Context: an optimization exercise on an open-source flow, tuned for small area. The choices shown serve that exercise and are no tape-out recipe.
Function was checked by simulation only, so behaviour that the tests miss may differ from the original.
Some runs may be left out. An edit can pass the tests and still lose a function that they never use.
Power and IR drop assume default switching activity.

==> flow/design.v <==
module fifo 
#(
	parameter DATA_WIDTH = 32,
	parameter ADDR_WIDTH = 8
)(
clk      ,  
rst      ,  
data_in  ,  
rd_en    ,  
wr_en    ,  
data_out ,  
empty    ,  
full        
);    
parameter RAM_DEPTH = (1 << ADDR_WIDTH);
input clk ;
input rst ;
input rd_en ;
input wr_en ;
input [DATA_WIDTH-1:0] data_in ;
output full ;
output empty ;
output [DATA_WIDTH-1:0] data_out ;
reg [ADDR_WIDTH-1:0] wr_pointer;
reg [ADDR_WIDTH-1:0] rd_pointer;
reg [ADDR_WIDTH :0] status_cnt;
reg [DATA_WIDTH-1:0] data_out ;
reg [DATA_WIDTH-1:0] data_ram [RAM_DEPTH-1:0];
assign full = (status_cnt == (RAM_DEPTH-1));
assign empty = (status_cnt == 0);
wire write_data;
wire read_data;
assign write_data = wr_en && !full;
assign read_data = rd_en && !empty;
always @ (posedge clk or posedge rst)
begin : WRITE
  if (rst) begin
    wr_pointer <= 0;
  end else if (write_data) begin
    wr_pointer <= wr_pointer + 1;
  end
end
always @ (posedge clk)
begin : RAM_WRITE
  if (write_data) begin
    data_ram[wr_pointer] <= data_in;
  end
end
always @ (posedge clk or posedge rst)
begin : READ
  if (rst) begin
    rd_pointer <= 0;
    data_out <= 0;
  end else if (read_data) begin
    rd_pointer <= rd_pointer + 1;
    data_out <= data_ram[rd_pointer];
  end
end
always @ (posedge clk or posedge rst)
begin : STATUS_COUNTER
  if (rst) begin
    status_cnt <= 0;
  end else if (read_data && !write_data) begin
    status_cnt <= status_cnt - 1;
  end else if (write_data && !read_data) begin
    status_cnt <= status_cnt + 1;
  end
end 
endmodule
module comparator(
	input									clk,
	input									reset,	
	output reg [(4-1):0]      	comparator_task_id,
	output reg[1:0]							comparator_logical_core_id,
	input									comparator_nmr,
	input[10-1 : 0]		csr_task_maxcount,
	output 									comparator_status_write,
	output reg	 							comparator_mismatch_detected,
	input 									csr_status_ack,
	input [32 - 1: 0]				fprint_0,
	input [32 - 1: 0]				fprint_1,
	input [32 - 1: 0]				fprint_2,
	input [((1 << (4))-1):0]				fprint_checkin,
	output									fprint_reset_task,
	input									fprint_reset_task_ack,
	output									comparator_checkpoint,
	input									checkpoint_ack
);
wire[4:0]				task_check;
wire 								fprints_match;
wire								fprints_match_0_1;
wire								fprints_match_1_2;
wire								fprints_match_2_0;
reg[10-1 : 0]	task_count[(1 << (4))-1 : 0];
wire								task_count_inc;
wire								task_maxcount_reached;
wire								task_count_reset;
integer	i;
assign task_check = fprint_checkin[0]		?	0	: fprint_checkin[1]		? 1		: 
					fprint_checkin[2]		?	2	: fprint_checkin[3]		? 3		:
					fprint_checkin[4]		?	4	: fprint_checkin[5] 	? 5		:
					fprint_checkin[6]		?	6	: fprint_checkin[7]		? 7		:
					fprint_checkin[8]		?	8	: fprint_checkin[9]		? 9		:
					fprint_checkin[10]		?	10	: fprint_checkin[11]	? 11	:
					fprint_checkin[12]		?	12	: fprint_checkin[13]	? 13	:
					fprint_checkin[14]		?	14	: fprint_checkin[15]	? 15	:
					16;  
assign fprints_match_0_1 = (fprint_0 == fprint_1);
assign fprints_match_1_2 = (fprint_1 == fprint_2);
assign fprints_match_2_0 = (fprint_2 == fprint_0);
assign fprints_match = fprints_match_0_1 & ((fprints_match_1_2 & fprints_match_2_0) | ~comparator_nmr);
assign task_maxcount_reached = (task_count[comparator_task_id] == csr_task_maxcount);
reg[3:0] state;
parameter idle								= 0;
parameter st_set_task 						= 1;
parameter st_load_fprint   					= 2;
parameter st_compare_fprints				= 3;
parameter st_comparator_checkpoint			= 4;
parameter st_task_count_inc					= 5;
parameter st_comparator_mismatch_detected	= 6;
parameter st_fprint_reset_task				= 7;
parameter st_task_count_reset				= 8;
parameter st_comparator_status_write		= 9;
always @ (posedge clk or posedge reset)
begin
	if (reset) begin
		state <= idle;
	end else begin
		case (state)
			idle:
				if(~task_check[4])
					state <= st_set_task;
			st_set_task:
				state <= st_load_fprint;
			st_load_fprint:
				state <= st_compare_fprints;
			st_compare_fprints:
				if(fprints_match)
					state <= st_comparator_checkpoint;
				else 
					state <= st_comparator_mismatch_detected;
			st_comparator_checkpoint:
				if(checkpoint_ack)
					state <= st_task_count_inc;
			st_task_count_inc:
				state <= st_fprint_reset_task;
			st_comparator_mismatch_detected:
				state <= st_fprint_reset_task;
			st_fprint_reset_task:
				if(fprint_reset_task_ack)
					if(task_maxcount_reached | comparator_mismatch_detected)
						state <= st_task_count_reset;
					else
						state <= idle;
			st_task_count_reset:
				state <= st_comparator_status_write;
			st_comparator_status_write:
				if(csr_status_ack)
					state <= idle;
		endcase
	end
end
assign comparator_checkpoint		=	(state == st_comparator_checkpoint);
assign task_count_inc				=	(state == st_task_count_inc);
assign fprint_reset_task			=	(state == st_fprint_reset_task);
assign task_count_reset				=	(state == st_task_count_reset);
assign comparator_status_write		=	(state == st_comparator_status_write);
always @ (posedge clk or posedge reset)
begin
	if(reset)
		comparator_mismatch_detected <= 0;
	else begin
		if(state == st_comparator_mismatch_detected)
			comparator_mismatch_detected <= 1;
		else if(state == idle)
			comparator_mismatch_detected <= 0;
	end
end
always @ (posedge clk) begin
	if(state == st_comparator_mismatch_detected) begin
		comparator_logical_core_id <=	~comparator_nmr ? 3 :
										(~fprints_match_0_1 & ~fprints_match_2_0) ? 0 :
										(~fprints_match_1_2 & ~fprints_match_0_1) ? 1 :
										(~fprints_match_2_0 & ~fprints_match_1_2) ? 2 :
										3;
	end
end
always @ (posedge clk or posedge reset)
begin
	if(reset)
		comparator_task_id <= 4'h0;
	else begin
		if (state == st_set_task)
			comparator_task_id <= task_check[4-1:0];
	end
end
always @ (posedge clk or posedge reset)
begin
	if(reset) begin
		for(i=0 ; i<(1 << (4)) ; i=i+1) begin
			task_count[i] <= 0;
		end
	end else begin
	if(task_count_inc) begin
		task_count[comparator_task_id] <= task_count[comparator_task_id] + 1;
	end
	if(task_count_reset) begin
		task_count[comparator_task_id] <= 0;
	end
	end
end
endmodule
module csr_registers(
	input										clk,
	input										reset,	
	input [(10-1):0]				csr_address,
	input										csr_read,
	output reg [(32-1):0]			csr_readdata,
	input										csr_write,
	input [(32-1):0]				csr_writedata,
	output 										csr_waitrequest,
	input [(4-1):0]				comparator_task_id,
	input [1:0]									comparator_logical_core_id,
	output										comparator_nmr,
	output [10-1 : 0]		csr_task_maxcount,
	input 										comparator_status_write,
	input 		 								comparator_mismatch_detected,
	output 										csr_status_ack,
	input [(4-1):0]				fprint_task_id,
	input [(4-1):0]				fprint_physical_core_id,
	output [1:0]								fprint_logical_core_id,
	output [((1 << (4))-1):0]				fprint_nmr,
	input [1:0]									checkpoint_logical_core_id,
	output [(4-1):0]				checkpoint_physical_core_id,
	output 										irq
);
reg [(16-1):0] 	exception_reg;
reg [((1 << (4))-1):0] 						success_reg;
reg [1:0]				 						fail_reg[((1 << (4))-1):0];
reg [4-1:0]						cat_mem_0[(1 << (4))-1:0];
reg [4-1:0]						cat_mem_1[(1 << (4))-1:0];
reg [4-1:0]						cat_mem_2[(1 << (4))-1:0];
reg [10-1 : 0]				task_maxcount_mem	[((1 << (4))-1):0];
reg [((1 << (4))-1):0]						nmr_mem;
wire											csr_regs_write;
wire											csr_cat_write;
wire											csr_task_maxcount_write;
wire											csr_nmr_write;
wire											comparator_regs_write;
wire [10-1:0]				csr_task_maxcount_data;
wire											csr_nmr_data;
wire [(4-1):0]						csr_task_id;
wire [1:0]										csr_logical_core_id;
wire [(4-1):0]						csr_physical_core_id;
integer i,j;
wire 								exception_reg_sel;
wire 								success_reg_sel;
wire 								fail_reg_sel;
wire								cat_sel;
wire 								task_maxcount_reg_sel;
wire								nmr_sel;
wire [32-1:0]			fail_reg_out;
assign exception_reg_sel  			= (csr_address == 'h00);
assign success_reg_sel    			= (csr_address == 'h02);
assign fail_reg_sel       			= (csr_address == 'h03);
assign task_maxcount_reg_sel		= (csr_address == 'h06);
assign cat_sel			 			= (csr_address[5:0] == 'h04);
assign nmr_sel						= (csr_address == 'h05);
assign csr_task_id					= csr_writedata[19:16];
assign csr_logical_core_id			= csr_writedata[25:24];
assign csr_physical_core_id			= csr_writedata[3:0];
assign csr_task_maxcount_data		= csr_writedata[10-1:0];
assign csr_nmr_data					= csr_writedata[0];
assign irq 							= exception_reg[6];
assign fail_reg_out					=	{	fail_reg[15],
											fail_reg[14],
											fail_reg[13],
											fail_reg[12],
											fail_reg[11],
											fail_reg[10],
											fail_reg[9],
											fail_reg[8],
											fail_reg[7],
											fail_reg[6],
											fail_reg[5],
											fail_reg[4],
											fail_reg[3],
											fail_reg[2],
											fail_reg[1],
											fail_reg[0]
										};
reg[3:0] state;
parameter idle							= 0;
parameter st_csr_regs_write				= 1;
parameter st_csr_cat_write				= 2;
parameter st_csr_task_maxcount_write	= 3;
parameter st_csr_nmr_write				= 4;
parameter st_csr_read					= 5;
parameter st_waitrequest				= 6;
parameter st_comparator_regs_write		= 7;
parameter st_comparator_status_ack		= 8;
always @(posedge clk or posedge reset)
begin
	if(reset)
		state <= idle;
	else begin
		case(state)
			idle:
				if(csr_write) begin
					if(exception_reg_sel) begin
						state <= st_csr_regs_write;
					end else if (cat_sel) begin
						state <= st_csr_cat_write;
					end else if (task_maxcount_reg_sel) begin
						state <= st_csr_task_maxcount_write;
					end else if (nmr_sel) begin
						state <= st_csr_nmr_write;
					end
				end else if(csr_read) begin
					state <= st_csr_read;
				end else if(comparator_status_write & ~irq) begin
					state <= st_comparator_regs_write;
				end
			st_csr_regs_write:
				state <= st_waitrequest;
			st_csr_cat_write:
					state <= st_waitrequest;
			st_csr_task_maxcount_write:
					state <= st_waitrequest;
			st_csr_nmr_write:
				state <= st_waitrequest;
			st_csr_read:
				state <= st_waitrequest;
			st_waitrequest:
				state <= idle;
			st_comparator_regs_write:
				state <= st_comparator_status_ack;
			st_comparator_status_ack:
				state <= idle;
		endcase
	end
end
assign csr_regs_write			=	(state == st_csr_regs_write);
assign csr_cat_write			=	(state == st_csr_cat_write);
assign csr_task_maxcount_write	=	(state == st_csr_task_maxcount_write);
assign csr_nmr_write			=	(state == st_csr_nmr_write);
assign csr_waitrequest			=	~(state == st_waitrequest);
assign csr_status_ack			=	(state == st_comparator_status_ack);
assign comparator_regs_write	=	(state == st_comparator_regs_write);
always @(posedge clk or posedge reset)
begin
	if(reset)begin
		csr_readdata <= 0;
	end else begin
		if(state == st_csr_read)begin
			csr_readdata <= exception_reg_sel ? exception_reg : success_reg_sel ? success_reg :
									fail_reg_sel ? fail_reg_out : 0; 
		end 
	end
end
always @(posedge clk or posedge reset)
begin
	if(reset)begin
		exception_reg <= 0;
		success_reg <= 0;
		for(i=0 ; i<(1 << (4)) ; i=i+1) begin
			fail_reg[i] <= 3;
		end
	end else begin
		if(csr_regs_write)begin
			success_reg <= 0;
			for(i=0 ; i<(1 << (4)) ; i=i+1) begin
				fail_reg[i] <= 3;
			end
			exception_reg <= csr_writedata;
		end else if(comparator_regs_write)begin
			exception_reg[6] <= 1;
			exception_reg[(4)-1:0] <= comparator_task_id;
			exception_reg[5] <= comparator_mismatch_detected;
			success_reg[comparator_task_id] <= ~comparator_mismatch_detected;
			if(comparator_mismatch_detected) begin
				fail_reg[comparator_task_id] <= comparator_logical_core_id;
			end
		end
	end
end
always @ (posedge clk or posedge reset) begin
	if(reset) begin
		for(i=0 ; i<(1 << (4)) ; i=i+1) begin
			cat_mem_0[i] <= 0;
			cat_mem_1[i] <= 0;
			cat_mem_2[i] <= 0;
		end
	end else begin
	if(csr_cat_write & (csr_logical_core_id == 0)) begin
		cat_mem_0[csr_task_id] <= csr_physical_core_id;
	end
	if(csr_cat_write & (csr_logical_core_id == 1)) begin
		cat_mem_1[csr_task_id] <= csr_physical_core_id;
	end
	if(csr_cat_write & (csr_logical_core_id == 2)) begin
		cat_mem_2[csr_task_id] <= csr_physical_core_id;
	end
	end
end
assign fprint_logical_core_id	=	cat_mem_0[fprint_task_id] == fprint_physical_core_id ? 0 :
									cat_mem_1[fprint_task_id] == fprint_physical_core_id ? 1 :
									cat_mem_2[fprint_task_id] == fprint_physical_core_id ? 2 :
									3;
assign checkpoint_physical_core_id	=	checkpoint_logical_core_id == 0 ? cat_mem_0[comparator_task_id] :
										checkpoint_logical_core_id == 1 ? cat_mem_1[comparator_task_id] :
										checkpoint_logical_core_id == 2 ? cat_mem_2[comparator_task_id] :
										0;
always @ (posedge clk or posedge reset)
begin
	if(reset) begin
		for(i=0 ; i<(1 << (4)) ; i=i+1) begin
			task_maxcount_mem[i] <= 0;
		end
	end else if(csr_task_maxcount_write) begin
		task_maxcount_mem[csr_task_id] <= csr_task_maxcount_data;
	end
end
assign csr_task_maxcount = task_maxcount_mem[comparator_task_id];
always @ (posedge clk or posedge reset) begin
	if(reset)
		nmr_mem <= 0;
	else if(csr_nmr_write)
		nmr_mem[csr_task_id] <= csr_nmr_data;
end
assign comparator_nmr	=	nmr_mem[comparator_task_id];
assign fprint_nmr		=	nmr_mem;
endmodule
module fprint_registers(
	input								    	clk,
	input								    	reset,
	input 	[(10-1):0]	fprint_address,
	input										fprint_write,
	input 	[(32-1):0]			fprint_writedata,
	output										fprint_waitrequest,
	output [(4-1):0]				fprint_task_id,
	output [(4-1):0]				fprint_physical_core_id,
	input [1:0]									fprint_logical_core_id,
	input [((1 << (4))-1):0]					fprint_nmr,
	input [(4-1):0] 				comparator_task_id,
	output [32 - 1: 0] 					fprint_0,
	output [32 - 1: 0]             		fprint_1,
	output [32 - 1: 0]             		fprint_2,
	output [((1 << (4))-1):0]  				fprint_checkin,
	input 										fprint_reset_task,
	output 										fprint_reset_task_ack
);
reg  [((1 << (4))-1):0]                  checkout_reg[2:0];
reg  [((1 << (4))-1):0]                  checkin_reg[2:0];
reg  [32/2 - 1: 0] 					fprint_mem_0_0[(1 << (4)) -1 :0];
reg  [32/2 - 1: 0] 					fprint_mem_0_1[(1 << (4)) -1 :0];
reg  [32/2 - 1: 0] 					fprint_mem_1_0[(1 << (4)) -1 :0];
reg  [32/2 - 1: 0] 					fprint_mem_1_1[(1 << (4)) -1 :0];
reg  [32/2 - 1: 0] 					fprint_mem_2_0[(1 << (4)) -1 :0];
reg  [32/2 - 1: 0] 					fprint_mem_2_1[(1 << (4)) -1 :0];
reg [32/2 - 1: 0] 					fprint_0_0;
reg [32/2 - 1: 0] 					fprint_0_1;
reg [32/2 - 1: 0] 					fprint_1_0;
reg [32/2 - 1: 0] 					fprint_1_1;
reg [32/2 - 1: 0] 					fprint_2_0;
reg [32/2 - 1: 0] 					fprint_2_1;
wire [32/2 - 1: 0] 					fprint_mem_data_in;
wire 										fprint_regs_write;
wire										fprint_mem_write;
wire 										fprint_block;
wire										comparator_regs_write;
wire										fifo_rd_en;
wire										fifo_wr_en;
wire 										fifo_full;
wire										fifo_empty;
wire [29:0]									fifo_data_in;
wire [29:0]									fifo_data_out;
integer i,j;
wire checkout_sel;
wire checkin_sel;
wire fprint_sel;
assign fifo_data_in				=	{fprint_writedata[31:16],fprint_address[7:0],fprint_writedata[5:0]};
assign fprint_mem_data_in		=	fifo_data_out[29:14];
assign fprint_physical_core_id	=	fifo_data_out[13:10];
assign fprint_task_id			=	fifo_data_out[3:0];
assign checkout_sel				=	(fifo_data_out[9:6] == 0) & fifo_data_out[4];
assign checkin_sel				=	(fifo_data_out[9:6] == 0) & ~fifo_data_out[4];
assign fprint_sel				=	(fifo_data_out[9:6] == 1);
assign fprint_block				=	(fifo_data_out[5]);
assign fprint_0					=	{fprint_0_1,fprint_0_0};
assign fprint_1					=	{fprint_1_1,fprint_1_0};
assign fprint_2					=	{fprint_2_1,fprint_2_0};
reg[3:0] FIFO_state;
parameter idle 				= 0;
parameter st_fifo_wr_en		= 1;
parameter st_waitrequest    = 2;
always @(posedge clk or posedge reset)
begin
	if(reset)
		FIFO_state <= idle;
	else begin
		case(FIFO_state)
			idle:
				if(fprint_write & ~fifo_full)
					FIFO_state <= st_fifo_wr_en;
			st_fifo_wr_en:
				FIFO_state <= st_waitrequest;
			st_waitrequest:
				FIFO_state <= idle;	
		endcase
	end
end
assign fifo_wr_en           = (FIFO_state == st_fifo_wr_en);
assign fprint_waitrequest   = ~(FIFO_state == st_waitrequest);
fifo #(30, 4)
fifo_block (
clk,
reset,
fifo_data_in,
fifo_rd_en,
fifo_wr_en,
fifo_data_out,
fifo_empty,
fifo_full
);
reg[3:0] state;
parameter st_comparator_regs_write		= 1;
parameter st_fprint_reset_task_ack		= 2;
parameter st_fifo_rd_en					= 3;
parameter st_decode						= 4;
parameter st_fprint_regs_write			= 5;
parameter st_fprint_mem_write			= 6;
always @(posedge clk or posedge reset)
begin
	if(reset)
		state <= idle;
	else begin
		case(state)
			idle:
				if(fprint_reset_task)
					state <= st_comparator_regs_write;
				else if(~fifo_empty)
                    state <= st_fifo_rd_en;
			st_comparator_regs_write:
				state <= st_fprint_reset_task_ack;
			st_fprint_reset_task_ack:
				state <= idle;
			st_fifo_rd_en:
                state <= st_decode;
			st_decode:
                if(fprint_sel) begin
					if((fprint_logical_core_id != 3) && checkout_reg[fprint_logical_core_id][fprint_task_id])
						state <= st_fprint_mem_write;
					else 
						state <= idle;
				end else if(~fprint_sel)
                    state <= st_fprint_regs_write;
			st_fprint_regs_write:
				state <= idle;
			st_fprint_mem_write:
				state <= idle;
		endcase
	end
end
assign comparator_regs_write	= (state == st_comparator_regs_write);
assign fprint_reset_task_ack	= (state == st_fprint_reset_task_ack);
assign fifo_rd_en           	= (state == st_fifo_rd_en);
assign fprint_regs_write  		= (state == st_fprint_regs_write);
assign fprint_mem_write			= (state == st_fprint_mem_write);
always @ (posedge clk or posedge reset)
begin
	if(reset)begin
		for(i=0 ; i<3 ; i=i+1) begin
			checkout_reg[i] <= 0;
			checkin_reg[i] <= 0;
		end
	end else begin			
		if(comparator_regs_write)begin
			for(i=0 ; i<3 ; i=i+1) begin
				checkout_reg[i][comparator_task_id] <= 0;
				checkin_reg[i][comparator_task_id] <= 0;
			end
		end else if(fprint_regs_write)begin
			if(checkout_sel & ~(fprint_logical_core_id == 3))
				checkout_reg[fprint_logical_core_id][fprint_task_id] <= 1;
			if (checkin_sel & ~(fprint_logical_core_id == 3) && checkout_reg[fprint_logical_core_id][fprint_task_id])
				checkin_reg[fprint_logical_core_id][fprint_task_id] <= 1;
		end
	end
end
assign fprint_checkin = checkin_reg[0] & checkin_reg[1] & (checkin_reg[2] | ~fprint_nmr);
always @ (posedge clk)
begin
	fprint_0_0 <= fprint_mem_0_0[comparator_task_id];
	if(fprint_mem_write & (fprint_logical_core_id == 0) & ~fprint_block)begin
		fprint_mem_0_0[fprint_task_id] <= fprint_mem_data_in; 
	end
end
always @ (posedge clk)
begin
	fprint_0_1 <= fprint_mem_0_1[comparator_task_id];
	if(fprint_mem_write & (fprint_logical_core_id == 0) & fprint_block)begin
		fprint_mem_0_1[fprint_task_id] <= fprint_mem_data_in; 
	end
end
always @ (posedge clk)
begin
	fprint_1_0 <= fprint_mem_1_0[comparator_task_id];
	if(fprint_mem_write & (fprint_logical_core_id == 1) & ~fprint_block)begin
		fprint_mem_1_0[fprint_task_id] <= fprint_mem_data_in; 
	end
end
always @ (posedge clk)
begin
	fprint_1_1 <= fprint_mem_1_1[comparator_task_id];
	if(fprint_mem_write & (fprint_logical_core_id == 1) & fprint_block)begin
		fprint_mem_1_1[fprint_task_id] <= fprint_mem_data_in; 
	end
end
always @ (posedge clk)
begin
	fprint_2_0 <= fprint_mem_2_0[comparator_task_id];
	if(fprint_mem_write & (fprint_logical_core_id == 2) & ~fprint_block)begin
		fprint_mem_2_0[fprint_task_id] <= fprint_mem_data_in; 
	end
end
always @ (posedge clk)
begin
	fprint_2_1 <= fprint_mem_2_1[comparator_task_id];
	if(fprint_mem_write & (fprint_logical_core_id == 2) & fprint_block)begin
		fprint_mem_2_1[fprint_task_id] <= fprint_mem_data_in; 
	end
end
endmodule
module checkpoint(
	input											clk,
	input											reset,
	output											checkpoint_write,
	output [32-1 : 0]					checkpoint_writedata,
	output [27-1 : 0]				checkpoint_address,
	input											checkpoint_waitrequest,
	output reg [1:0]								checkpoint_logical_core_id,
	input											checkpoint_nmr,
	input [(4-1):0]					checkpoint_physical_core_id,	
	input[(4-1):0]						comparator_task_id,
	input											comparator_checkpoint,
	output											checkpoint_ack
);
wire											checkpoint_done;
wire											checkpoint_logical_core_count;
wire [4+4-1 : 0]		fifo_data_in;
wire											fifo_rd_en;
wire											fifo_wr_en;
wire [4+4-1 : 0]		fifo_data_out;
wire											fifo_empty;
wire											fifo_full;
reg[3:0] state;
parameter idle					= 0;
parameter st_checkpoint			= 1;
parameter st_checkpoint_ack		= 2;
always @(posedge clk or posedge reset)
begin
	if(reset)
		state <= idle;
	else begin
		case(state)
			idle:
				if(comparator_checkpoint)
					state <= st_checkpoint;
			st_checkpoint:
				if(checkpoint_done)
					state <= st_checkpoint_ack;
			st_checkpoint_ack:
				state <= idle;
		endcase
	end
end
assign checkpoint_logical_core_count	=	(state == st_checkpoint);
assign checkpoint_ack					=	(state == st_checkpoint_ack);
always @ (posedge clk) begin
	if (checkpoint_logical_core_count)
		checkpoint_logical_core_id <= checkpoint_logical_core_id + 1;
	else
		checkpoint_logical_core_id <= 0;
end
assign checkpoint_done = checkpoint_nmr ? checkpoint_logical_core_id == 2 : checkpoint_logical_core_id == 1;
assign fifo_wr_en				=	(state == st_checkpoint);								
assign fifo_data_in				=	{checkpoint_physical_core_id, comparator_task_id};
fifo #(4+4, 4)
overflow_fifo (
clk,
reset,
fifo_data_in,
fifo_rd_en,
fifo_wr_en,
fifo_data_out,
fifo_empty,
fifo_full
);
reg[3:0] fifo_state;
parameter st_fifo_rd_en		= 1;
parameter st_output_ready	= 2;
always @(posedge clk or posedge reset)
begin
	if(reset)
		fifo_state <= idle;
	else begin
		case(fifo_state)
			idle:
				if(~fifo_empty)
					fifo_state <= st_fifo_rd_en;
			st_fifo_rd_en:
				fifo_state <= st_output_ready;
			st_output_ready:
				if(~checkpoint_waitrequest)
					fifo_state <= idle;
		endcase
	end
end
assign fifo_rd_en				=	(fifo_state == st_fifo_rd_en);
assign checkpoint_write			=	(fifo_state == st_output_ready);
assign checkpoint_address		=	27'h6000000+{fifo_data_out[4+4-1 : 4],20'h0};
assign checkpoint_writedata		=	{9'h100}+fifo_data_out;
endmodule
module cfpu(
	input										clk,
	input										reset,
	input [(10-1):0]				csr_address,
	input										csr_read,
	output [(32-1):0]				csr_readdata,
	input										csr_write,
	input [(32-1):0]				csr_writedata,
	output										csr_waitrequest,
	input [(10-1):0]		fprint_address,
	input										fprint_write,
	input [(32-1):0]				fprint_writedata,
	output										fprint_waitrequest,
   	output										checkpoint_write,
	output [32-1 : 0]				checkpoint_writedata,
	output [27-1 : 0]			checkpoint_address,
	input										checkpoint_waitrequest,
	output										irq
);
	wire [(4-1):0]			comparator_task_id;
	wire [1:0]							comparator_logical_core_id;
	wire								comparator_nmr;
	wire[10-1 : 0]	csr_task_maxcount;
	wire 								comparator_status_write;
	wire 		 						comparator_mismatch_detected;
	wire 								csr_status_ack;
	wire [(4-1):0]			fprint_task_id;
	wire [(4-1):0]			fprint_physical_core_id;
	wire [1:0]							fprint_logical_core_id;
	wire [((1 << (4))-1):0]			fprint_nmr;
	wire [1:0]							checkpoint_logical_core_id;
	wire [(4-1):0]			checkpoint_physical_core_id;
	wire [32 - 1: 0]			fprint_0;
	wire [32 - 1: 0]			fprint_1;
	wire [32 - 1: 0]			fprint_2;
	wire [((1 << (4))-1):0]			fprint_checkin;
	wire								fprint_reset_task;
	wire								fprint_reset_task_ack;
	wire								comparator_checkpoint;
	wire								checkpoint_ack;
csr_registers csr_registers(
	clk,
	reset,	
	csr_address,
	csr_read,
	csr_readdata,
	csr_write,
	csr_writedata,
	csr_waitrequest,
	comparator_task_id,
	comparator_logical_core_id,
	comparator_nmr,
	csr_task_maxcount,
	comparator_status_write,
	comparator_mismatch_detected,
	csr_status_ack,
	fprint_task_id,
	fprint_physical_core_id,
	fprint_logical_core_id,
	fprint_nmr,
	checkpoint_logical_core_id,
	checkpoint_physical_core_id,
	irq
);
comparator comparator(
	clk,
	reset,	
	comparator_task_id,
	comparator_logical_core_id,
	comparator_nmr,
	csr_task_maxcount,
	comparator_status_write,
	comparator_mismatch_detected,
	csr_status_ack,
	fprint_0,
	fprint_1,
	fprint_2,
	fprint_checkin,
	fprint_reset_task,
	fprint_reset_task_ack,
	comparator_checkpoint,
	checkpoint_ack
);
fprint_registers fprint_registers(
	clk,
	reset,
	fprint_address,
	fprint_write,
	fprint_writedata,
	fprint_waitrequest,
	fprint_task_id,
	fprint_physical_core_id,
	fprint_logical_core_id,
	fprint_nmr,
	comparator_task_id,
	fprint_0,
	fprint_1,
	fprint_2,
	fprint_checkin,
	fprint_reset_task,
	fprint_reset_task_ack
);
checkpoint checkpoint(
	clk,
	reset,
	checkpoint_write,
	checkpoint_writedata,
	checkpoint_address,
	checkpoint_waitrequest,
	checkpoint_logical_core_id,
	comparator_nmr,
	checkpoint_physical_core_id,	
	comparator_task_id,
	comparator_checkpoint,
	checkpoint_ack
);
endmodule
==> flow/run.sh <==
#!/bin/bash
# synth_recipe.tcl (not shown) runs the flow's synth.tcl, then flattens the netlist and writes it again
# the make line also repeats each setting of config.mk as NAME=value (left out here)
make -C /OpenROAD-flow-scripts/flow DESIGN_CONFIG=/design/flow/config.mk WORK_HOME=/design/flow/orfs CLKGATE_MAP_FILE= SYNTH_SCRIPT=/design/flow/synth_recipe.tcl finish
==> flow/config.mk <==
export PLATFORM = sky130hd
export DESIGN_NAME = cfpu
export DESIGN_NICKNAME = cfpu
export VERILOG_FILES = /design/flow/design.v
export SDC_FILE = /design/flow/constraint.sdc
export NUM_CORES = 4
export LEC_CHECK = 0
export CAP_MARGIN = 20
export CORE_MARGIN = 2
export CORE_UTILIZATION = 40
export SLEW_MARGIN = 20
==> flow/constraint.sdc <==
create_clock -name core_clock -period 10.0 [get_ports {clk}]
set_input_delay 2.0000 -clock core_clock [delete_from_list [all_inputs] [get_ports {clk}]]
set_output_delay 2.0000 -clock core_clock [all_outputs]
set_load 0.01 [all_outputs]
Fig. 1: run 1, clock nets
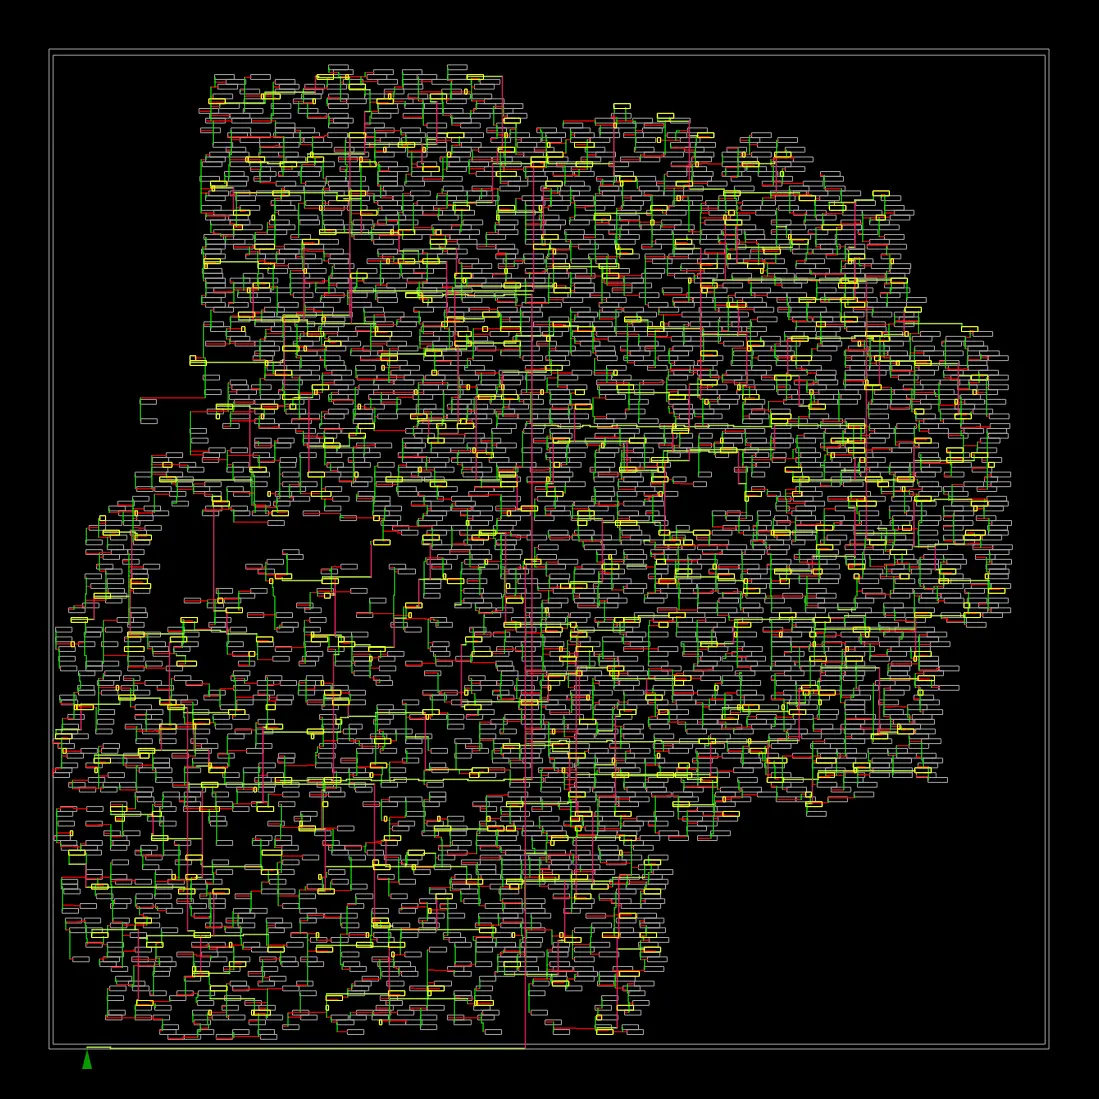
cts bufs inserted: 323
clkbuf count: 447
Layout Skew: 0.0659 ns

Fig. 2: run 1, a small window of the routed layout
The bar under the picture is 10 um long. Region (266, 153) to (296, 183) um. Cells in gray, sequential cells in the stronger gray; small squares are vias.
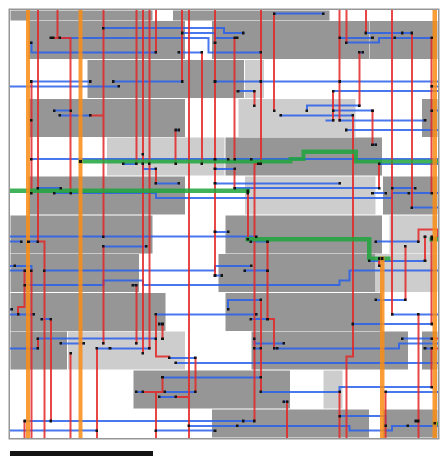
legend:
  orange:
    layer: met4
  red:
    layer: met2
  blue:
    layer: met1
  green:
    layer: met3
sequential cells in the window: 15
netlist names of flops here include: fprint_registers.fprint_mem_2_0 (15)
cells with their middle in the window: 21
most frequent: edfxtp_1 (15), mux4_2 (3), clkbuf_1 (2)

==> flow_summary.yaml, run 1 <==
worst_setup_path:
  r2r-end: "fprint_registers.checkin_reg[1][4]$_DFFE_PP0P_"
  cpPeakStageDelay_ns: 0.85
  path_cells: "ha_1, buf_4, nor3b_1, a22o_1, a221oi_1, a41oi_1, xnor2_1, nand4_1, o21ai_0, ha_1, a22oi_1, a211oi_1, o31ai_1, a221o_1, a21oi_1, nor3b_2, buf_4, a32o_1"
  r2r_start: "fprint_registers.fifo_block.data_out[1]$_DFFE_PP0P_"
  cp-start-kind: "flip-flop"
  endpoint_kind: "flip-flop"
  reg2regPathDepth: 18
  critPathMaxFanout: 27
  crit_end: "fprint_registers.checkin_reg[1][4]$_DFFE_PP0P_"
timing:
  hold_viol: 0
  period_minus_slack_ns: 7.48
  finalSetupViolations: 0
  rsz0062_at_grt: "false"
  worst_pin_slew_ns: 1.17
  fin_ws_ns: 2.52
hold_path:
  min_path_cells: 1
  min_from: "checkpoint.checkpoint_logical_core_id[0]$_SDFF_PN0_"
  hold_path_end: "checkpoint.checkpoint_logical_core_id[0]$_SDFF_PN0_"
synth:
  synth_compound_area_share_pct: 5.16
  yosys_warnings: 14
  synth_edf_count: 2146
  synthAdderAreaFrac_pct: 0.566
  muxShareOfSynthArea_pct: 16.8
  synth_simple_gate_area_share_pct: 4.62
  synth.top_cell.area_share_pct: 51.9
  synth_top_cell_by_area: "edfxtp_1"
global_route:
  grt_pass1_vias: 68577
  track_usage_pct: 20.7
  grtUsageMet1_pct: 28.9
  busiest_layer: "met2"
  grt_max_degree: 179
  met2_usage_pct: 33.3
clock_tree:
  ctsResizeCount: 0
  htree_levels: 5
  cts.clk_slew.worst_paths_ns: 0.07
  insertion_delay_ns: 0.90
  clock_sinks: 3050
  cts_hold_buf: 0
  cts_tree: "built"
cells_and_area:
  inv_count: 55
  stdcell_count: 11740
  sh_seq_area_pct: 61.4
  seq_cells: 3050
  multi_input_gates: 3594
  area_growth_pct: 13.8
  multi_input_area_sq_mm: 0.0357
  diodes: 7
  largest_class: "registers"
  layout_commonest_cell: "edfxtp_1"
  clkCellAreaFrac_pct: 7.46
  top_register: "fprint_registers.fifo_block.data_ram"
routing:
  routed.top_layer: "met5"
  drtIter0Drc: 7535
  wl_met1_mm: 138
  wl_met2_mm: 159
  dr_wl_met3_mm: 24.2
floorplanning:
  die_y_um: 561
placement:
  gp_congestion: 0.882
  dp_slack_ns: 2.78
power:
  power_density_mw_per_mm2: 233
  ir_worst_vdd_mv: 0.188
  power_mw: 32.9
outcome:
  outcome: "finished clean"
Fig. 3: run 1, the metal 4 layer
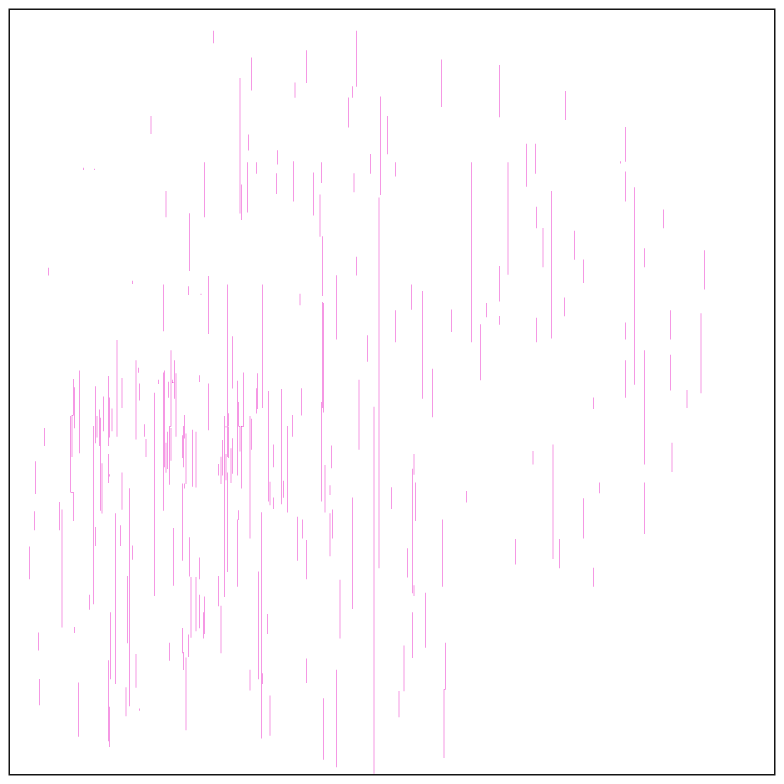
wire length on this layer: 8870 um
longest straight run: 272 um
share of all routed wire: 2.7%
Total Wirelength: 330 mm
vias: 68083

Fig. 4: run 1, signal wires on met3
The bar under the picture is 200 um long.
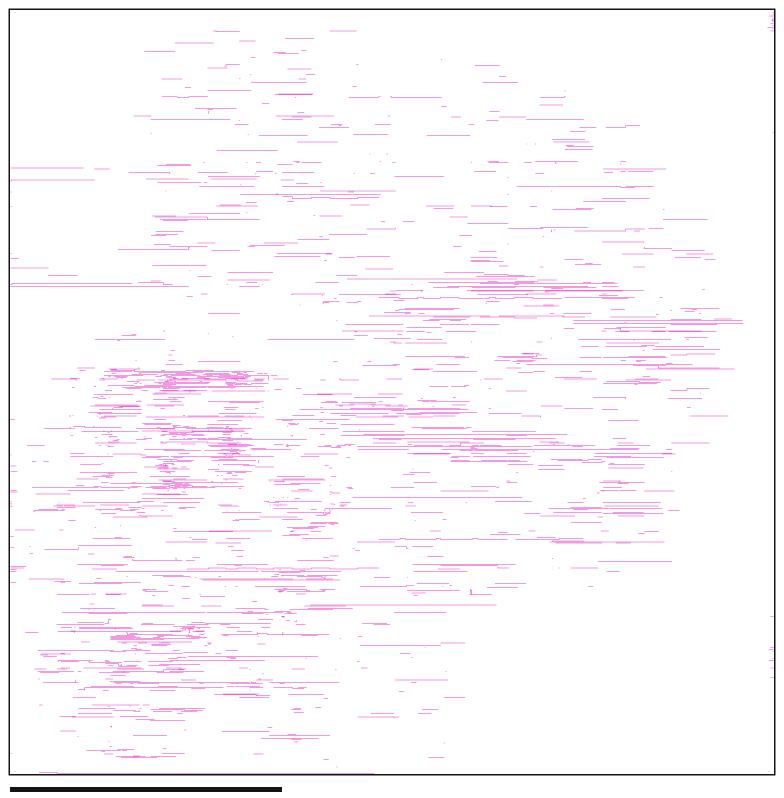
share of all routed wire: 7.3%
main direction: horizontal
nets with wire on the layer: 654
GR Util met3: 3.66%

run 1: Yosys cell counts (54+ instances only):
cell and n:
a211oi_1 105, a21oi_1 119, a22o_1 79, a22oi_1 120
buf_1 61, buf_4 68, clkbuf_1 319, dfrtp_1 774
dfxtp_1 98, edfxtp_1 2146, mux2_2 393, mux2i_1 100
mux4_2 685, nand2_1 370, nand3_1 151, nor2_1 478
o21ai_0 149, xnor2_1 100, xor2_1 54
run 1: stage by stage:
stage          instance area (sq um)  utilization [%]
6_report                      141000             45.7
5_1_grt                       141000             45.7
4_1_cts                       141000             45.7
3_5_place_dp                  130000             42.2
3_3_place_gp                  130000             42.2
2_1_floorplan                 124000                -
run 1: power by group:
part           internal [mW]  total [mW]  switching [mW]
Clock                   6.93        11.9            4.99
Combinational           1.67        4.75            3.08
Sequential              15.2        16.2           0.983
run 1: critical path, delay by kind of cell (launching register included):
kind,cells,cell delay [ns]
AO/OA/AOI/OAI,10,2.43
AND/OR/NAND/NOR,3,1.94
adder cells (fa/ha/maj),2,1.26
buffers and inverters,2,0.87
flip-flops,1,0.67
XOR/XNOR,1,0.17
Fig. 5: run 1, wires at chosen ports, followed through buffers
The bar under the picture is 200 um long.
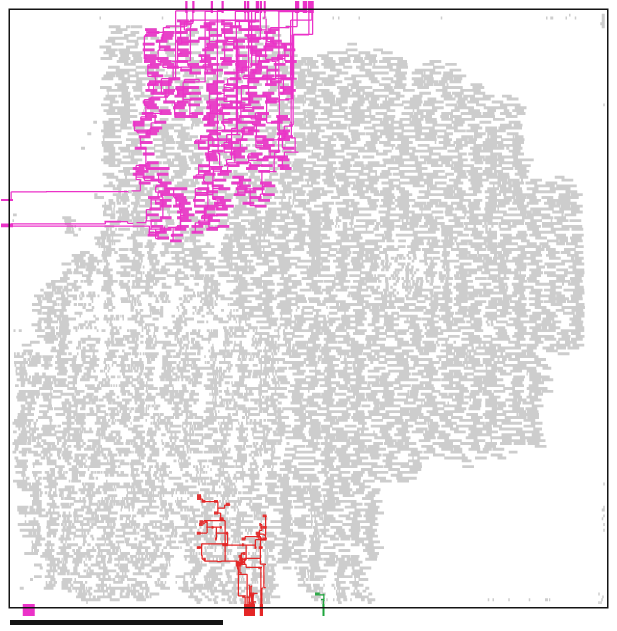

## Run 2: files that changed since run 1, shown whole
==> flow/design.v <==
module cfpu(
	input										clk,
	input										reset,
	input [(10-1):0]				csr_address,
	input										csr_read,
	output [(32-1):0]				csr_readdata,
	input										csr_write,
	input [(32-1):0]				csr_writedata,
	output										csr_waitrequest,
	input [(10-1):0]		fprint_address,
	input										fprint_write,
	input [(32-1):0]				fprint_writedata,
	output										fprint_waitrequest,
	output										checkpoint_write,
	output [32-1 : 0]				checkpoint_writedata,
	output [27-1 : 0]			checkpoint_address,
	input										checkpoint_waitrequest,
	output										irq
);
integer i;
localparam CS_IDLE = 3'd0, CS_ACC = 3'd1, CS_WAIT = 3'd2, CS_CMPW = 3'd3, CS_ACK = 3'd4;
reg [2:0] cs;
wire exception_sel	= (csr_address == 10'd0);
wire success_sel	= (csr_address == 10'd2);
wire fail_sel		= (csr_address == 10'd3);
wire cat_sel		= (csr_address[5:0] == 6'd4);
wire nmr_sel		= (csr_address == 10'd5);
wire maxcount_sel	= (csr_address == 10'd6);
wire wr_known		= exception_sel | cat_sel | nmr_sel | maxcount_sel;
reg [15:0]	exception_reg;
reg [15:0]	success_reg;
reg [31:0]	fail_reg;
assign irq = exception_reg[6];
wire cmp_status_write;
always @(posedge clk or posedge reset) begin
	if (reset)
		cs <= CS_IDLE;
	else case (cs)
		CS_IDLE:
			if (csr_write) begin
				if (wr_known) cs <= CS_ACC;
			end else if (csr_read)
				cs <= CS_ACC;
			else if (cmp_status_write & ~irq)
				cs <= CS_CMPW;
		CS_ACC:  cs <= CS_WAIT;
		CS_CMPW: cs <= CS_ACK;
		default: cs <= CS_IDLE;
	endcase
end
assign csr_waitrequest = ~(cs == CS_WAIT);
wire csr_status_ack  = (cs == CS_ACK);
wire csr_regs_write  = (cs == CS_ACC) & csr_write & exception_sel;
wire csr_cat_write   = (cs == CS_ACC) & csr_write & cat_sel;
wire csr_nmr_write   = (cs == CS_ACC) & csr_write & nmr_sel;
wire csr_max_write   = (cs == CS_ACC) & csr_write & maxcount_sel;
wire cmp_regs_write  = (cs == CS_CMPW);
assign csr_readdata = exception_sel ? {16'd0, exception_reg} :
					  success_sel   ? {16'd0, success_reg} :
					  fail_sel      ? fail_reg : 32'd0;
wire [3:0]	csr_task	= csr_writedata[19:16];
wire [1:0]	csr_lcore	= csr_writedata[25:24];
reg [3:0]	tid;			 
reg			mismatch;
reg [1:0]	lcid;			 
always @(posedge clk or posedge reset) begin
	if (reset) begin
		exception_reg <= 0;
		success_reg <= 0;
		fail_reg <= 32'hffffffff;
	end else if (csr_regs_write) begin
		exception_reg <= csr_writedata[15:0];
		success_reg <= 0;
		fail_reg <= 32'hffffffff;
	end else if (cmp_regs_write) begin
		exception_reg[6] <= 1'b1;
		exception_reg[3:0] <= tid;
		exception_reg[5] <= mismatch;
		for (i = 0; i < 16; i = i + 1)
			if (tid == i) begin
				success_reg[i] <= ~mismatch;
				if (mismatch) fail_reg[2*i +: 2] <= lcid;
			end
	end
end
reg [3:0]	cat0 [0:15];
reg [3:0]	cat1 [0:15];
reg [3:0]	cat2 [0:15];
reg [9:0]	maxc [0:15];
reg [15:0]	nmr;
always @(posedge clk or posedge reset) begin
	if (reset) begin
		for (i = 0; i < 16; i = i + 1) begin
			cat0[i] <= 0; cat1[i] <= 0; cat2[i] <= 0; maxc[i] <= 0;
		end
		nmr <= 0;
	end else begin
		for (i = 0; i < 16; i = i + 1) begin
			if (csr_cat_write && csr_task == i && csr_lcore == 2'd0) cat0[i] <= csr_writedata[3:0];
			if (csr_cat_write && csr_task == i && csr_lcore == 2'd1) cat1[i] <= csr_writedata[3:0];
			if (csr_cat_write && csr_task == i && csr_lcore == 2'd2) cat2[i] <= csr_writedata[3:0];
			if (csr_max_write && csr_task == i) maxc[i] <= csr_writedata[9:0];
			if (csr_nmr_write && csr_task == i) nmr[i] <= csr_writedata[0];
		end
	end
end
wire cmp_nmr = nmr[tid];
localparam FF_IDLE = 2'd0, FF_WR = 2'd1, FF_WQ = 2'd2;
reg [1:0] ff;
reg [4:0]	fi_cnt;
reg [3:0]	fi_wp;
reg [3:0]	fi_q;			 
reg [25:0]	fi_ram [0:15];
wire fi_full  = (fi_cnt == 5'd15);
wire fi_empty = (fi_cnt == 5'd0);
always @(posedge clk or posedge reset) begin
	if (reset)
		ff <= FF_IDLE;
	else case (ff)
		FF_IDLE: if (fprint_write & ~fi_full) ff <= FF_WR;
		FF_WR:   ff <= FF_WQ;
		default: ff <= FF_IDLE;
	endcase
end
assign fprint_waitrequest = ~(ff == FF_WQ);
wire fi_wr = (ff == FF_WR);
wire is_fp_in = (fprint_address[3:0] == 4'd1);
wire [25:0] fi_in = {is_fp_in ? fprint_writedata[5] : fprint_writedata[4], is_fp_in,
					 fprint_address[7:4], fprint_writedata[3:0],
					 fprint_writedata[31:17],
					 is_fp_in ? fprint_writedata[16] : (fprint_address[3:0] == 4'd0)};
always @(posedge clk)
	if (fi_wr) fi_ram[fi_wp] <= fi_in;
localparam FS_IDLE = 3'd0, FS_CRW = 3'd1, FS_ACK = 3'd2, FS_RD = 3'd3,
		   FS_DEC = 3'd4, FS_RW = 3'd5, FS_MW = 3'd6;
reg [2:0] fs;
wire fi_rd = (fs == FS_RD);
always @(posedge clk or posedge reset) begin
	if (reset) begin
		fi_cnt <= 0; fi_wp <= 0; fi_q <= 4'hf;
	end else begin
		if (fi_wr) fi_wp <= fi_wp + 1'b1;
		if (fi_rd) fi_q <= fi_q + 1'b1;
		if (fi_wr & ~fi_rd) fi_cnt <= fi_cnt + 1'b1;
		else if (fi_rd & ~fi_wr) fi_cnt <= fi_cnt - 1'b1;
	end
end
wire [25:0]	fe		= fi_ram[fi_q];
wire [15:0]	fe_data	= fe[15:0];
wire [3:0]	fe_task	= fe[19:16];
wire [3:0]	fe_core	= fe[23:20];
wire		fe_fp	= fe[24];
wire		fe_k	= fe[25];
wire		fe_cs	= ~fe_fp & fe[0];
wire [1:0]	fe_lid	= (cat0[fe_task] == fe_core) ? 2'd0 :
					  (cat1[fe_task] == fe_core) ? 2'd1 :
					  (cat2[fe_task] == fe_core) ? 2'd2 : 2'd3;
reg [15:0]	checkout0, checkout1, checkout2;
reg [15:0]	checkin0, checkin1, checkin2;
wire fe_out = (fe_lid == 2'd0) ? checkout0[fe_task] :
			  (fe_lid == 2'd1) ? checkout1[fe_task] :
			  (fe_lid == 2'd2) ? checkout2[fe_task] : 1'b0;
localparam C_IDLE = 4'd0, C_SET = 4'd1, C_LOAD = 4'd2, C_CMP = 4'd3, C_CKPT = 4'd4,
		   C_INC = 4'd5, C_MM = 4'd6, C_RST = 4'd7, C_TCR = 4'd8, C_STW = 4'd9;
reg [3:0] cst;
assign cmp_status_write = (cst == C_STW);
wire fprint_reset_task = (cst == C_RST);
wire fprint_reset_ack  = (fs == FS_ACK);
always @(posedge clk or posedge reset) begin
	if (reset)
		fs <= FS_IDLE;
	else case (fs)
		FS_IDLE:
			if (fprint_reset_task) fs <= FS_CRW;
			else if (~fi_empty) fs <= FS_RD;
		FS_CRW: fs <= FS_ACK;
		FS_RD:  fs <= FS_DEC;
		FS_DEC:
			if (fe_fp) fs <= fe_out ? FS_MW : FS_IDLE;
			else fs <= FS_RW;
		default: fs <= FS_IDLE;
	endcase
end
always @(posedge clk or posedge reset) begin
	if (reset) begin
		checkout0 <= 0; checkout1 <= 0; checkout2 <= 0;
		checkin0 <= 0; checkin1 <= 0; checkin2 <= 0;
	end else begin
		for (i = 0; i < 16; i = i + 1) begin
			if (fs == FS_CRW) begin
				if (tid == i) begin
					checkout0[i] <= 0; checkout1[i] <= 0; checkout2[i] <= 0;
					checkin0[i] <= 0; checkin1[i] <= 0; checkin2[i] <= 0;
				end
			end else if (fs == FS_RW && fe_cs && fe_task == i) begin
				if (fe_k) begin
					if (fe_lid == 2'd0) checkout0[i] <= 1'b1;
					if (fe_lid == 2'd1) checkout1[i] <= 1'b1;
					if (fe_lid == 2'd2) checkout2[i] <= 1'b1;
				end else if (fe_out) begin
					if (fe_lid == 2'd0) checkin0[i] <= 1'b1;
					if (fe_lid == 2'd1) checkin1[i] <= 1'b1;
					if (fe_lid == 2'd2) checkin2[i] <= 1'b1;
				end
			end
		end
	end
end
wire [15:0] fprint_checkin = checkin0 & checkin1 & (checkin2 | ~nmr);
reg [3:0] task_check;
always @(*) begin
	task_check = 4'd0;
	for (i = 15; i >= 0; i = i - 1)
		if (fprint_checkin[i]) task_check = i;
end
reg [15:0]	fm00 [0:15];
reg [15:0]	fm01 [0:15];
reg [15:0]	fm10 [0:15];
reg [15:0]	fm11 [0:15];
reg [15:0]	fm20 [0:15];
reg [15:0]	fm21 [0:15];
wire mw = (fs == FS_MW);
always @(posedge clk) begin
	if (mw && fe_lid == 2'd0 && !fe_k) fm00[fe_task] <= fe_data;
	if (mw && fe_lid == 2'd0 &&  fe_k) fm01[fe_task] <= fe_data;
	if (mw && fe_lid == 2'd1 && !fe_k) fm10[fe_task] <= fe_data;
	if (mw && fe_lid == 2'd1 &&  fe_k) fm11[fe_task] <= fe_data;
	if (mw && fe_lid == 2'd2 && !fe_k) fm20[fe_task] <= fe_data;
	if (mw && fe_lid == 2'd2 &&  fe_k) fm21[fe_task] <= fe_data;
end
wire [31:0] rf0 = {fm01[tid], fm00[tid]};
wire [31:0] rf1 = {fm11[tid], fm10[tid]};
wire [31:0] rf2 = {fm21[tid], fm20[tid]};
reg m01, m12, m20;
always @(posedge clk) begin
	m01 <= (rf0 == rf1);
	m12 <= (rf1 == rf2);
	m20 <= (rf2 == rf0);
end
wire fmatch = m01 & ((m12 & m20) | ~cmp_nmr);
reg [9:0]	tcount [0:15];
wire		ckpt_ack;
wire		max_reached = (tcount[tid] == maxc[tid]);
always @(posedge clk or posedge reset) begin
	if (reset)
		cst <= C_IDLE;
	else case (cst)
		C_IDLE: if (|fprint_checkin) cst <= C_SET;
		C_SET:  cst <= C_LOAD;
		C_LOAD: cst <= C_CMP;
		C_CMP:  cst <= fmatch ? C_CKPT : C_MM;
		C_CKPT: if (ckpt_ack) cst <= C_INC;
		C_INC:  cst <= C_RST;
		C_MM:   cst <= C_RST;
		C_RST:
			if (fprint_reset_ack)
				cst <= (max_reached | mismatch) ? C_TCR : C_IDLE;
		C_TCR:  cst <= C_STW;
		C_STW:  if (csr_status_ack) cst <= C_IDLE;
		default: cst <= cst;
	endcase
end
always @(posedge clk or posedge reset) begin
	if (reset)
		mismatch <= 0;
	else if (cst == C_MM)
		mismatch <= 1'b1;
	else if (cst == C_IDLE)
		mismatch <= 1'b0;
end
always @(posedge clk)
	if (cst == C_MM)
		lcid <= ~cmp_nmr ? 2'd3 :
				(~m01 & ~m20) ? 2'd0 :
				(~m12 & ~m01) ? 2'd1 :
				(~m20 & ~m12) ? 2'd2 : 2'd3;
always @(posedge clk or posedge reset) begin
	if (reset)
		tid <= 0;
	else if (cst == C_SET)
		tid <= task_check;
end
always @(posedge clk or posedge reset) begin
	if (reset) begin
		for (i = 0; i < 16; i = i + 1) tcount[i] <= 0;
	end else begin
		for (i = 0; i < 16; i = i + 1)
			if (tid == i) begin
				if (cst == C_TCR) tcount[i] <= 0;
				else if (cst == C_INC) tcount[i] <= tcount[i] + 1'b1;
			end
	end
end
localparam P_IDLE = 2'd0, P_CK = 2'd1, P_ACK = 2'd2;
reg [1:0] ps;
reg [1:0] cp_lid;
wire cp_done = cmp_nmr ? (cp_lid == 2'd2) : (cp_lid == 2'd1);
assign ckpt_ack = (ps == P_ACK);
always @(posedge clk or posedge reset) begin
	if (reset)
		ps <= P_IDLE;
	else case (ps)
		P_IDLE: if (cst == C_CKPT) ps <= P_CK;
		P_CK:   if (cp_done) ps <= P_ACK;
		default: ps <= P_IDLE;
	endcase
end
always @(posedge clk)
	cp_lid <= (ps == P_CK) ? cp_lid + 1'b1 : 2'd0;
wire [3:0] cp_phys = (cp_lid == 2'd0) ? cat0[tid] :
					 (cp_lid == 2'd1) ? cat1[tid] :
					 (cp_lid == 2'd2) ? cat2[tid] : 4'd0;
reg [4:0]	co_cnt;
reg [3:0]	co_wp;
reg [3:0]	co_q;
reg [7:0]	co_ram [0:15];
wire co_full  = (co_cnt == 5'd15);
wire co_empty = (co_cnt == 5'd0);
wire co_wr = (ps == P_CK) & ~co_full;
localparam O_IDLE = 2'd0, O_RD = 2'd1, O_OUT = 2'd2;
reg [1:0] os;
wire co_rd = (os == O_RD);
always @(posedge clk)
	if (co_wr) co_ram[co_wp] <= {cp_phys, tid};
always @(posedge clk or posedge reset) begin
	if (reset) begin
		co_cnt <= 0; co_wp <= 0; co_q <= 4'hf;
	end else begin
		if (co_wr) co_wp <= co_wp + 1'b1;
		if (co_rd) co_q <= co_q + 1'b1;
		if (co_wr & ~co_rd) co_cnt <= co_cnt + 1'b1;
		else if (co_rd & ~co_wr) co_cnt <= co_cnt - 1'b1;
	end
end
always @(posedge clk or posedge reset) begin
	if (reset)
		os <= O_IDLE;
	else case (os)
		O_IDLE: if (~co_empty) os <= O_RD;
		O_RD:   os <= O_OUT;
		O_OUT:  if (~checkpoint_waitrequest) os <= O_IDLE;
		default: os <= O_IDLE;
	endcase
end
wire [7:0] co_out = co_ram[co_q];
assign checkpoint_write     = (os == O_OUT);
assign checkpoint_address   = {3'b110, co_out[7:4], 20'h0};
assign checkpoint_writedata = {23'd0, 1'b1, co_out};
endmodule
Fig. 6: run 2, wires at chosen ports, followed through buffers
The bar under the picture is 200 um long.
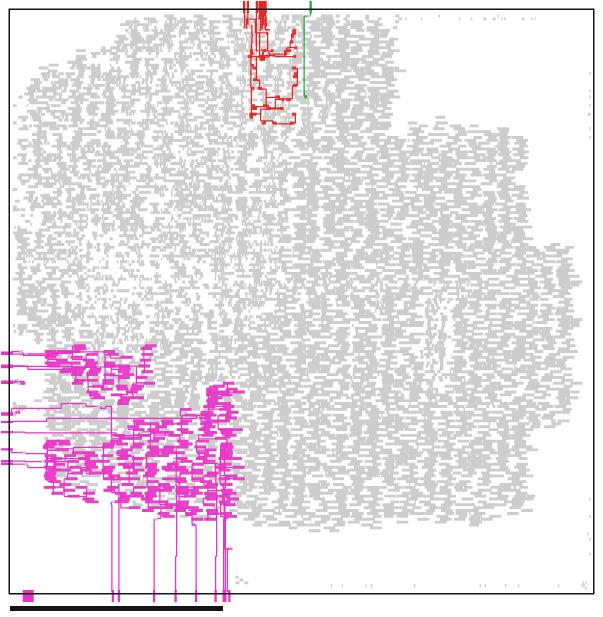
legend:
  red:
    port: csr_address
    direction: input
    edge: top
    end_cells: 47
    buffers: 11
    wire: 800 um
  magenta:
    port: fprint_writedata
    direction: input
    edge: 19 bottom, 13 left
    end_cells: 306
    buffers: 22
    wire: 4180 um
  green:
    port: checkpoint_write
    direction: output
    edge: top
    end_cells: 1
    buffers: 1
    wire: 85.2 um
IO buf count: 115
IO Count: 185

Fig. 7: run 2, a small window of the routed layout
The bar under the picture is 10 um long. Region (259, 149) to (289, 179) um. Cells in gray, sequential cells in the stronger gray; small squares are vias.
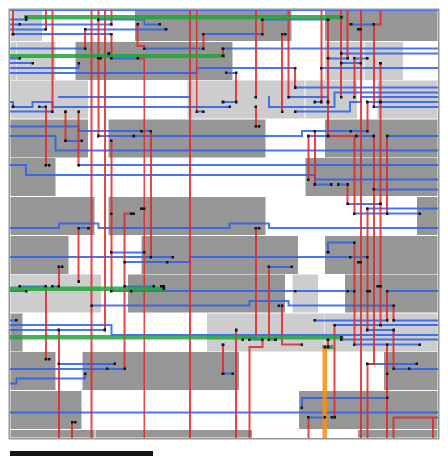
legend:
  red:
    layer: met2
  orange:
    layer: met4
  green:
    layer: met3
  blue:
    layer: met1
netlist names of flops here include: fm20 (14)
sequential cells in the window: 14
most frequent: edfxtp_1 (14), mux4_2 (4), buf_4 (3)
cells with their middle in the window: 26

Fig. 8: run 2, the metal 4 layer
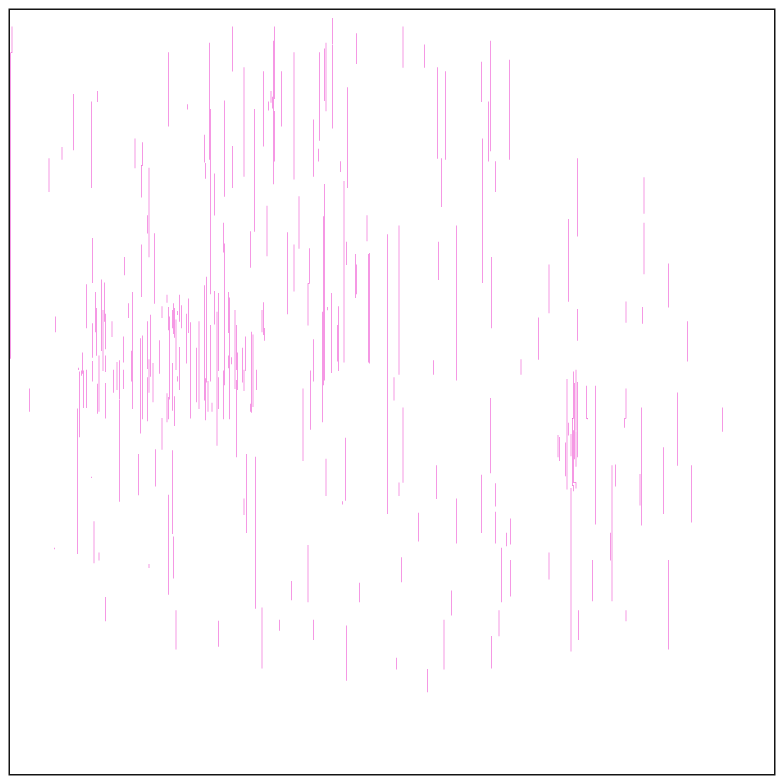
longest straight run: 219 um
wire length on this layer: 10200 um
nets with wire on the layer: 164
main direction: vertical
share of all routed wire: 3.2%

Fig. 9: run 2, clock nets
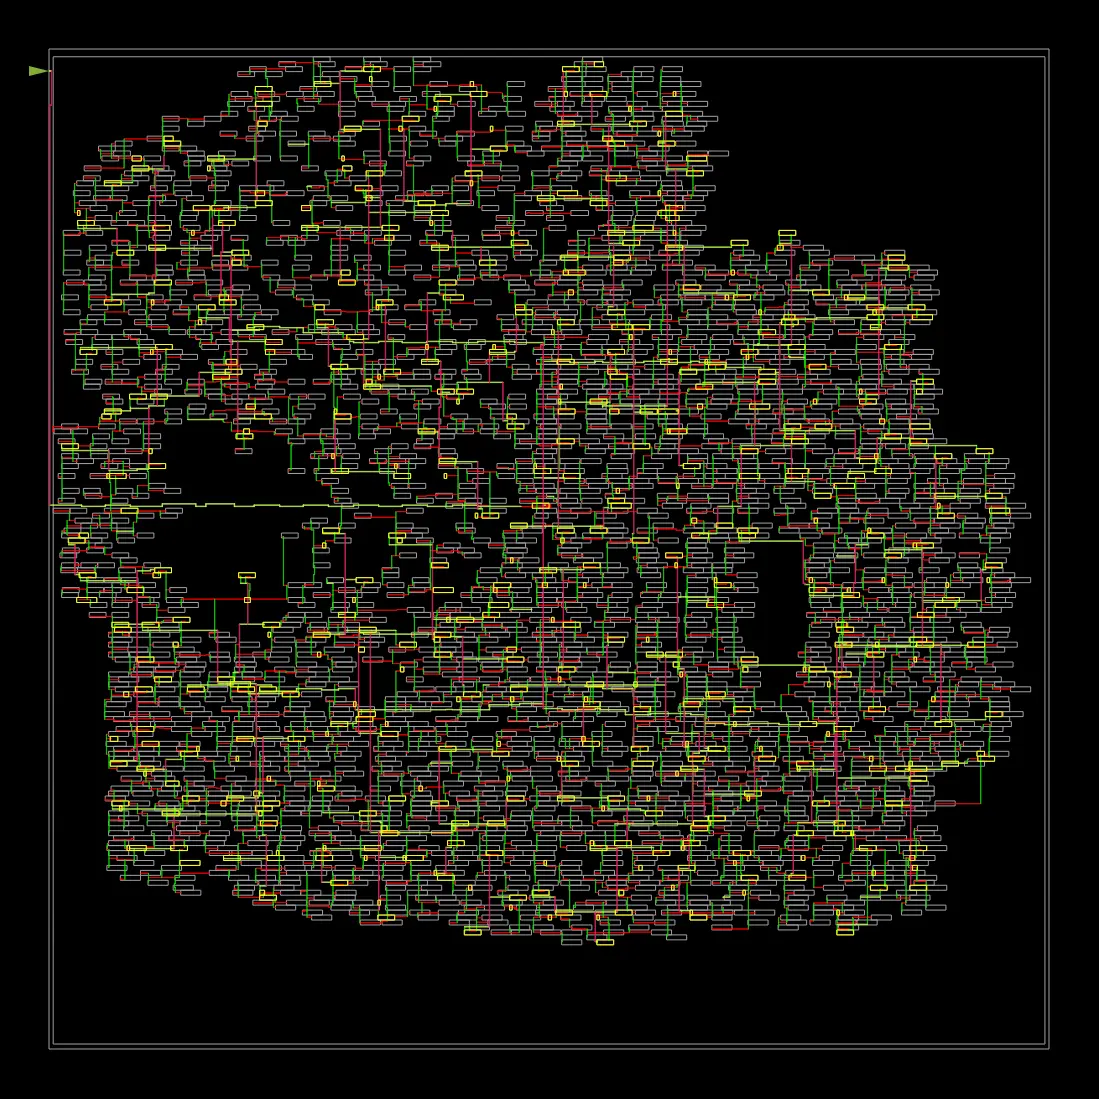
CTS sink cnt: 2822
Layout Skew: 0.0524 ns

==> run 2 against run 1 <==
Effect of this change:
- still clean
- die area shrank 4.5%
- non-clock buffer count grew 13
- setup slack lost 0.31 ns
- sequential share of layout area shrank 1.4 points
- routed wire length shrank 3.1%
- final area shrank 4.4%
- clock-buffer cell count shrank 48
- cell count shrank 2.0%
- flip-flop and latch count shrank 228
- worst hold slack lost 0.026 ns
- area after synthesis shrank 4.5%
==> flow_summary.yaml, run 2 <==
outcome:
  outcome: "finished clean"
cells_and_area:
  sh_seq_area_pct: 60.0
  multi_input_area_sq_mm: 0.0359
  fin_area_sq_mm: 0.135
  inv_count: 60
  clkCellAreaFrac_pct: 7.24
  area_growth_pct: 14.0
  layout_commonest_cell: "edfxtp_1"
  diodes: 2
  post-route-util_pct: 45.9
  largest_class: "registers"
  stdcell_count: 11502
  top_register: "fi_ram"
  clock_buffers: 399
floorplanning:
  start_util_pct: 40.3
  die_y_um: 548
synth:
  muxShareOfSynthArea_pct: 16.1
  synth_edf_count: 2082
  yosys_warnings: 6
  synth.top_cell.area_share_pct: 52.8
  synth_simple_gate_area_share_pct: 5.87
  synth_top_cell_by_area: "edfxtp_1"
  synth_compound_area_share_pct: 5.84
  synth_most_common_cell: "edfxtp_1"
  synthAdderAreaFrac_pct: 0.425
  synthFlopType: "edfxtp_1"
  synth.top_cells.by_count: "edfxtp_1, dfrtp_1, mux4_2, nand2_1"
worst_setup_path:
  cp-start-kind: "flip-flop"
  endpoint_kind: "flip-flop"
  reg2regPathDepth: 12
  cp_top_family: "simple AND/OR/NAND/NOR gates"
  path_cells: "mux2i_1, a22oi_1, nand3_1, nand2_1, nor2_1, a22o_1, a31o_1, and3_1, nor3_2, and3_1, nand2_1, nor2_2"
  cpPeakStageDelay_ns: 1.02
  worst-path-buf-inv: 0
  critPathMaxFanout: 35
power:
  internal-power_mw: 22.7
  power_switching_mw: 9.90
  power_leader: "registers"
  comb_power_mw: 6.66
  power_mw: 32.6
  p_comb_share_pct: 20.4
  power_density_mw_per_mm2: 241
  ir_worst_vdd_mv: 0.293
  clock_power_share_pct: 34.0
  swShare_pct: 30.4
  p_seq_mw: 14.9
clock_tree:
  cts-root-buf: "clkbuf_16"
  insertion_delay_ns: 0.86
  ctsResizeCount: 0
  cts_made_buffers: 303
  cts.clk_slew.worst_paths_ns: 0.06
  cts_hold_buf: 0
routing:
  wirelength_mm: 320
  drtIter0Drc: 8210
  wl_met2_mm: 150
  dr_wl_met3_mm: 23.0
  vias_per_cell: 5.92
  routed.top_layer: "met5"
  wl_met1_mm: 137
  vias: 68124
timing:
  rsz0062_at_grt: "false"
  finalSetupViolations: 0
  hold_viol: 0
  period_minus_slack_ns: 7.79
global_route:
  grtUsageMet1_pct: 30.3
  met2_usage_pct: 32.9
  track_usage_pct: 21.0
  grt_max_degree: 181
  grt_pass1_vias: 67525
placement:
  dp_slack_ns: 2.46
  placed_cell_area_sq_mm: 0.125
hold_path:
  min_path_cells: 1
==> run 2: cell count changes after synthesis, sizes merged, moves of 63 or more <==
| cell | before | now |
|---|---|---|
| a211oi | 115 | 17 |
| a22oi | 120 | 205 |
| clkbuf | 319 | 256 |
| dfrtp | 774 | 695 |
| dfxtp | 98 | 5 |
| edfxtp | 2146 | 2082 |
| mux2i | 100 | 35 |
| nand2 | 370 | 443 |
| nor2 | 481 | 384 |
| o21ai | 152 | 302 |
| or3 | 4 | 75 |
| xnor2 | 103 | 21 |
| xor2 | 55 | 167 |
==> run 2: final timing paths <==
| path | slack, ns | startpoint | to |
|---|---|---|---|
| max in group asynchronous | 6.38 | reset | maxc[6][6]$_DFFE_PP0P_ |
| worst min-delay path | 0.44 | ps[1]$_DFFE_PP0P_ | ps[0]$_DFFE_PP0P_ |
| min in group asynchronous | 1.52 | reset | ff[1]$_DFFE_PP0P_ |
| worst max-delay path | 2.21 | fi_q[2]$_DFFE_PP1N_ | fm10[14][15]$_DFFE_PP_ |
| worst min register to register | 0.44 | ps[1]$_DFFE_PP0P_ | ps[0]$_DFFE_PP0P_ |
| worst max register to register | 2.21 | fi_q[2]$_DFFE_PP1N_ | fm10[14][15]$_DFFE_PP_ |
Fig. 10: run 2, signal wires on met3
The bar under the picture is 200 um long.
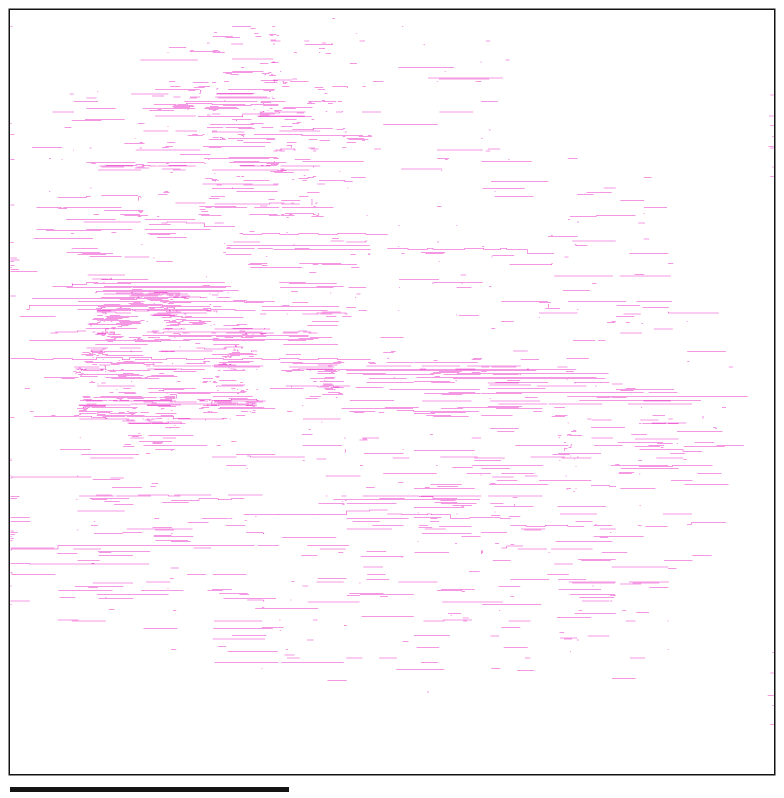

==> run 2 -> run 3 <==
--- a/flow/design.v
+++ b/flow/design.v
@@ -110,7 +110,9 @@
 reg [4:0]	fi_cnt;
 reg [3:0]	fi_wp;
 reg [3:0]	fi_q;			 
-reg [25:0]	fi_ram [0:15];
+reg [25:0]	fr0 [0:7];
+reg [25:0]	fr1 [0:7];
+reg			fph;
 wire fi_full  = (fi_cnt == 5'd15);
 wire fi_empty = (fi_cnt == 5'd0);
 always @(posedge clk or posedge reset) begin
@@ -129,23 +131,29 @@
 					 fprint_address[7:4], fprint_writedata[3:0],
 					 fprint_writedata[31:17],
 					 is_fp_in ? fprint_writedata[16] : (fprint_address[3:0] == 4'd0)};
-always @(posedge clk)
-	if (fi_wr) fi_ram[fi_wp] <= fi_in;
+wire fi_commit = ((ff == FF_WR) | ((ff == FF_IDLE) & fprint_write & ~fi_full)) & (fi_wp[0] ^ fph);
+always @(posedge clk) begin
+	for (i = 0; i < 8; i = i + 1) begin
+		fr1[i] <= fr0[i];
+		fr0[i] <= (fi_commit && fi_wp[3:1] == i) ? fi_in : fr1[i];
+	end
+end
 localparam FS_IDLE = 3'd0, FS_CRW = 3'd1, FS_ACK = 3'd2, FS_RD = 3'd3,
 		   FS_DEC = 3'd4, FS_RW = 3'd5, FS_MW = 3'd6;
 reg [2:0] fs;
 wire fi_rd = (fs == FS_RD);
 always @(posedge clk or posedge reset) begin
 	if (reset) begin
-		fi_cnt <= 0; fi_wp <= 0; fi_q <= 4'hf;
+		fi_cnt <= 0; fi_wp <= 0; fi_q <= 4'hf; fph <= 0;
 	end else begin
+		fph <= ~fph;
 		if (fi_wr) fi_wp <= fi_wp + 1'b1;
 		if (fi_rd) fi_q <= fi_q + 1'b1;
 		if (fi_wr & ~fi_rd) fi_cnt <= fi_cnt + 1'b1;
 		else if (fi_rd & ~fi_wr) fi_cnt <= fi_cnt - 1'b1;
 	end
 end
-wire [25:0]	fe		= fi_ram[fi_q];
+wire [25:0]	fe		= (fi_q[0] ^ fph) ? fr1[fi_q[3:1]] : fr0[fi_q[3:1]];
 wire [15:0]	fe_data	= fe[15:0];
 wire [3:0]	fe_task	= fe[19:16];
 wire [3:0]	fe_core	= fe[23:20];
@@ -213,24 +221,43 @@
 	for (i = 15; i >= 0; i = i - 1)
 		if (fprint_checkin[i]) task_check = i;
 end
-reg [15:0]	fm00 [0:15];
-reg [15:0]	fm01 [0:15];
-reg [15:0]	fm10 [0:15];
-reg [15:0]	fm11 [0:15];
-reg [15:0]	fm20 [0:15];
-reg [15:0]	fm21 [0:15];
+reg [15:0]	fm [0:95];		 
+reg [1:0]	mph;
+reg			pvalid;
+reg [15:0]	pv;
+reg [3:0]	pt;
+reg [2:0]	pch;
 wire mw = (fs == FS_MW);
+wire paligned = ((pt[1:0] + mph) == 2'd3);
+always @(posedge clk) begin
+	mph <= mph + 1'b1;
+	if (mw) begin
+		pvalid <= (fe_lid != 2'd3);
+		pv <= fe_data;
+		pt <= fe_task;
+		pch <= {fe_lid, fe_k};
+	end else if (paligned)
+		pvalid <= 1'b0;
+end
 always @(posedge clk) begin
-	if (mw && fe_lid == 2'd0 && !fe_k) fm00[fe_task] <= fe_data;
-	if (mw && fe_lid == 2'd0 &&  fe_k) fm01[fe_task] <= fe_data;
-	if (mw && fe_lid == 2'd1 && !fe_k) fm10[fe_task] <= fe_data;
-	if (mw && fe_lid == 2'd1 &&  fe_k) fm11[fe_task] <= fe_data;
-	if (mw && fe_lid == 2'd2 && !fe_k) fm20[fe_task] <= fe_data;
-	if (mw && fe_lid == 2'd2 &&  fe_k) fm21[fe_task] <= fe_data;
-end
-wire [31:0] rf0 = {fm01[tid], fm00[tid]};
-wire [31:0] rf1 = {fm11[tid], fm10[tid]};
-wire [31:0] rf2 = {fm21[tid], fm20[tid]};
+	for (i = 0; i < 24; i = i + 1) begin
+		fm[i*4+1] <= fm[i*4+0];
+		fm[i*4+2] <= fm[i*4+1];
+		fm[i*4+3] <= fm[i*4+2];
+		fm[i*4+0] <= (pvalid && paligned && {pch, pt[3:2]} == i) ? pv : fm[i*4+3];
+	end
+end
+wire [1:0] rpos = tid[1:0] + mph;
+wire [3:0] ridx = {tid[3:2], rpos};
+wire [15:0] fr00 = (pvalid && pt == tid && pch == 3'd0) ? pv : fm[0*16 + ridx];
+wire [15:0] fr01 = (pvalid && pt == tid && pch == 3'd1) ? pv : fm[1*16 + ridx];
+wire [15:0] fr10 = (pvalid && pt == tid && pch == 3'd2) ? pv : fm[2*16 + ridx];
+wire [15:0] fr11 = (pvalid && pt == tid && pch == 3'd3) ? pv : fm[3*16 + ridx];
+wire [15:0] fr20 = (pvalid && pt == tid && pch == 3'd4) ? pv : fm[4*16 + ridx];
+wire [15:0] fr21 = (pvalid && pt == tid && pch == 3'd5) ? pv : fm[5*16 + ridx];
+wire [31:0] rf0 = {fr01, fr00};
+wire [31:0] rf1 = {fr11, fr10};
+wire [31:0] rf2 = {fr21, fr20};
 reg m01, m12, m20;
 always @(posedge clk) begin
 	m01 <= (rf0 == rf1);
@@ -238,9 +265,12 @@
 	m20 <= (rf2 == rf0);
 end
 wire fmatch = m01 & ((m12 & m20) | ~cmp_nmr);
-reg [9:0]	tcount [0:15];
+reg [9:0]	tc0 [0:7];
+reg [9:0]	tc1 [0:7];
+reg			tc_late;
+wire [9:0]	tc_rd = (tid[0] ^ fph) ? tc1[tid[3:1]] : tc0[tid[3:1]];
 wire		ckpt_ack;
-wire		max_reached = (tcount[tid] == maxc[tid]);
+wire		max_reached = (tc_rd == maxc[tid]);
 always @(posedge clk or posedge reset) begin
 	if (reset)
 		cst <= C_IDLE;
@@ -280,15 +310,21 @@
 	else if (cst == C_SET)
 		tid <= task_check;
 end
+wire tc_wr = (cst == C_INC) | (cst == C_TCR);
+wire tc_commit = (tc_wr & (tid[0] ^ fph)) | tc_late;
+wire [9:0] tc_data = ((cst == C_INC) | (cst == C_RST)) ? tc_rd + 1'b1 : 10'd0;
 always @(posedge clk or posedge reset) begin
 	if (reset) begin
-		for (i = 0; i < 16; i = i + 1) tcount[i] <= 0;
+		tc_late <= 0;
+		for (i = 0; i < 8; i = i + 1) begin
+			tc0[i] <= 0; tc1[i] <= 0;
+		end
 	end else begin
-		for (i = 0; i < 16; i = i + 1)
-			if (tid == i) begin
-				if (cst == C_TCR) tcount[i] <= 0;
-				else if (cst == C_INC) tcount[i] <= tcount[i] + 1'b1;
-			end
+		tc_late <= tc_wr & ~(tid[0] ^ fph);
+		for (i = 0; i < 8; i = i + 1) begin
+			tc1[i] <= tc0[i];
+			tc0[i] <= (tc_commit && tid[3:1] == i) ? tc_data : tc1[i];
+		end
 	end
 end
 localparam P_IDLE = 2'd0, P_CK = 2'd1, P_ACK = 2'd2;
--- a/flow/config.mk
+++ b/flow/config.mk
@@ -7,5 +7,8 @@
 export LEC_CHECK = 0
 export CAP_MARGIN = 20
 export CORE_MARGIN = 2
-export CORE_UTILIZATION = 40
+export CORE_UTILIZATION = 50
+export CTS_BUF_LIST = sky130_fd_sc_hd__clkbuf_8
+export CTS_CLUSTER_DIAMETER = 50
+export CTS_CLUSTER_SIZE = 12
 export SLEW_MARGIN = 20
Fig. 11: run 3, signal wires on met3
The bar under the picture is 100 um long.
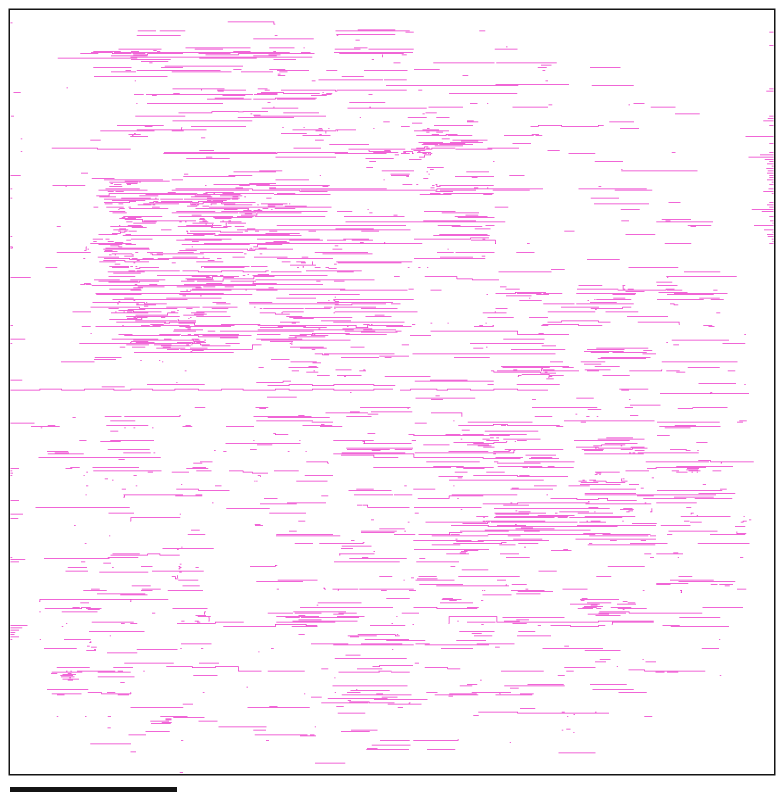
nets with wire on the layer: 750
longest straight run: 130 um
main direction: horizontal

Fig. 12: run 3, a small window of the routed layout
The bar under the picture is 10 um long. Region (213, 122) to (243, 152) um. Cells in gray, sequential cells in the stronger gray; small squares are vias.
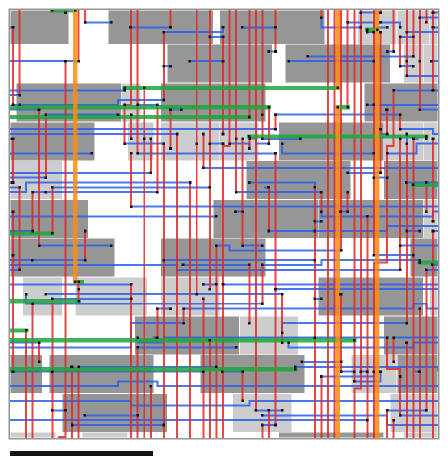

==> run 3 against run 2 <==
Effect of this change:
- largest power group unchanged
- sequential power down 9%
- critical endpoint is now checkin2[1]$_DFFE_PP0P_
- combinational power down 5.6%
- register-to-register slack better by 0.54 ns
- largest cell class unchanged
- worst hold slack worse by 0.14 ns
- utilization up 9.0 points
- clock-buffer cell count down 66
- critical path type unchanged
- highest routed layer is now met4
- first-iteration DRC count down 14%
==> flow_summary.yaml, run 3 <==
outcome:
  outcome: "finished clean"
cells_and_area:
  layout_commonest_cell: "dfxtp_1"
  seqCellArea_sq_mm: 0.0624
  fillers: 17376
  top_regs: "fm x1536, fr0 x208, fr1 x208"
  multi_input_area_sq_mm: 0.0376
  post-route-util_pct: 54.9
  top_register: "fm"
  layout.nets: 8894
  largest_reg_flops: 1536
  drive_gt1_share_pct: 19.5
  stdcell_count: 11598
  fin_area_sq_mm: 0.112
  final_cell_mix: "dfxtp_1, mux2_2, nand2_1"
  area_growth_pct: 9.28
flow_run:
  maxCapViolCount: 0
power:
  internal-power_mw: 18.2
  swShare_pct: 33.5
  comb_power_mw: 6.29
  p_seq_mw: 13.5
  power_mw: 27.4
  power_switching_mw: 9.19
  p_leak_nw: 45.7
  seq_power_share_pct: 49.4
  ir_worst_vdd_mv: 0.347
  power_density_mw_per_mm2: 244
  clock_power_share_pct: 27.6
  p_comb_share_pct: 23.0
  p_clk_mw: 7.55
  power_leader: "registers"
global_route:
  track_usage_pct: 30.6
  busiest_layer: "met2"
  grt_antenna_before_repair: 10
  grt-ovfl-total: 0
  met2_usage_pct: 47.7
  grt_pass1_vias: 72430
  grtUsageMet1_pct: 42.6
  grt_max_degree: 167
  grt_pass1_wl_mm: 482
  globalRouteMet3Util_pct: 5.81
clock_tree:
  cts-root-buf: "clkbuf_8"
  cts_tree: "built"
  cts_hold_buf: 0
  cts.clk_slew.worst_paths_ns: 0.08
  clock_sinks: 2850
  cts_buffer_depth: 4
  post_cts_buffers: 0
  cts_made_buffers: 311
  htree_levels: 5
  insertion_delay_ns: 1.11
  ctsResizeCount: 0
worst_setup_path:
  r2r-end: "checkin2[1]$_DFFE_PP0P_"
  crit_end: "checkin2[1]$_DFFE_PP0P_"
  r2r_start: "fi_q[2]$_DFFE_PP1P_"
  critical_path_class: "flip-flop to flip-flop"
  r2r_slack_ns: 2.75
  cp-start-kind: "flip-flop"
  critPathArrivalTime_ns: 8.20
  required_ns: 10.95
  critPathMaxFanout: 48
  startpoint: "fi_q[2]$_DFFE_PP1P_"
  reg2regPathDepth: 16
  endpoint_kind: "flip-flop"
synth:
  synthFlopType: "dfxtp_1"
  syn-mean-instance-area_sq_um: 11.7
  synth.top_cell.area_share_pct: 38.2
  ys_types: 104
  syn_inst: 8753
  synth_most_common_cell: "dfxtp_1"
  synthTopCellsByArea: "dfxtp_1, dfrtp_1, mux2_2"
  ys_seq_area_share_pct: 60.8
  synth_area_sq_mm: 0.103
  synth_seq_cells: 2850
  ys_async_sr_fraction_pct: 25.9
  synth_top_cell_by_area: "dfxtp_1"
  synth_edf_count: 154
  synth.top_cells.by_count: "dfxtp_1, mux2_2, nand2_1, dfrtp_1, nor2_1"
  yosys_warnings: 10
floorplanning:
  die_area_sq_mm: 0.209
  start_util_pct: 50.2
  io_pins: 185
  rows: 166
  core-area_sq_mm: 0.204
  die_y_um: 457
  dieWidth_um: 457
placement:
  placedCellCount: 11153
  io_buffers: 115
  dp_slack_ns: 2.92
  hpwl_mm: 194
  placed_cell_area_sq_mm: 0.106
  gp_congestion: 0.919
routing:
  dr_wl_met3_mm: 27.1
  wl_met2_mm: 147
  drtIter0Drc: 7035
  drc_errors: 0
  routed.top_layer: "met4"
  vias_per_cell: 6.22
  wl_met1_mm: 141
  first_pass_iters: 8
  ant_nets: 0
  detail_route.wl_per_cell_um: 28.1
timing:
  fin_ws_ns: 2.75
  rsz0062_at_grt: "false"
  hold_slack_ns: 0.302
  slew_violations: 0
  finalClockSkew_ns: 0.0860
  hold_viol: 0
  worst_pin_slew_ns: 1.19
  period_minus_slack_ns: 7.25
  finalSetupViolations: 0
  slew_headroom_pct: 19.9
  fin_crit_sh_pct: 72.5
  fmax_ghz: 0.138
  setup_tns_ns: 0
hold_path:
  hold_path_end: "fm[49][3]$_DFF_P_"
  min_path_cells: 0
  min_from: "fm[48][3]$_DFF_P_"
  hold_class: "flip-flop to flip-flop"
Fig. 13: run 3, wires at chosen ports, followed through buffers
The bar under the picture is 100 um long.
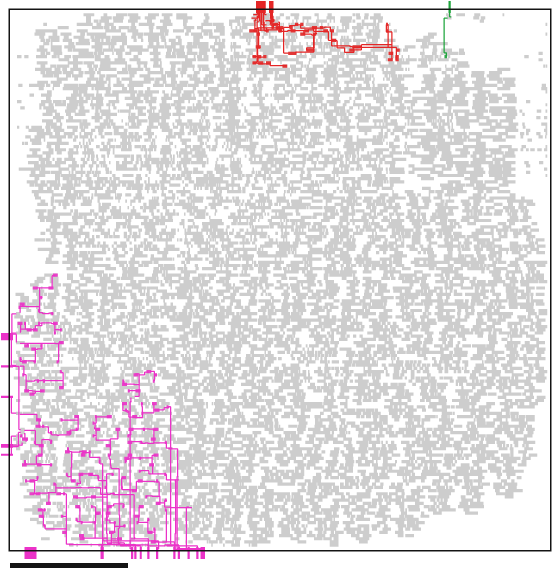
legend:
  red:
    port: csr_address
    direction: input
    edge: top
    end_cells: 47
    buffers: 12
    wire: 754 um
  magenta:
    port: fprint_writedata
    direction: input
    edge: 23 bottom, 9 left
    end_cells: 154
    buffers: 22
    wire: 2950 um
  green:
    port: checkpoint_write
    direction: output
    edge: top
    end_cells: 1
    buffers: 1
    wire: 43.7 um

Fig. 14: run 3, the metal 4 layer
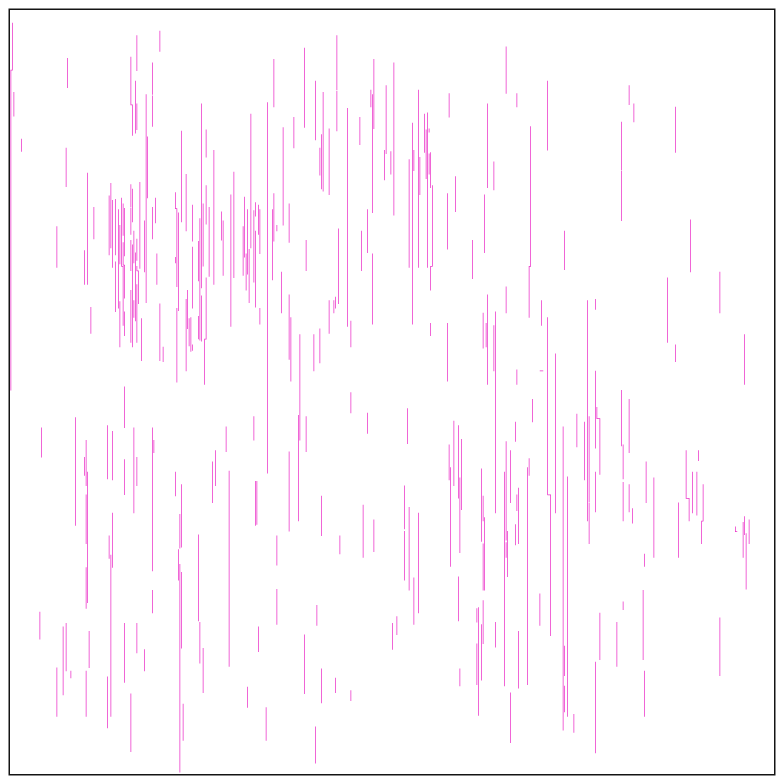
longest straight run: 222 um
share of all routed wire: 3.5%
vias: 72128
Total Wirelength: 326 mm

## run 3: final cells by class
type	count	area share, %
diodes	5	0.0112
clock buffers	333	4.09
clock inverters	104	0.851
inverters	73	0.250
multi-input cells	5220	33.6
flip-flops and latches	2850	55.6
well taps	2688	3.00
repair buffers	325	2.60
## run 3: worst max-delay path, stage by stage (launching register included)
cell       delay (ns)
dfstp_4          1.05
buf_4            0.61
nand2_1          0.36
o2bb2ai_1        0.23
a211o_1          0.17
o211ai_4         0.07
buf_4            0.27
inv_2            0.64
nor2_1           0.25
a32o_1           0.28
a2111oi_0        0.89
and4b_1          0.32
nor3_1           0.09
and3_1           0.34
nor3_4           0.79
nand2_1          0.36
o21ai_0          0.27
## run 3: cell families after synthesis
kind of cell               after synthesis  share of synthesized area [%]
other                                    2                        0.00732
buffers and inverters                  728                           3.03
and+or+nand+nor                       1971                           8.39
muxes                                 1112                           12.7
adders and majority gates               23                          0.295
DFF                                   2850                           60.8
AOI/OAI and AO/OA                     1916                           13.5
xor gates and xnor gates               151                           1.32
Fig. 15: run 3, clock nets
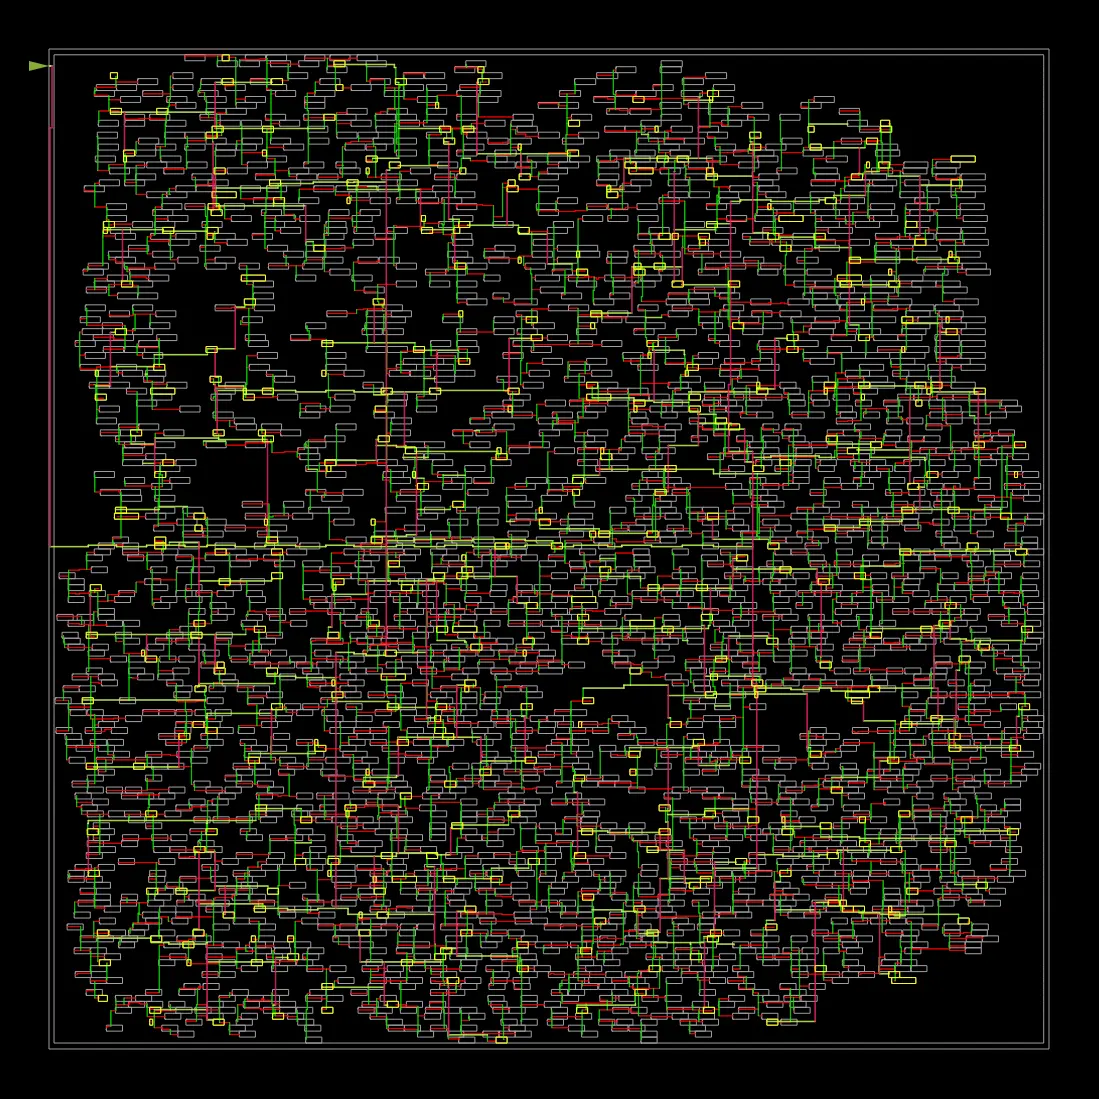

==> run 3 -> run 4 <==
--- a/flow/config.mk
+++ b/flow/config.mk
@@ -5,10 +5,11 @@
 export SDC_FILE = /design/flow/constraint.sdc
 export NUM_CORES = 4
 export LEC_CHECK = 0
+export ABC_AREA = 1
 export CAP_MARGIN = 20
 export CORE_MARGIN = 2
 export CORE_UTILIZATION = 50
 export CTS_BUF_LIST = sky130_fd_sc_hd__clkbuf_8
 export CTS_CLUSTER_DIAMETER = 50
-export CTS_CLUSTER_SIZE = 12
+export CTS_CLUSTER_SIZE = 16
 export SLEW_MARGIN = 20
Fig. 16: run 4, clock nets
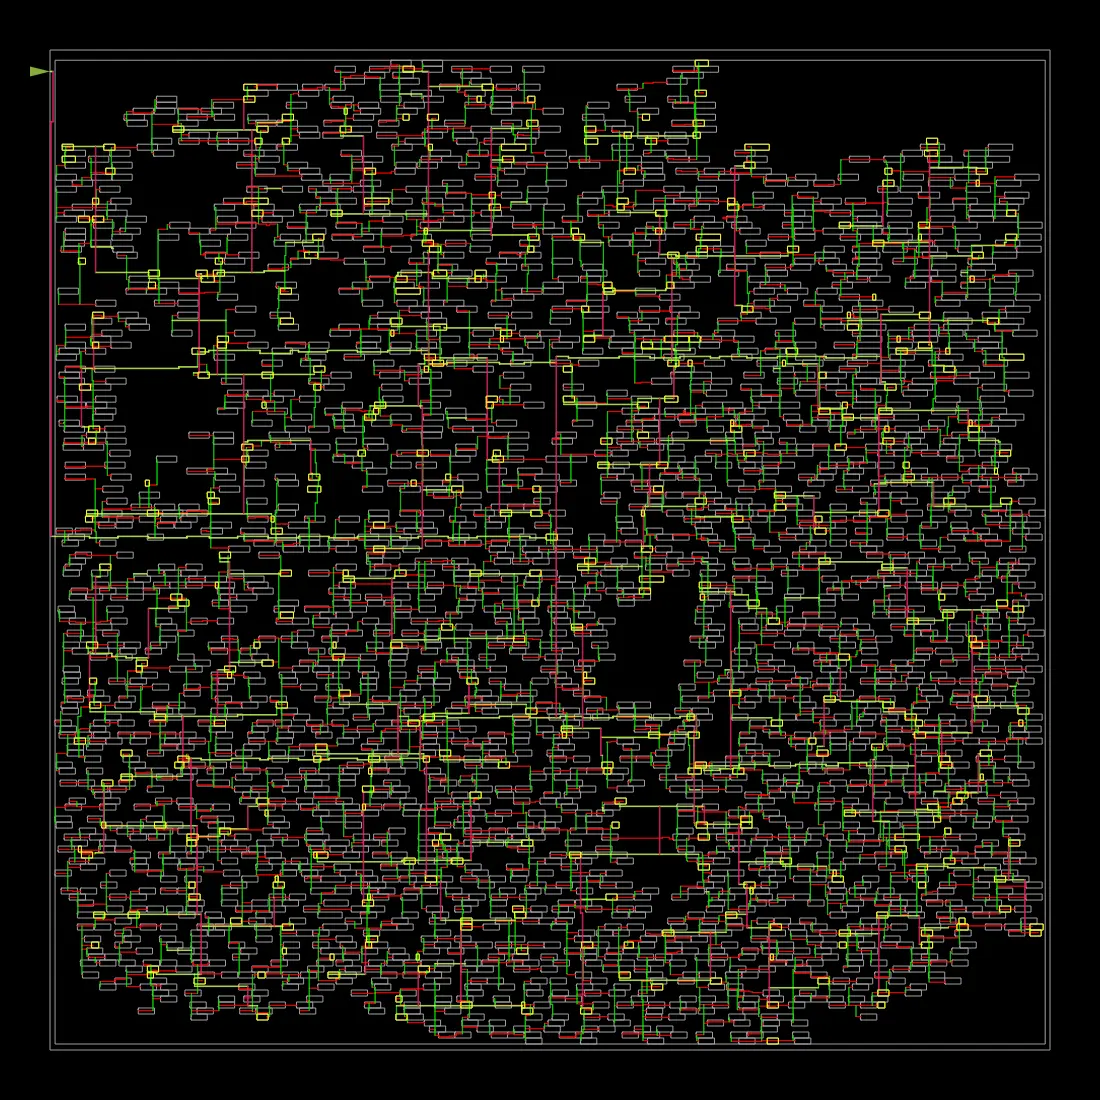
num sequential: 2850
Clk. pwr: 6.91 mW
CTS sink cnt: 2850
clkbuf count: 256

Fig. 17: run 4, a small window of the routed layout
The bar under the picture is 10 um long. Region (212, 121) to (242, 151) um. Cells in gray, sequential cells in the stronger gray; small squares are vias.
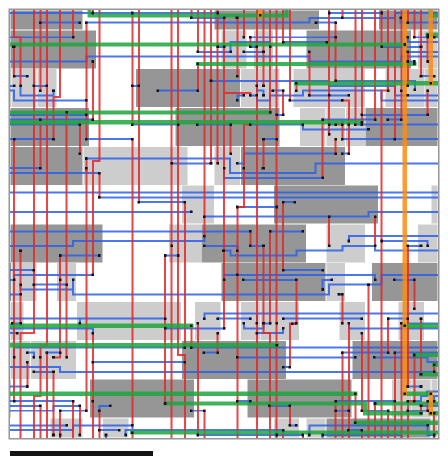
legend:
  green:
    layer: met3
  orange:
    layer: met4
  red:
    layer: met2
  blue:
    layer: met1
netlist names of flops here include: fm (21)
most frequent: dfxtp_1 (21), nand2_1 (10), o21ai_0 (9)
cells with their middle in the window: 56
sequential cells in the window: 21

Fig. 18: run 4, wires at chosen ports, followed through buffers
The bar under the picture is 100 um long.
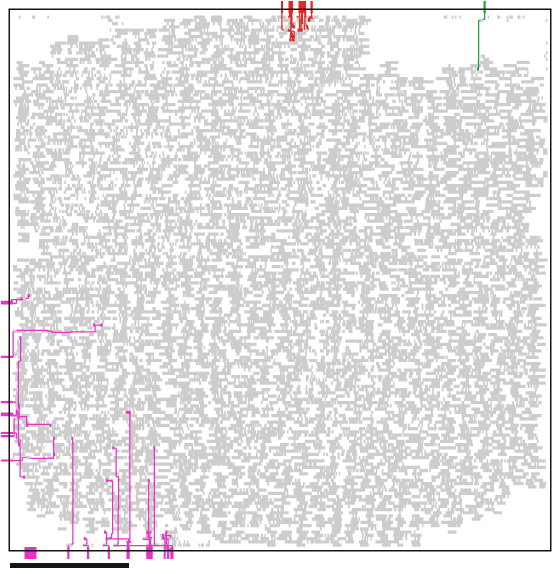
legend:
  red:
    port: csr_address
    direction: input
    edge: top
    end_cells: 12
    buffers: 10
    wire: 198 um
  green:
    port: checkpoint_write
    direction: output
    edge: top
    end_cells: 1
    buffers: 1
    wire: 49.7 um
  magenta:
    port: fprint_writedata
    direction: input
    edge: 23 bottom, 9 left
    end_cells: 26
    buffers: 22
    wire: 1110 um

Fig. 19: run 4, the metal 4 layer
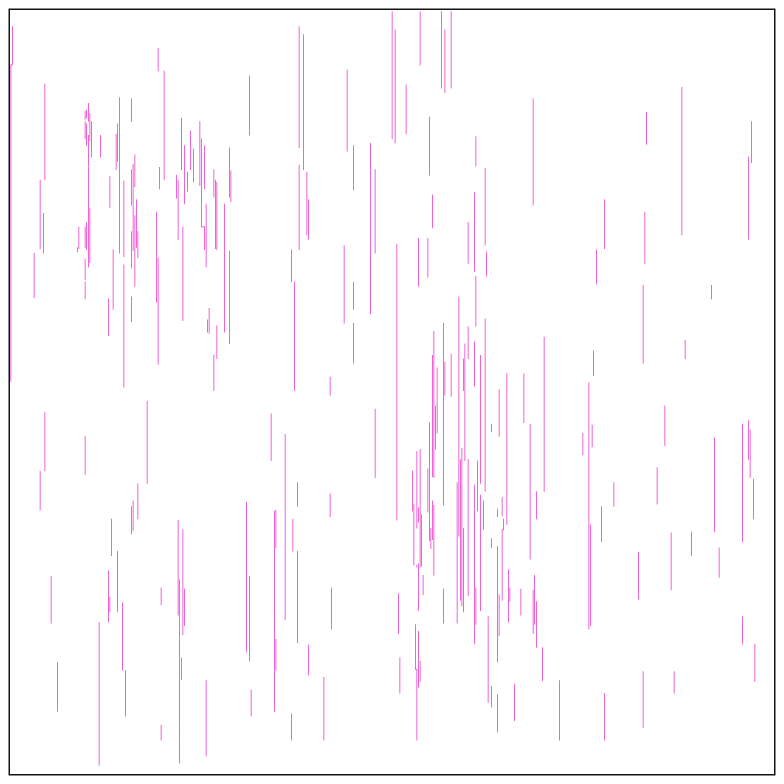
share of all routed wire: 2.9%
wire length on this layer: 9110 um
longest straight run: 188 um
main direction: vertical
vias: 78538
Total Wirelength: 311 mm

==> run 4 against run 3 <==
Effect of this change:
- non-clock buffer count is 22 lower
- synthesized cell count up 24%
- first-iteration DRC count up 15%
- fmax up 3.3%
- sequential share of layout area rose by 1.2 points
- die area down 1.5%
- still clean on timing, DRC and antenna
- sequential power about the same
- register-to-register slack improved by 0.64 ns
- highest routed layer unchanged
- via count rose by 8.9%
- worst hold slack got worse by 0.0048 ns
- critical path type is now primary input to output port
- cell count up 17%
==> flow_summary.yaml, run 4 <==
synth:
  synth_compound_area_share_pct: 14.4
  synth_edf_count: 154
  syn-mean-instance-area_sq_um: 9.33
  ys_async_sr_fraction_pct: 25.9
  synth_area_sq_mm: 0.101
  synth_simple_gate_area_share_pct: 17.4
  ys_types: 68
  ys_seq_area_share_pct: 61.7
  synth_most_common_cell: "nand2_1"
  synthTopCellsByArea: "dfxtp_1, dfrtp_1, nand2_1"
  yosys_warnings: 10
  synth.top_cells.by_count: "nand2_1, dfxtp_1, o21ai_0, dfrtp_1, inv_1"
  synthFlopType: "dfxtp_1"
  synth_seq_cells: 2850
  synth.top_cell.area_share_pct: 38.8
  syn_inst: 10829
  muxShareOfSynthArea_pct: 0.317
  synthAdderAreaFrac_pct: 0.300
  synth_xor_area_share_pct: 1.06
  synth_top_family_by_area: "simple AND/OR/NAND/NOR gates"
clock_tree:
  cts_tree: "built"
  cts_made_buffers: 240
  ctsResizeCount: 0
  cts.clk_slew.worst_paths_ns: 0.10
  cts_hold_buf: 0
  htree_levels: 4
  cts_buffer_depth: 3
  post_cts_buffers: 0
  insertion_delay_ns: 1.12
  cts-root-buf: "clkbuf_8"
worst_setup_path:
  critPathMaxFanout: 22
  cp-start-kind: "primary input"
  r2r-end: "checkin0[11]$_DFFE_PP0P_"
  cpPeakStageDelay_ns: 0.58
  critical_path_class: "primary input to output port"
  path_cells: "clkdlybuf4s50_1, nor2_1, inv_1, nor2_1, nand3_1, inv_1, nand2_1, o211ai_1, o21ai_0, inv_1, clkdlybuf4s50_1"
  worst-path-buf-inv: 5
  cp_top_family: "buffers and inverters"
  crit_top_cell: "inv_1"
  r2r_slack_ns: 3.39
  startpoint: "csr_address[9]"
  cp_slowest_cell: "nand3_1"
  reg2regPathDepth: 21
  crit_cells: 11
  required_ns: 8.00
  critPathArrivalTime_ns: 5.02
  crit_end: "csr_readdata[4]"
  r2r_start: "fi_q[3]$_DFFE_PP1P_"
cells_and_area:
  layout_commonest_cell: "nand2_1"
  top_register: "fm"
  largest_reg_flops: 1536
  drive_gt1_share_pct: 6.74
  post-route-util_pct: 54.7
  stdcell_count: 13611
  area_growth_pct: 8.51
  top_regs: "fm x1536, fr0 x208, fr1 x208"
  final_cell_mix: "nand2_1, dfxtp_1, o21ai_0"
  layout.nets: 10895
power:
  p_leak_nw: 45.2
  power_density_mw_per_mm2: 263
  power_mw: 28.8
timing:
  finalSetupViolations: 0
  slew_headroom_pct: 17.4
  hold_viol: 0
  period_minus_slack_ns: 7.02
  fmax_ghz: 0.143
  worst_pin_slew_ns: 1.23
  fin_ws_ns: 2.98
  finalClockSkew_ns: 0.0698
  fin_crit_sh_pct: 70.2
  slew_violations: 0
  rsz0062_at_grt: "false"
floorplanning:
  die_area_sq_mm: 0.206
  start_util_pct: 50.4
  rows: 164
  core-area_sq_mm: 0.200
  dieWidth_um: 453
  io_pins: 185
  die_y_um: 453
outcome:
  outcome: "finished clean"
hold_path:
  hold_class: "flip-flop to flip-flop"
  hold_path_end: "fm[62][0]$_DFF_P_"
  min_from: "fm[61][0]$_DFF_P_"
  min_path_cells: 0
routing:
  ant_nets: 0
  drtIter0Drc: 8083
  first_pass_iters: 8
  detail_route.wl_per_cell_um: 22.8
placement:
  io_buffers: 115
  placedCellCount: 13193
  gp_congestion: 0.937
  dp_slack_ns: 3.01
global_route:
  grt_pass1_vias: 75916
  grt-ovfl-total: 0
  grt_pass1_wl_mm: 473
  grt_max_degree: 148
flow_run:
  maxCapViolCount: 0
run 4: metrics by stage:
step / area (sq um) / setup TNS (ns) / hold slack [ns]
CTS: 110000 / 0 / 0.296
global route: 110000 / 0 / 0.302
finish: 110000 / 0 / 0.297
detailed placement: 105000 / 0 / 0.332
floorplan: 101000 / -1440.61 / 0.324
global placement: 105000 / 0 / 0.329
run 4: report_power, final:
part	leakage (nW)	internal, mW	switching, mW
Combinational	15.3	2.07	6.12
Sequential	27.3	12.9	0.852
Clock	2.60	2.76	4.15
Total	45.2	17.7	11.1
run 4: final cells by class:
type,count,area (sq um)
Fill cell,18163,90700
Multi-Input combinational cell,6841,34100
Tap cell,2656,3320
Sequential cell,2850,62300
Clock inverter,150,1440
Inverter,546,2090
Timing Repair Buffer,303,2720
Antenna cell,9,22.5
Clock buffer,256,3520
run 4: routing by layer:
metal / track usage, % / share of wire [%]
met1: 42.9 / 44
met2: 46.1 / 44
met5: 0 / 0
met3: 5.29 / 8.6
met4: 9.06 / 2.9
run 4: kinds of logic after synthesis:
family,Yosys count
adder cells (fa/ha/maj),23
multiplexers,32
AND/OR/NAND/NOR,4208
buffers and inverters,1183
flip-flops,2850
XOR/XNOR,122
other,2
AO/OA/AOI/OAI,2409
Fig. 20: run 4, signal wires on met3
The bar under the picture is 100 um long.
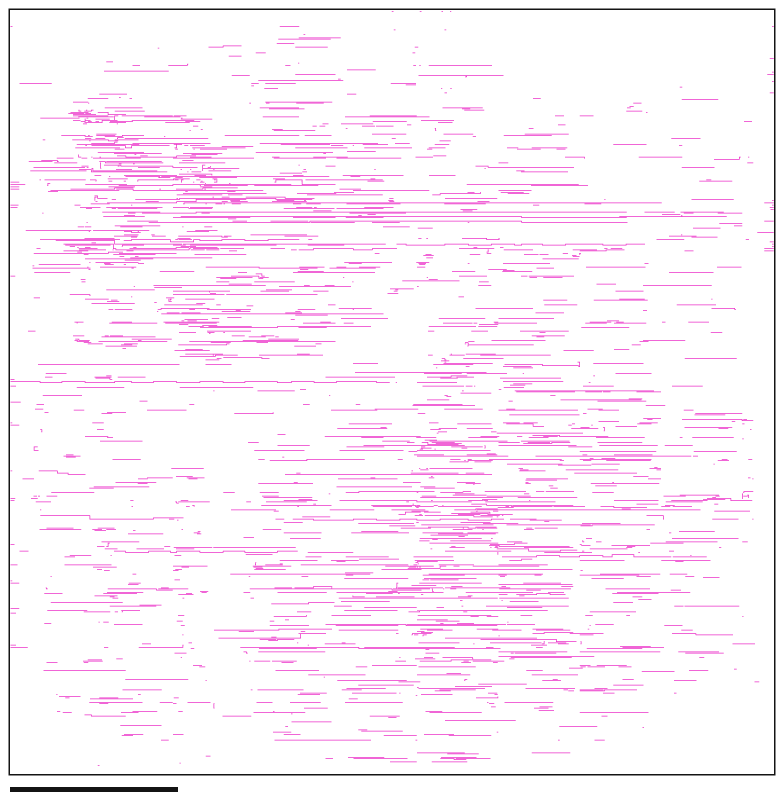

==> run 4 -> run 5 <==
--- a/flow/config.mk
+++ b/flow/config.mk
@@ -9,7 +9,7 @@
 export CAP_MARGIN = 20
 export CORE_MARGIN = 2
 export CORE_UTILIZATION = 50
-export CTS_BUF_LIST = sky130_fd_sc_hd__clkbuf_8
-export CTS_CLUSTER_DIAMETER = 50
-export CTS_CLUSTER_SIZE = 16
+export CTS_BUF_LIST = sky130_fd_sc_hd__clkbuf_16
+export CTS_CLUSTER_DIAMETER = 60
+export CTS_CLUSTER_SIZE = 24
 export SLEW_MARGIN = 20
Fig. 21: run 5, signal wires on met3
The bar under the picture is 100 um long.
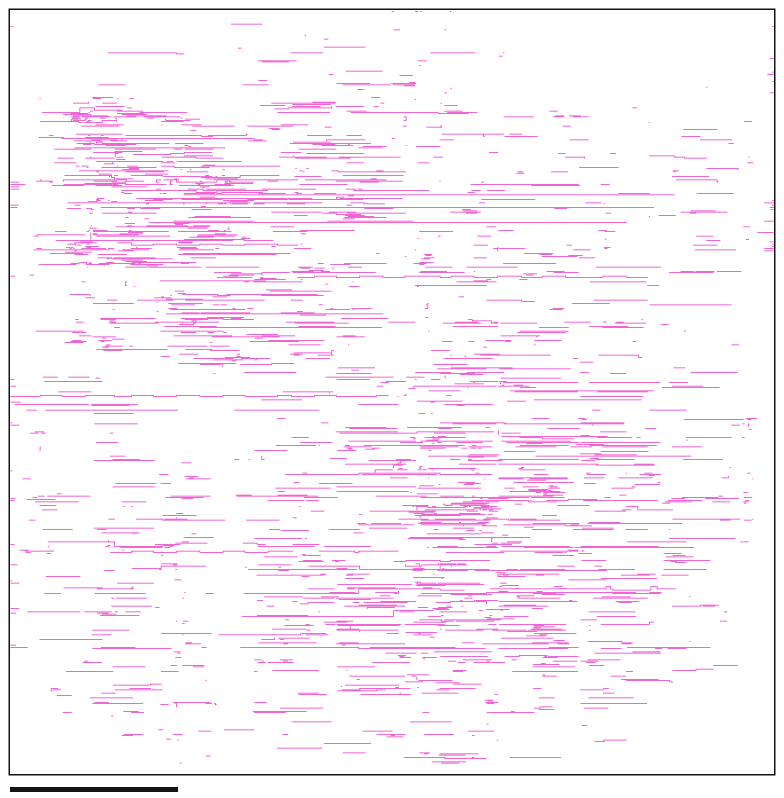
GR Util met3: 4.83%
vias: 78260
Total Wirelength: 310 mm

Fig. 22: run 5, wires at chosen ports, followed through buffers
The bar under the picture is 100 um long.
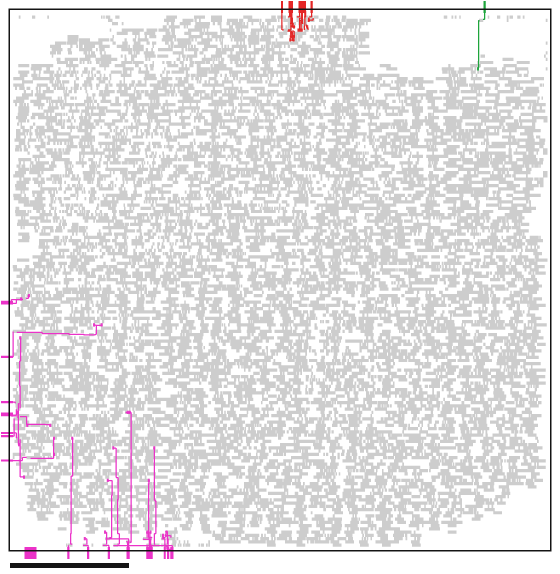

Fig. 23: run 5, a small window of the routed layout
The bar under the picture is 10 um long. Region (212, 121) to (242, 151) um. Cells in gray, sequential cells in the stronger gray; small squares are vias.
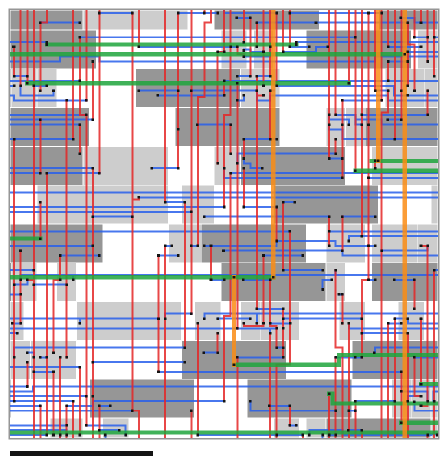

Fig. 24: run 5, the metal 4 layer
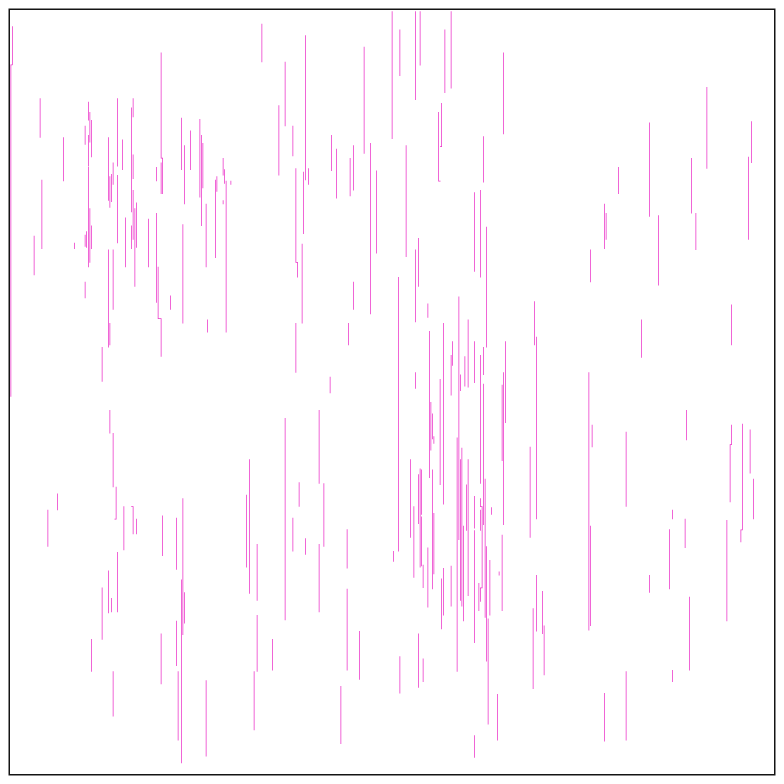
main direction: vertical
longest straight run: 197 um
share of all routed wire: 2.8%
wire length on this layer: 8730 um

==> run 5 against run 4 <==
Effect of this change:
- still clean
- setup slack gained 0.0089 ns
- sequential share of layout area shrank 0.46 points
- clock power is 14% higher
- synthesized cell count did not move
- via count shrank 0.35%
- power rose by 3.3%
- critical path type unchanged
- critical endpoint unchanged
- largest cell class unchanged
- highest routed layer unchanged
==> flow_summary.yaml, run 5 <==
global_route:
  grt-ovfl-total: 0
  grt_antenna_before_repair: 12
  track_usage_pct: 29.8
  grt_max_degree: 148
  grt_pass1_vias: 75297
  grt_pass1_wl_mm: 471
synth:
  synth_xor_area_share_pct: 1.06
  synth_edf_count: 154
  yosys_warnings: 10
  muxShareOfSynthArea_pct: 0.317
  synth.top_cell.area_share_pct: 38.8
  synth_top_family_by_area: "simple AND/OR/NAND/NOR gates"
  syn-mean-instance-area_sq_um: 9.33
  synth_compound_area_share_pct: 14.4
  ys_async_sr_fraction_pct: 25.9
  synth_top_cell_by_area: "dfxtp_1"
  syn_inst: 10829
  synth_area_sq_mm: 0.101
  synthFlopType: "dfxtp_1"
  ys_seq_area_share_pct: 61.7
  ys_types: 68
  synth_most_common_cell: "nand2_1"
  synth_seq_cells: 2850
  synth.top_cells.by_count: "nand2_1, dfxtp_1, o21ai_0, dfrtp_1, inv_1"
  synth_simple_gate_area_share_pct: 17.4
  synthAdderAreaFrac_pct: 0.300
  synthTopCellsByArea: "dfxtp_1, dfrtp_1, nand2_1"
power:
  p_leak_nw: 45.4
  power_mw: 29.8
  ir_worst_vdd_mv: 0.394
  power_density_mw_per_mm2: 270
clock_tree:
  cts_made_buffers: 172
  cts.clk_slew.worst_paths_ns: 0.09
  clock_sinks: 2850
  ctsResizeCount: 0
  post_cts_buffers: 0
  cts_hold_buf: 0
  cts_buffer_depth: 3
  cts_tree: "built"
  cts-root-buf: "clkbuf_16"
  insertion_delay_ns: 0.87
  htree_levels: 4
flow_run:
  maxCapViolCount: 0
cells_and_area:
  final_cell_mix: "nand2_1, dfxtp_1, o21ai_0"
  layout.nets: 10827
  area_growth_pct: 9.40
  stdcell_count: 13514
  fin_area_sq_mm: 0.110
  top_register: "fm"
  drive_gt1_share_pct: 5.99
  largest_reg_flops: 1536
  layout_commonest_cell: "nand2_1"
  top_regs: "fm x1536, fr0 x208, fr1 x208"
  fillers: 17949
  post-route-util_pct: 55.2
timing:
  slew_headroom_pct: 16.5
  rsz0062_at_grt: "false"
  finalSetupViolations: 0
  finalClockSkew_ns: 0.0360
  hold_slack_ns: 0.327
  hold_viol: 0
  worst_pin_slew_ns: 1.24
  setup_tns_ns: 0
  slew_violations: 0
  fin_ws_ns: 2.99
  period_minus_slack_ns: 7.01
  fin_crit_sh_pct: 70.1
  fmax_ghz: 0.143
floorplanning:
  core-area_sq_mm: 0.200
  rows: 164
  io_pins: 185
  die_area_sq_mm: 0.206
  dieWidth_um: 453
  die_y_um: 453
  start_util_pct: 50.4
placement:
  placed_cell_area_sq_mm: 0.105
  gp_congestion: 0.937
  hpwl_mm: 192
  dp_slack_ns: 3.01
  placedCellCount: 13193
  io_buffers: 115
routing:
  vias_per_cell: 5.79
  first_pass_iters: 6
  ant_nets: 0
  drc_errors: 0
  detail_route.wl_per_cell_um: 23.0
  drtIter0Drc: 8644
worst_setup_path:
  reg2regPathDepth: 21
  r2r-end: "checkin0[11]$_DFFE_PP0P_"
  required_ns: 8.00
  critical_path_class: "primary input to output port"
  critPathArrivalTime_ns: 5.01
  r2r_start: "fi_q[3]$_DFFE_PP1P_"
  critPathMaxFanout: 22
  cp-start-kind: "primary input"
  r2r_slack_ns: 3.39
  startpoint: "csr_address[9]"
  endpoint_kind: "output port"
  crit_end: "csr_readdata[4]"
hold_path:
  hold_class: "flip-flop to flip-flop"
  min_path_cells: 0
  min_from: "fm[12][15]$_DFF_P_"
  hold_path_end: "fm[13][15]$_DFF_P_"
outcome:
  outcome: "finished clean"
[run 5: cell counts after synthesis]
No cell type changed its count.
[run 5: worst max-delay path: stages]
cell and delay (ns):
clkdlybuf4s50_1 0.40, nor2_1 0.27, inv_1 0.07, nor2_1 0.17, nand3_1 0.58, inv_1 0.51, nand2_1 0.13, o211ai_1 0.11
o21ai_0 0.11, inv_1 0.08, clkdlybuf4s50_1 0.57
[run 5: power by group]
part | internal [mW] | switching (mW)
clock | 3.64 | 4.21
sequential | 12.9 | 0.852
combinational | 2.07 | 6.14
[run 5: layer usage]
layer / wire [um] / vias to the layer above / GRT usage [%]
li1: - / 36297 / -
met1: 137000 / 38181 / 42.9
met2: 138000 / 3239 / 46.4
met3: 26200 / 543 / 4.83
met4: 8730 / 0 / 8.33
met5: 0 / - / 0
[run 5: area by class of cell]
class / instances / area [sq um] / share of cell area (%)
tap: 2656 / 3320 / 3.01
inverter: 546 / 2090 / 1.89
clock inverter: 135 / 1460 / 1.32
multi-input combinational: 6841 / 34100 / 30.9
clock buffer: 176 / 4400 / 3.99
sequential: 2850 / 62300 / 56.4
timing repair buffer: 303 / 2720 / 2.46
antenna: 7 / 17.5 / 0.0159
Fig. 25: run 5, clock nets
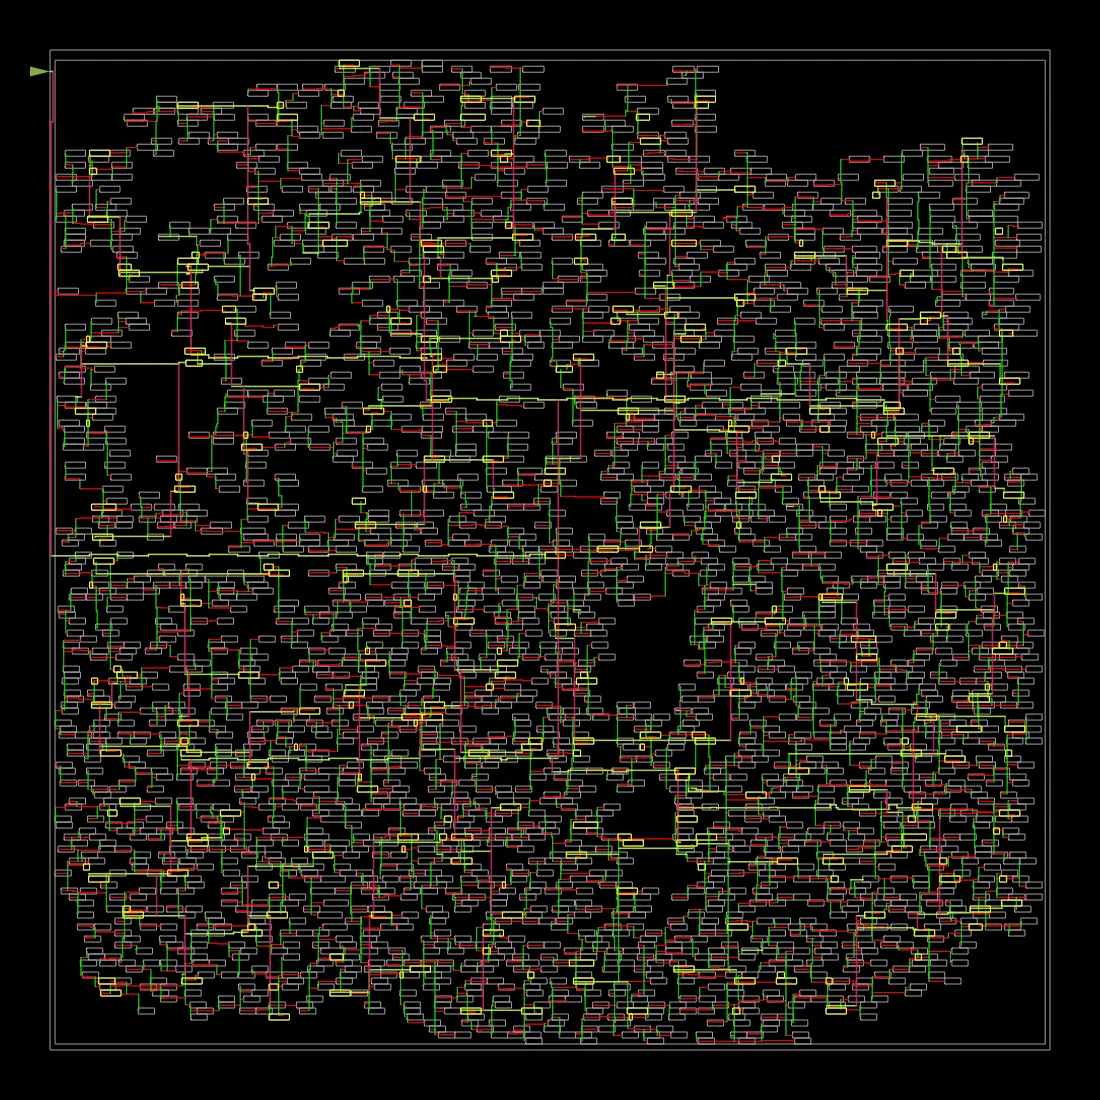

==> run 5 -> run 6 <==
==> flow/config.mk (replaced) <==
export PLATFORM = sky130hd
export DESIGN_NAME = cfpu
export DESIGN_NICKNAME = cfpu
export VERILOG_FILES = /design/flow/design.v
export SDC_FILE = /design/flow/constraint.sdc
export NUM_CORES = 4
export LEC_CHECK = 0
export CAP_MARGIN = 20
export CORE_MARGIN = 2
export CORE_UTILIZATION = 40
export SLEW_MARGIN = 20
Fig. 26: run 6, clock nets
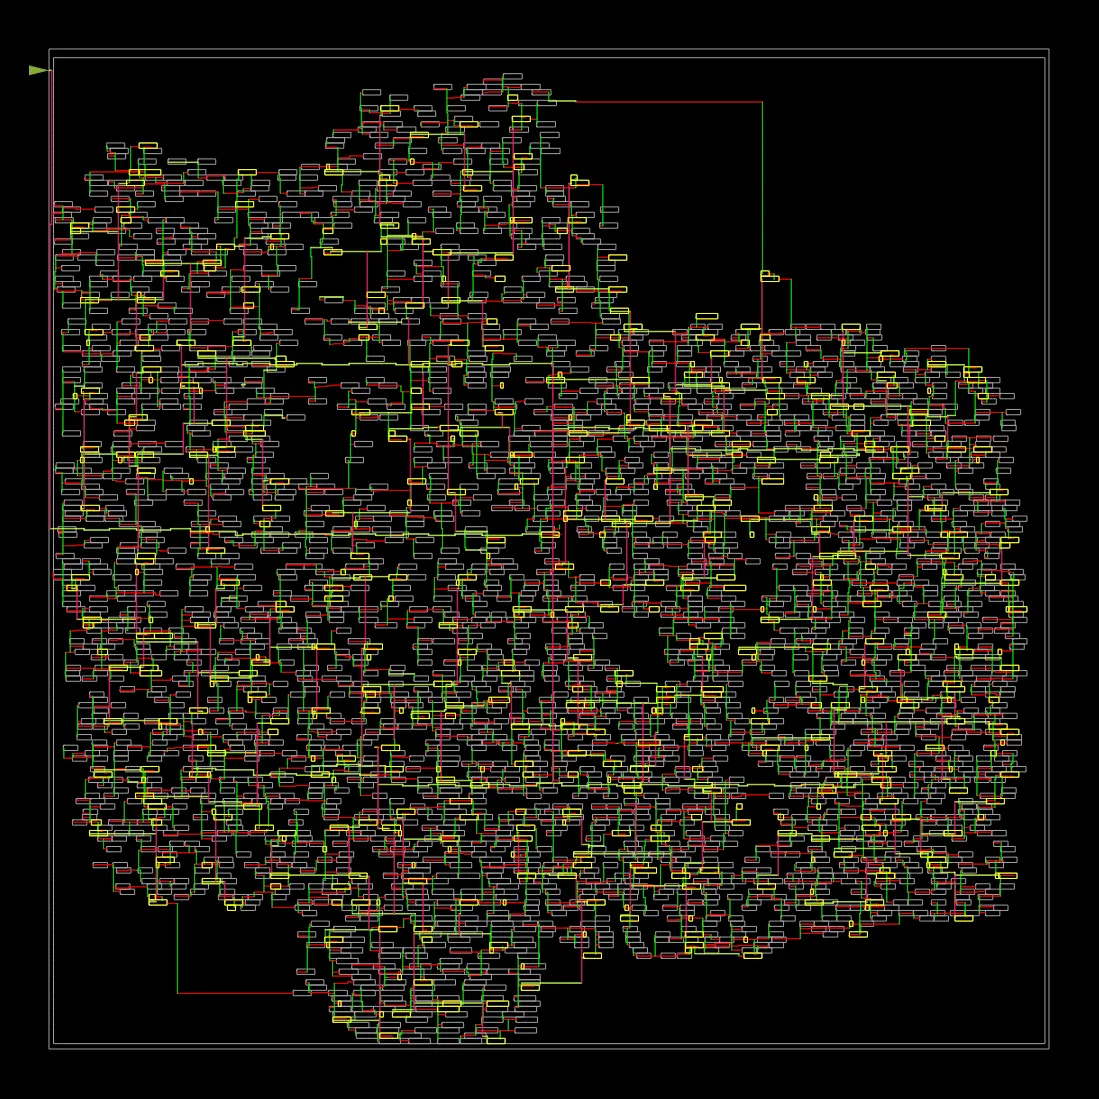
clkbuf count: 440
Clk Latency, worst-skew pair: 0.94 ns
Clk. pwr: 11.3 mW
Layout Skew: 0.0545 ns
cts bufs inserted: 309

Fig. 27: run 6, wires at chosen ports, followed through buffers
The bar under the picture is 200 um long.
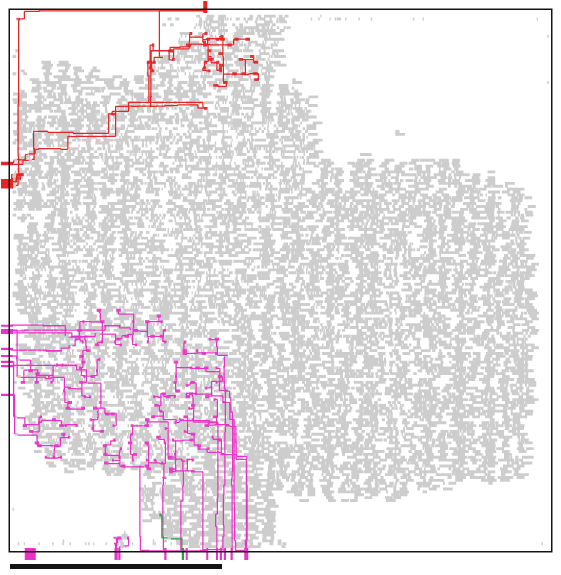
legend:
  magenta:
    port: fprint_writedata
    direction: input
    edge: 23 bottom, 9 left
    end_cells: 154
    buffers: 22
    wire: 3910 um
  green:
    port: checkpoint_write
    direction: output
    edge: bottom
    end_cells: 1
    buffers: 1
    wire: 48.8 um
  red:
    port: csr_address
    direction: input
    edge: 8 left, 2 top
    end_cells: 47
    buffers: 12
    wire: 1570 um

==> run 6 against run 5 <==
Effect of this change:
- flip-flop and latch count unchanged
- clock power grew 44%
- die area up 27%
- first-iteration DRC count down 12%
==> flow_summary.yaml, run 6 <==
outcome:
  outcome: "finished clean"
routing:
  drtIter0Drc: 7639
  ant_nets: 0
  drc_errors: 0
  wl_met1_mm: 140
  first_pass_iters: 8
  dr_wl_met3_mm: 26.8
  detail_route.wl_per_cell_um: 26.5
  routed.top_layer: "met5"
  wl_met2_mm: 148
  vias_per_cell: 5.89
placement:
  dp_slack_ns: 2.26
  placed_cell_area_sq_mm: 0.107
  io_buffers: 115
  placedCellCount: 11830
  gp_congestion: 0.928
clock_tree:
  post_cts_buffers: 0
  ctsResizeCount: 0
  cts_buffer_depth: 4
  cts-root-buf: "clkbuf_16"
  cts_tree: "built"
  cts_hold_buf: 0
  cts.clk_slew.worst_paths_ns: 0.06
  clock_sinks: 2850
  htree_levels: 5
hold_path:
  hold_path_end: "fr1[2][6]$_DFF_P_"
  min_from: "fr0[2][6]$_DFF_P_"
  min_path_cells: 0
  hold_class: "flip-flop to flip-flop"
worst_setup_path:
  crit_cells: 6
  critPathMaxFanout: 19
  path_cells: "clkdlybuf4s50_1, nor4_2, or3b_2, nor2_1, and2_1, clkdlybuf4s50_1"
  worst-path-buf-inv: 2
  r2r_start: "fi_q[2]$_DFFE_PP1P_"
  crit_top_cell: "clkdlybuf4s50_1"
  cpPeakStageDelay_ns: 0.96
  r2r-end: "checkin2[10]$_DFFE_PP0P_"
  required_ns: 8.00
  reg2regPathDepth: 15
  critPathArrivalTime_ns: 5.57
  cp_slowest_cell: "nor4_2"
  cp_top_family: "simple AND/OR/NAND/NOR gates"
  critical_path_class: "primary input to output port"
  r2r_slack_ns: 2.88
  cp-start-kind: "primary input"
floorplanning:
  start_util_pct: 40.3
  die_area_sq_mm: 0.260
  core-area_sq_mm: 0.255
  rows: 185
  die_y_um: 510
  dieWidth_um: 510
timing:
  fmax_ghz: 0.132
  hold_viol: 0
  fin_ws_ns: 2.43
  period_minus_slack_ns: 7.57
  rsz0062_at_grt: "false"
  slew_violations: 0
  setup_tns_ns: 0
  worst_pin_slew_ns: 1.34
  finalSetupViolations: 0
  slew_headroom_pct: 10.6
  fin_crit_sh_pct: 75.7
  hold_slack_ns: 0.307
synth:
  synth_seq_cells: 2850
  synthFlopType: "dfxtp_1"
  synth_most_common_cell: "dfxtp_1"
  synth_edf_count: 154
  ys_types: 104
  synth.top_cell.area_share_pct: 38.2
  synth_area_sq_mm: 0.103
  syn_inst: 8753
  ys_seq_area_share_pct: 60.8
  synthTopCellsByArea: "dfxtp_1, dfrtp_1, mux2_2"
  yosys_warnings: 10
  syn-mean-instance-area_sq_um: 11.7
  synth.top_cells.by_count: "dfxtp_1, mux2_2, nand2_1, dfrtp_1, nor2_1"
cells_and_area:
  seqCellArea_sq_mm: 0.0624
  final_cell_mix: "dfxtp_1, mux2_2, nand2_1"
  top_regs: "fm x1536, fr0 x208, fr1 x208"
  fin_area_sq_mm: 0.117
  multi_input_area_sq_mm: 0.0376
  largest_reg_flops: 1536
  post-route-util_pct: 46.1
  top_register: "fm"
  fillers: 23025
  area_growth_pct: 14.5
  layout.nets: 8889
  layout_commonest_cell: "dfxtp_1"
  drive_gt1_share_pct: 20.2
global_route:
  track_usage_pct: 24.6
  met2_usage_pct: 38.7
  grt-ovfl-total: 0
  grt_max_degree: 167
  busiest_layer: "met2"
  grt_pass1_wl_mm: 485
  grtUsageMet1_pct: 33.8
  grt_pass1_vias: 73869
power:
  p_leak_nw: 47.7
  power_mw: 31.3
  power_density_mw_per_mm2: 267
  ir_worst_vdd_mv: 0.230
flow_run:
  maxCapViolCount: 0
Fig. 28: run 6, signal wires on met3
The bar under the picture is 200 um long.
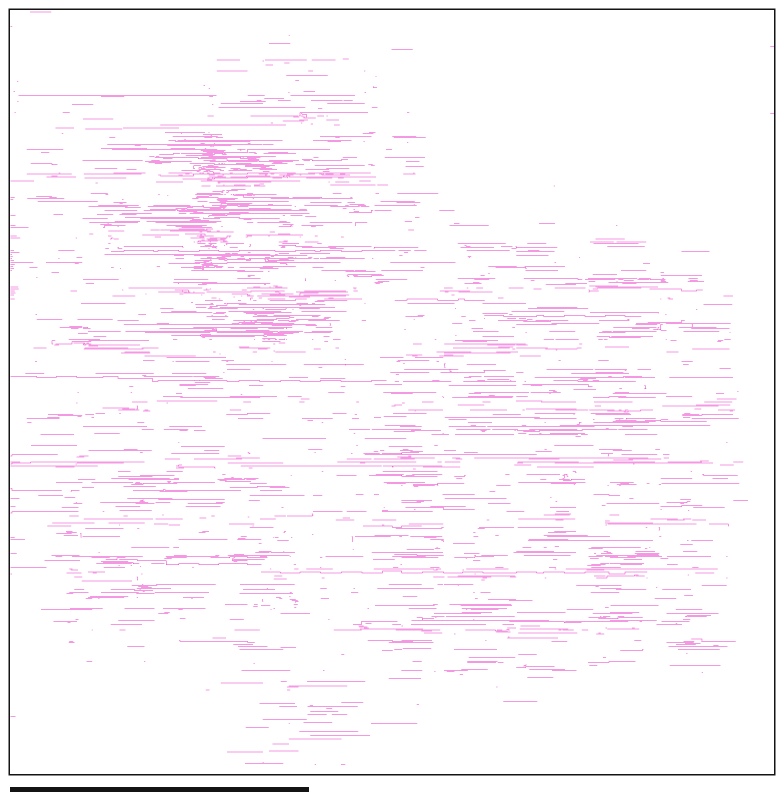
vias: 72903
GR Util met3: 4.46%
Total Wirelength: 328 mm

Fig. 29: run 6, a small window of the routed layout
The bar under the picture is 10 um long. Region (240, 138) to (270, 168) um. Cells in gray, sequential cells in the stronger gray; small squares are vias.
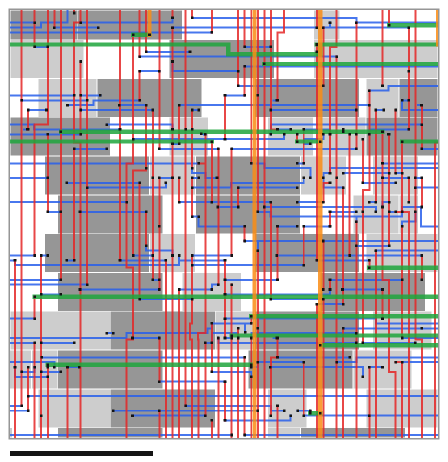
legend:
  blue:
    layer: met1
  orange:
    layer: met4
  green:
    layer: met3
  red:
    layer: met2
netlist names of flops here include: fm (20)
sequential cells in the window: 20
cells with their middle in the window: 45
most frequent: dfxtp_1 (20), mux2_2 (4), clkbuf_16 (4)

-- run 6: cell count changes in the layout (fill, tap and decap cells not counted), sizes merged, moves of 47 or more --
| cell | change |
|---|---|
| nand4 | -241 |
| clkbuf | +263 |
| mux4 | +60 |
| nand2 | -2029 |
| a22oi | +237 |
| mux2i | +109 |
| mux2 | +911 |
| a31oi | +47 |
| o21ai | -983 |
| nand3 | -198 |
| a22o | +99 |
| o211ai | -49 |
| inv | -508 |
-- run 6: cell type report --
type	count	area share [%]
timing repair buffer	322	2.48
tap	3366	3.59
clock buffer	440	7.79
multi-input combinational	5220	32.0
sequential	2850	53.1
antenna	9	0.0192
inverter	73	0.239
clock inverter	96	0.738
-- run 6: cells by family after synthesis --
family,Yosys count,share of synthesized area (%)
flops,2850,60.8
simple gates,1971,8.39
compound gates,1916,13.5
mux,1112,12.7
buf+inv,728,3.03
xor+xnor,151,1.32
fa+ha+maj,23,0.295
other cells,2,0.00732
-- run 6: power by group --
group	internal (mW)	total [mW]	switching, mW	leakage, nW
clock	6.67	11.3	4.63	4.98
combinational	2.01	6.48	4.47	15.5
sequential	12.8	13.5	0.784	27.3

[separate check: timing with driven ports]
How much do the figures lean on ideal ports? The routed layouts below were timed once more, with nothing changed but the port constraints.
Step 1 assumes that a clkbuf_16 drives the clock port and a buf_2 every other input.
Step 2 times the ports against the registers' clock, not the clock port: input delays grow and output delays shrink by t, the midpoint of the rising clock arrivals with the driver on.
a / b / c = no drivers / after step 1 / after step 2; a / b = the first two.
run	shift t [ns]	setup slack, ns	hold WS [ns]	worst setup path at the end	worst register clock-pin slew, ns
run 1	0.965	2.522 / 2.522 / 2.522	0.464 / 0.464 / 0.464	register to register	0.07 / 0.07
run 2	0.941	2.208 / 2.208 / 2.208	0.438 / 0.438 / 0.438	register to register	0.07 / 0.07
run 3	1.144	2.753 / 2.753 / 2.753	0.302 / 0.302 / 0.302	register to register	0.09 / 0.09
run 4	1.147	2.984 / 2.957 / 2.957	0.297 / 0.297 / 0.297	input to output	0.11 / 0.11
run 5	0.943	2.993 / 2.967 / 2.967	0.327 / 0.327 / 0.327	input to output	0.10 / 0.10
run 6	1.022	2.433 / 2.349 / 2.349	0.307 / 0.307 / 0.307	input to output	0.08 / 0.08
After both steps setup and hold are still met in every run listed. The setup slack of run 6, which loses most, moves by -0.084 ns with the drivers and by -0.084 ns with both steps.
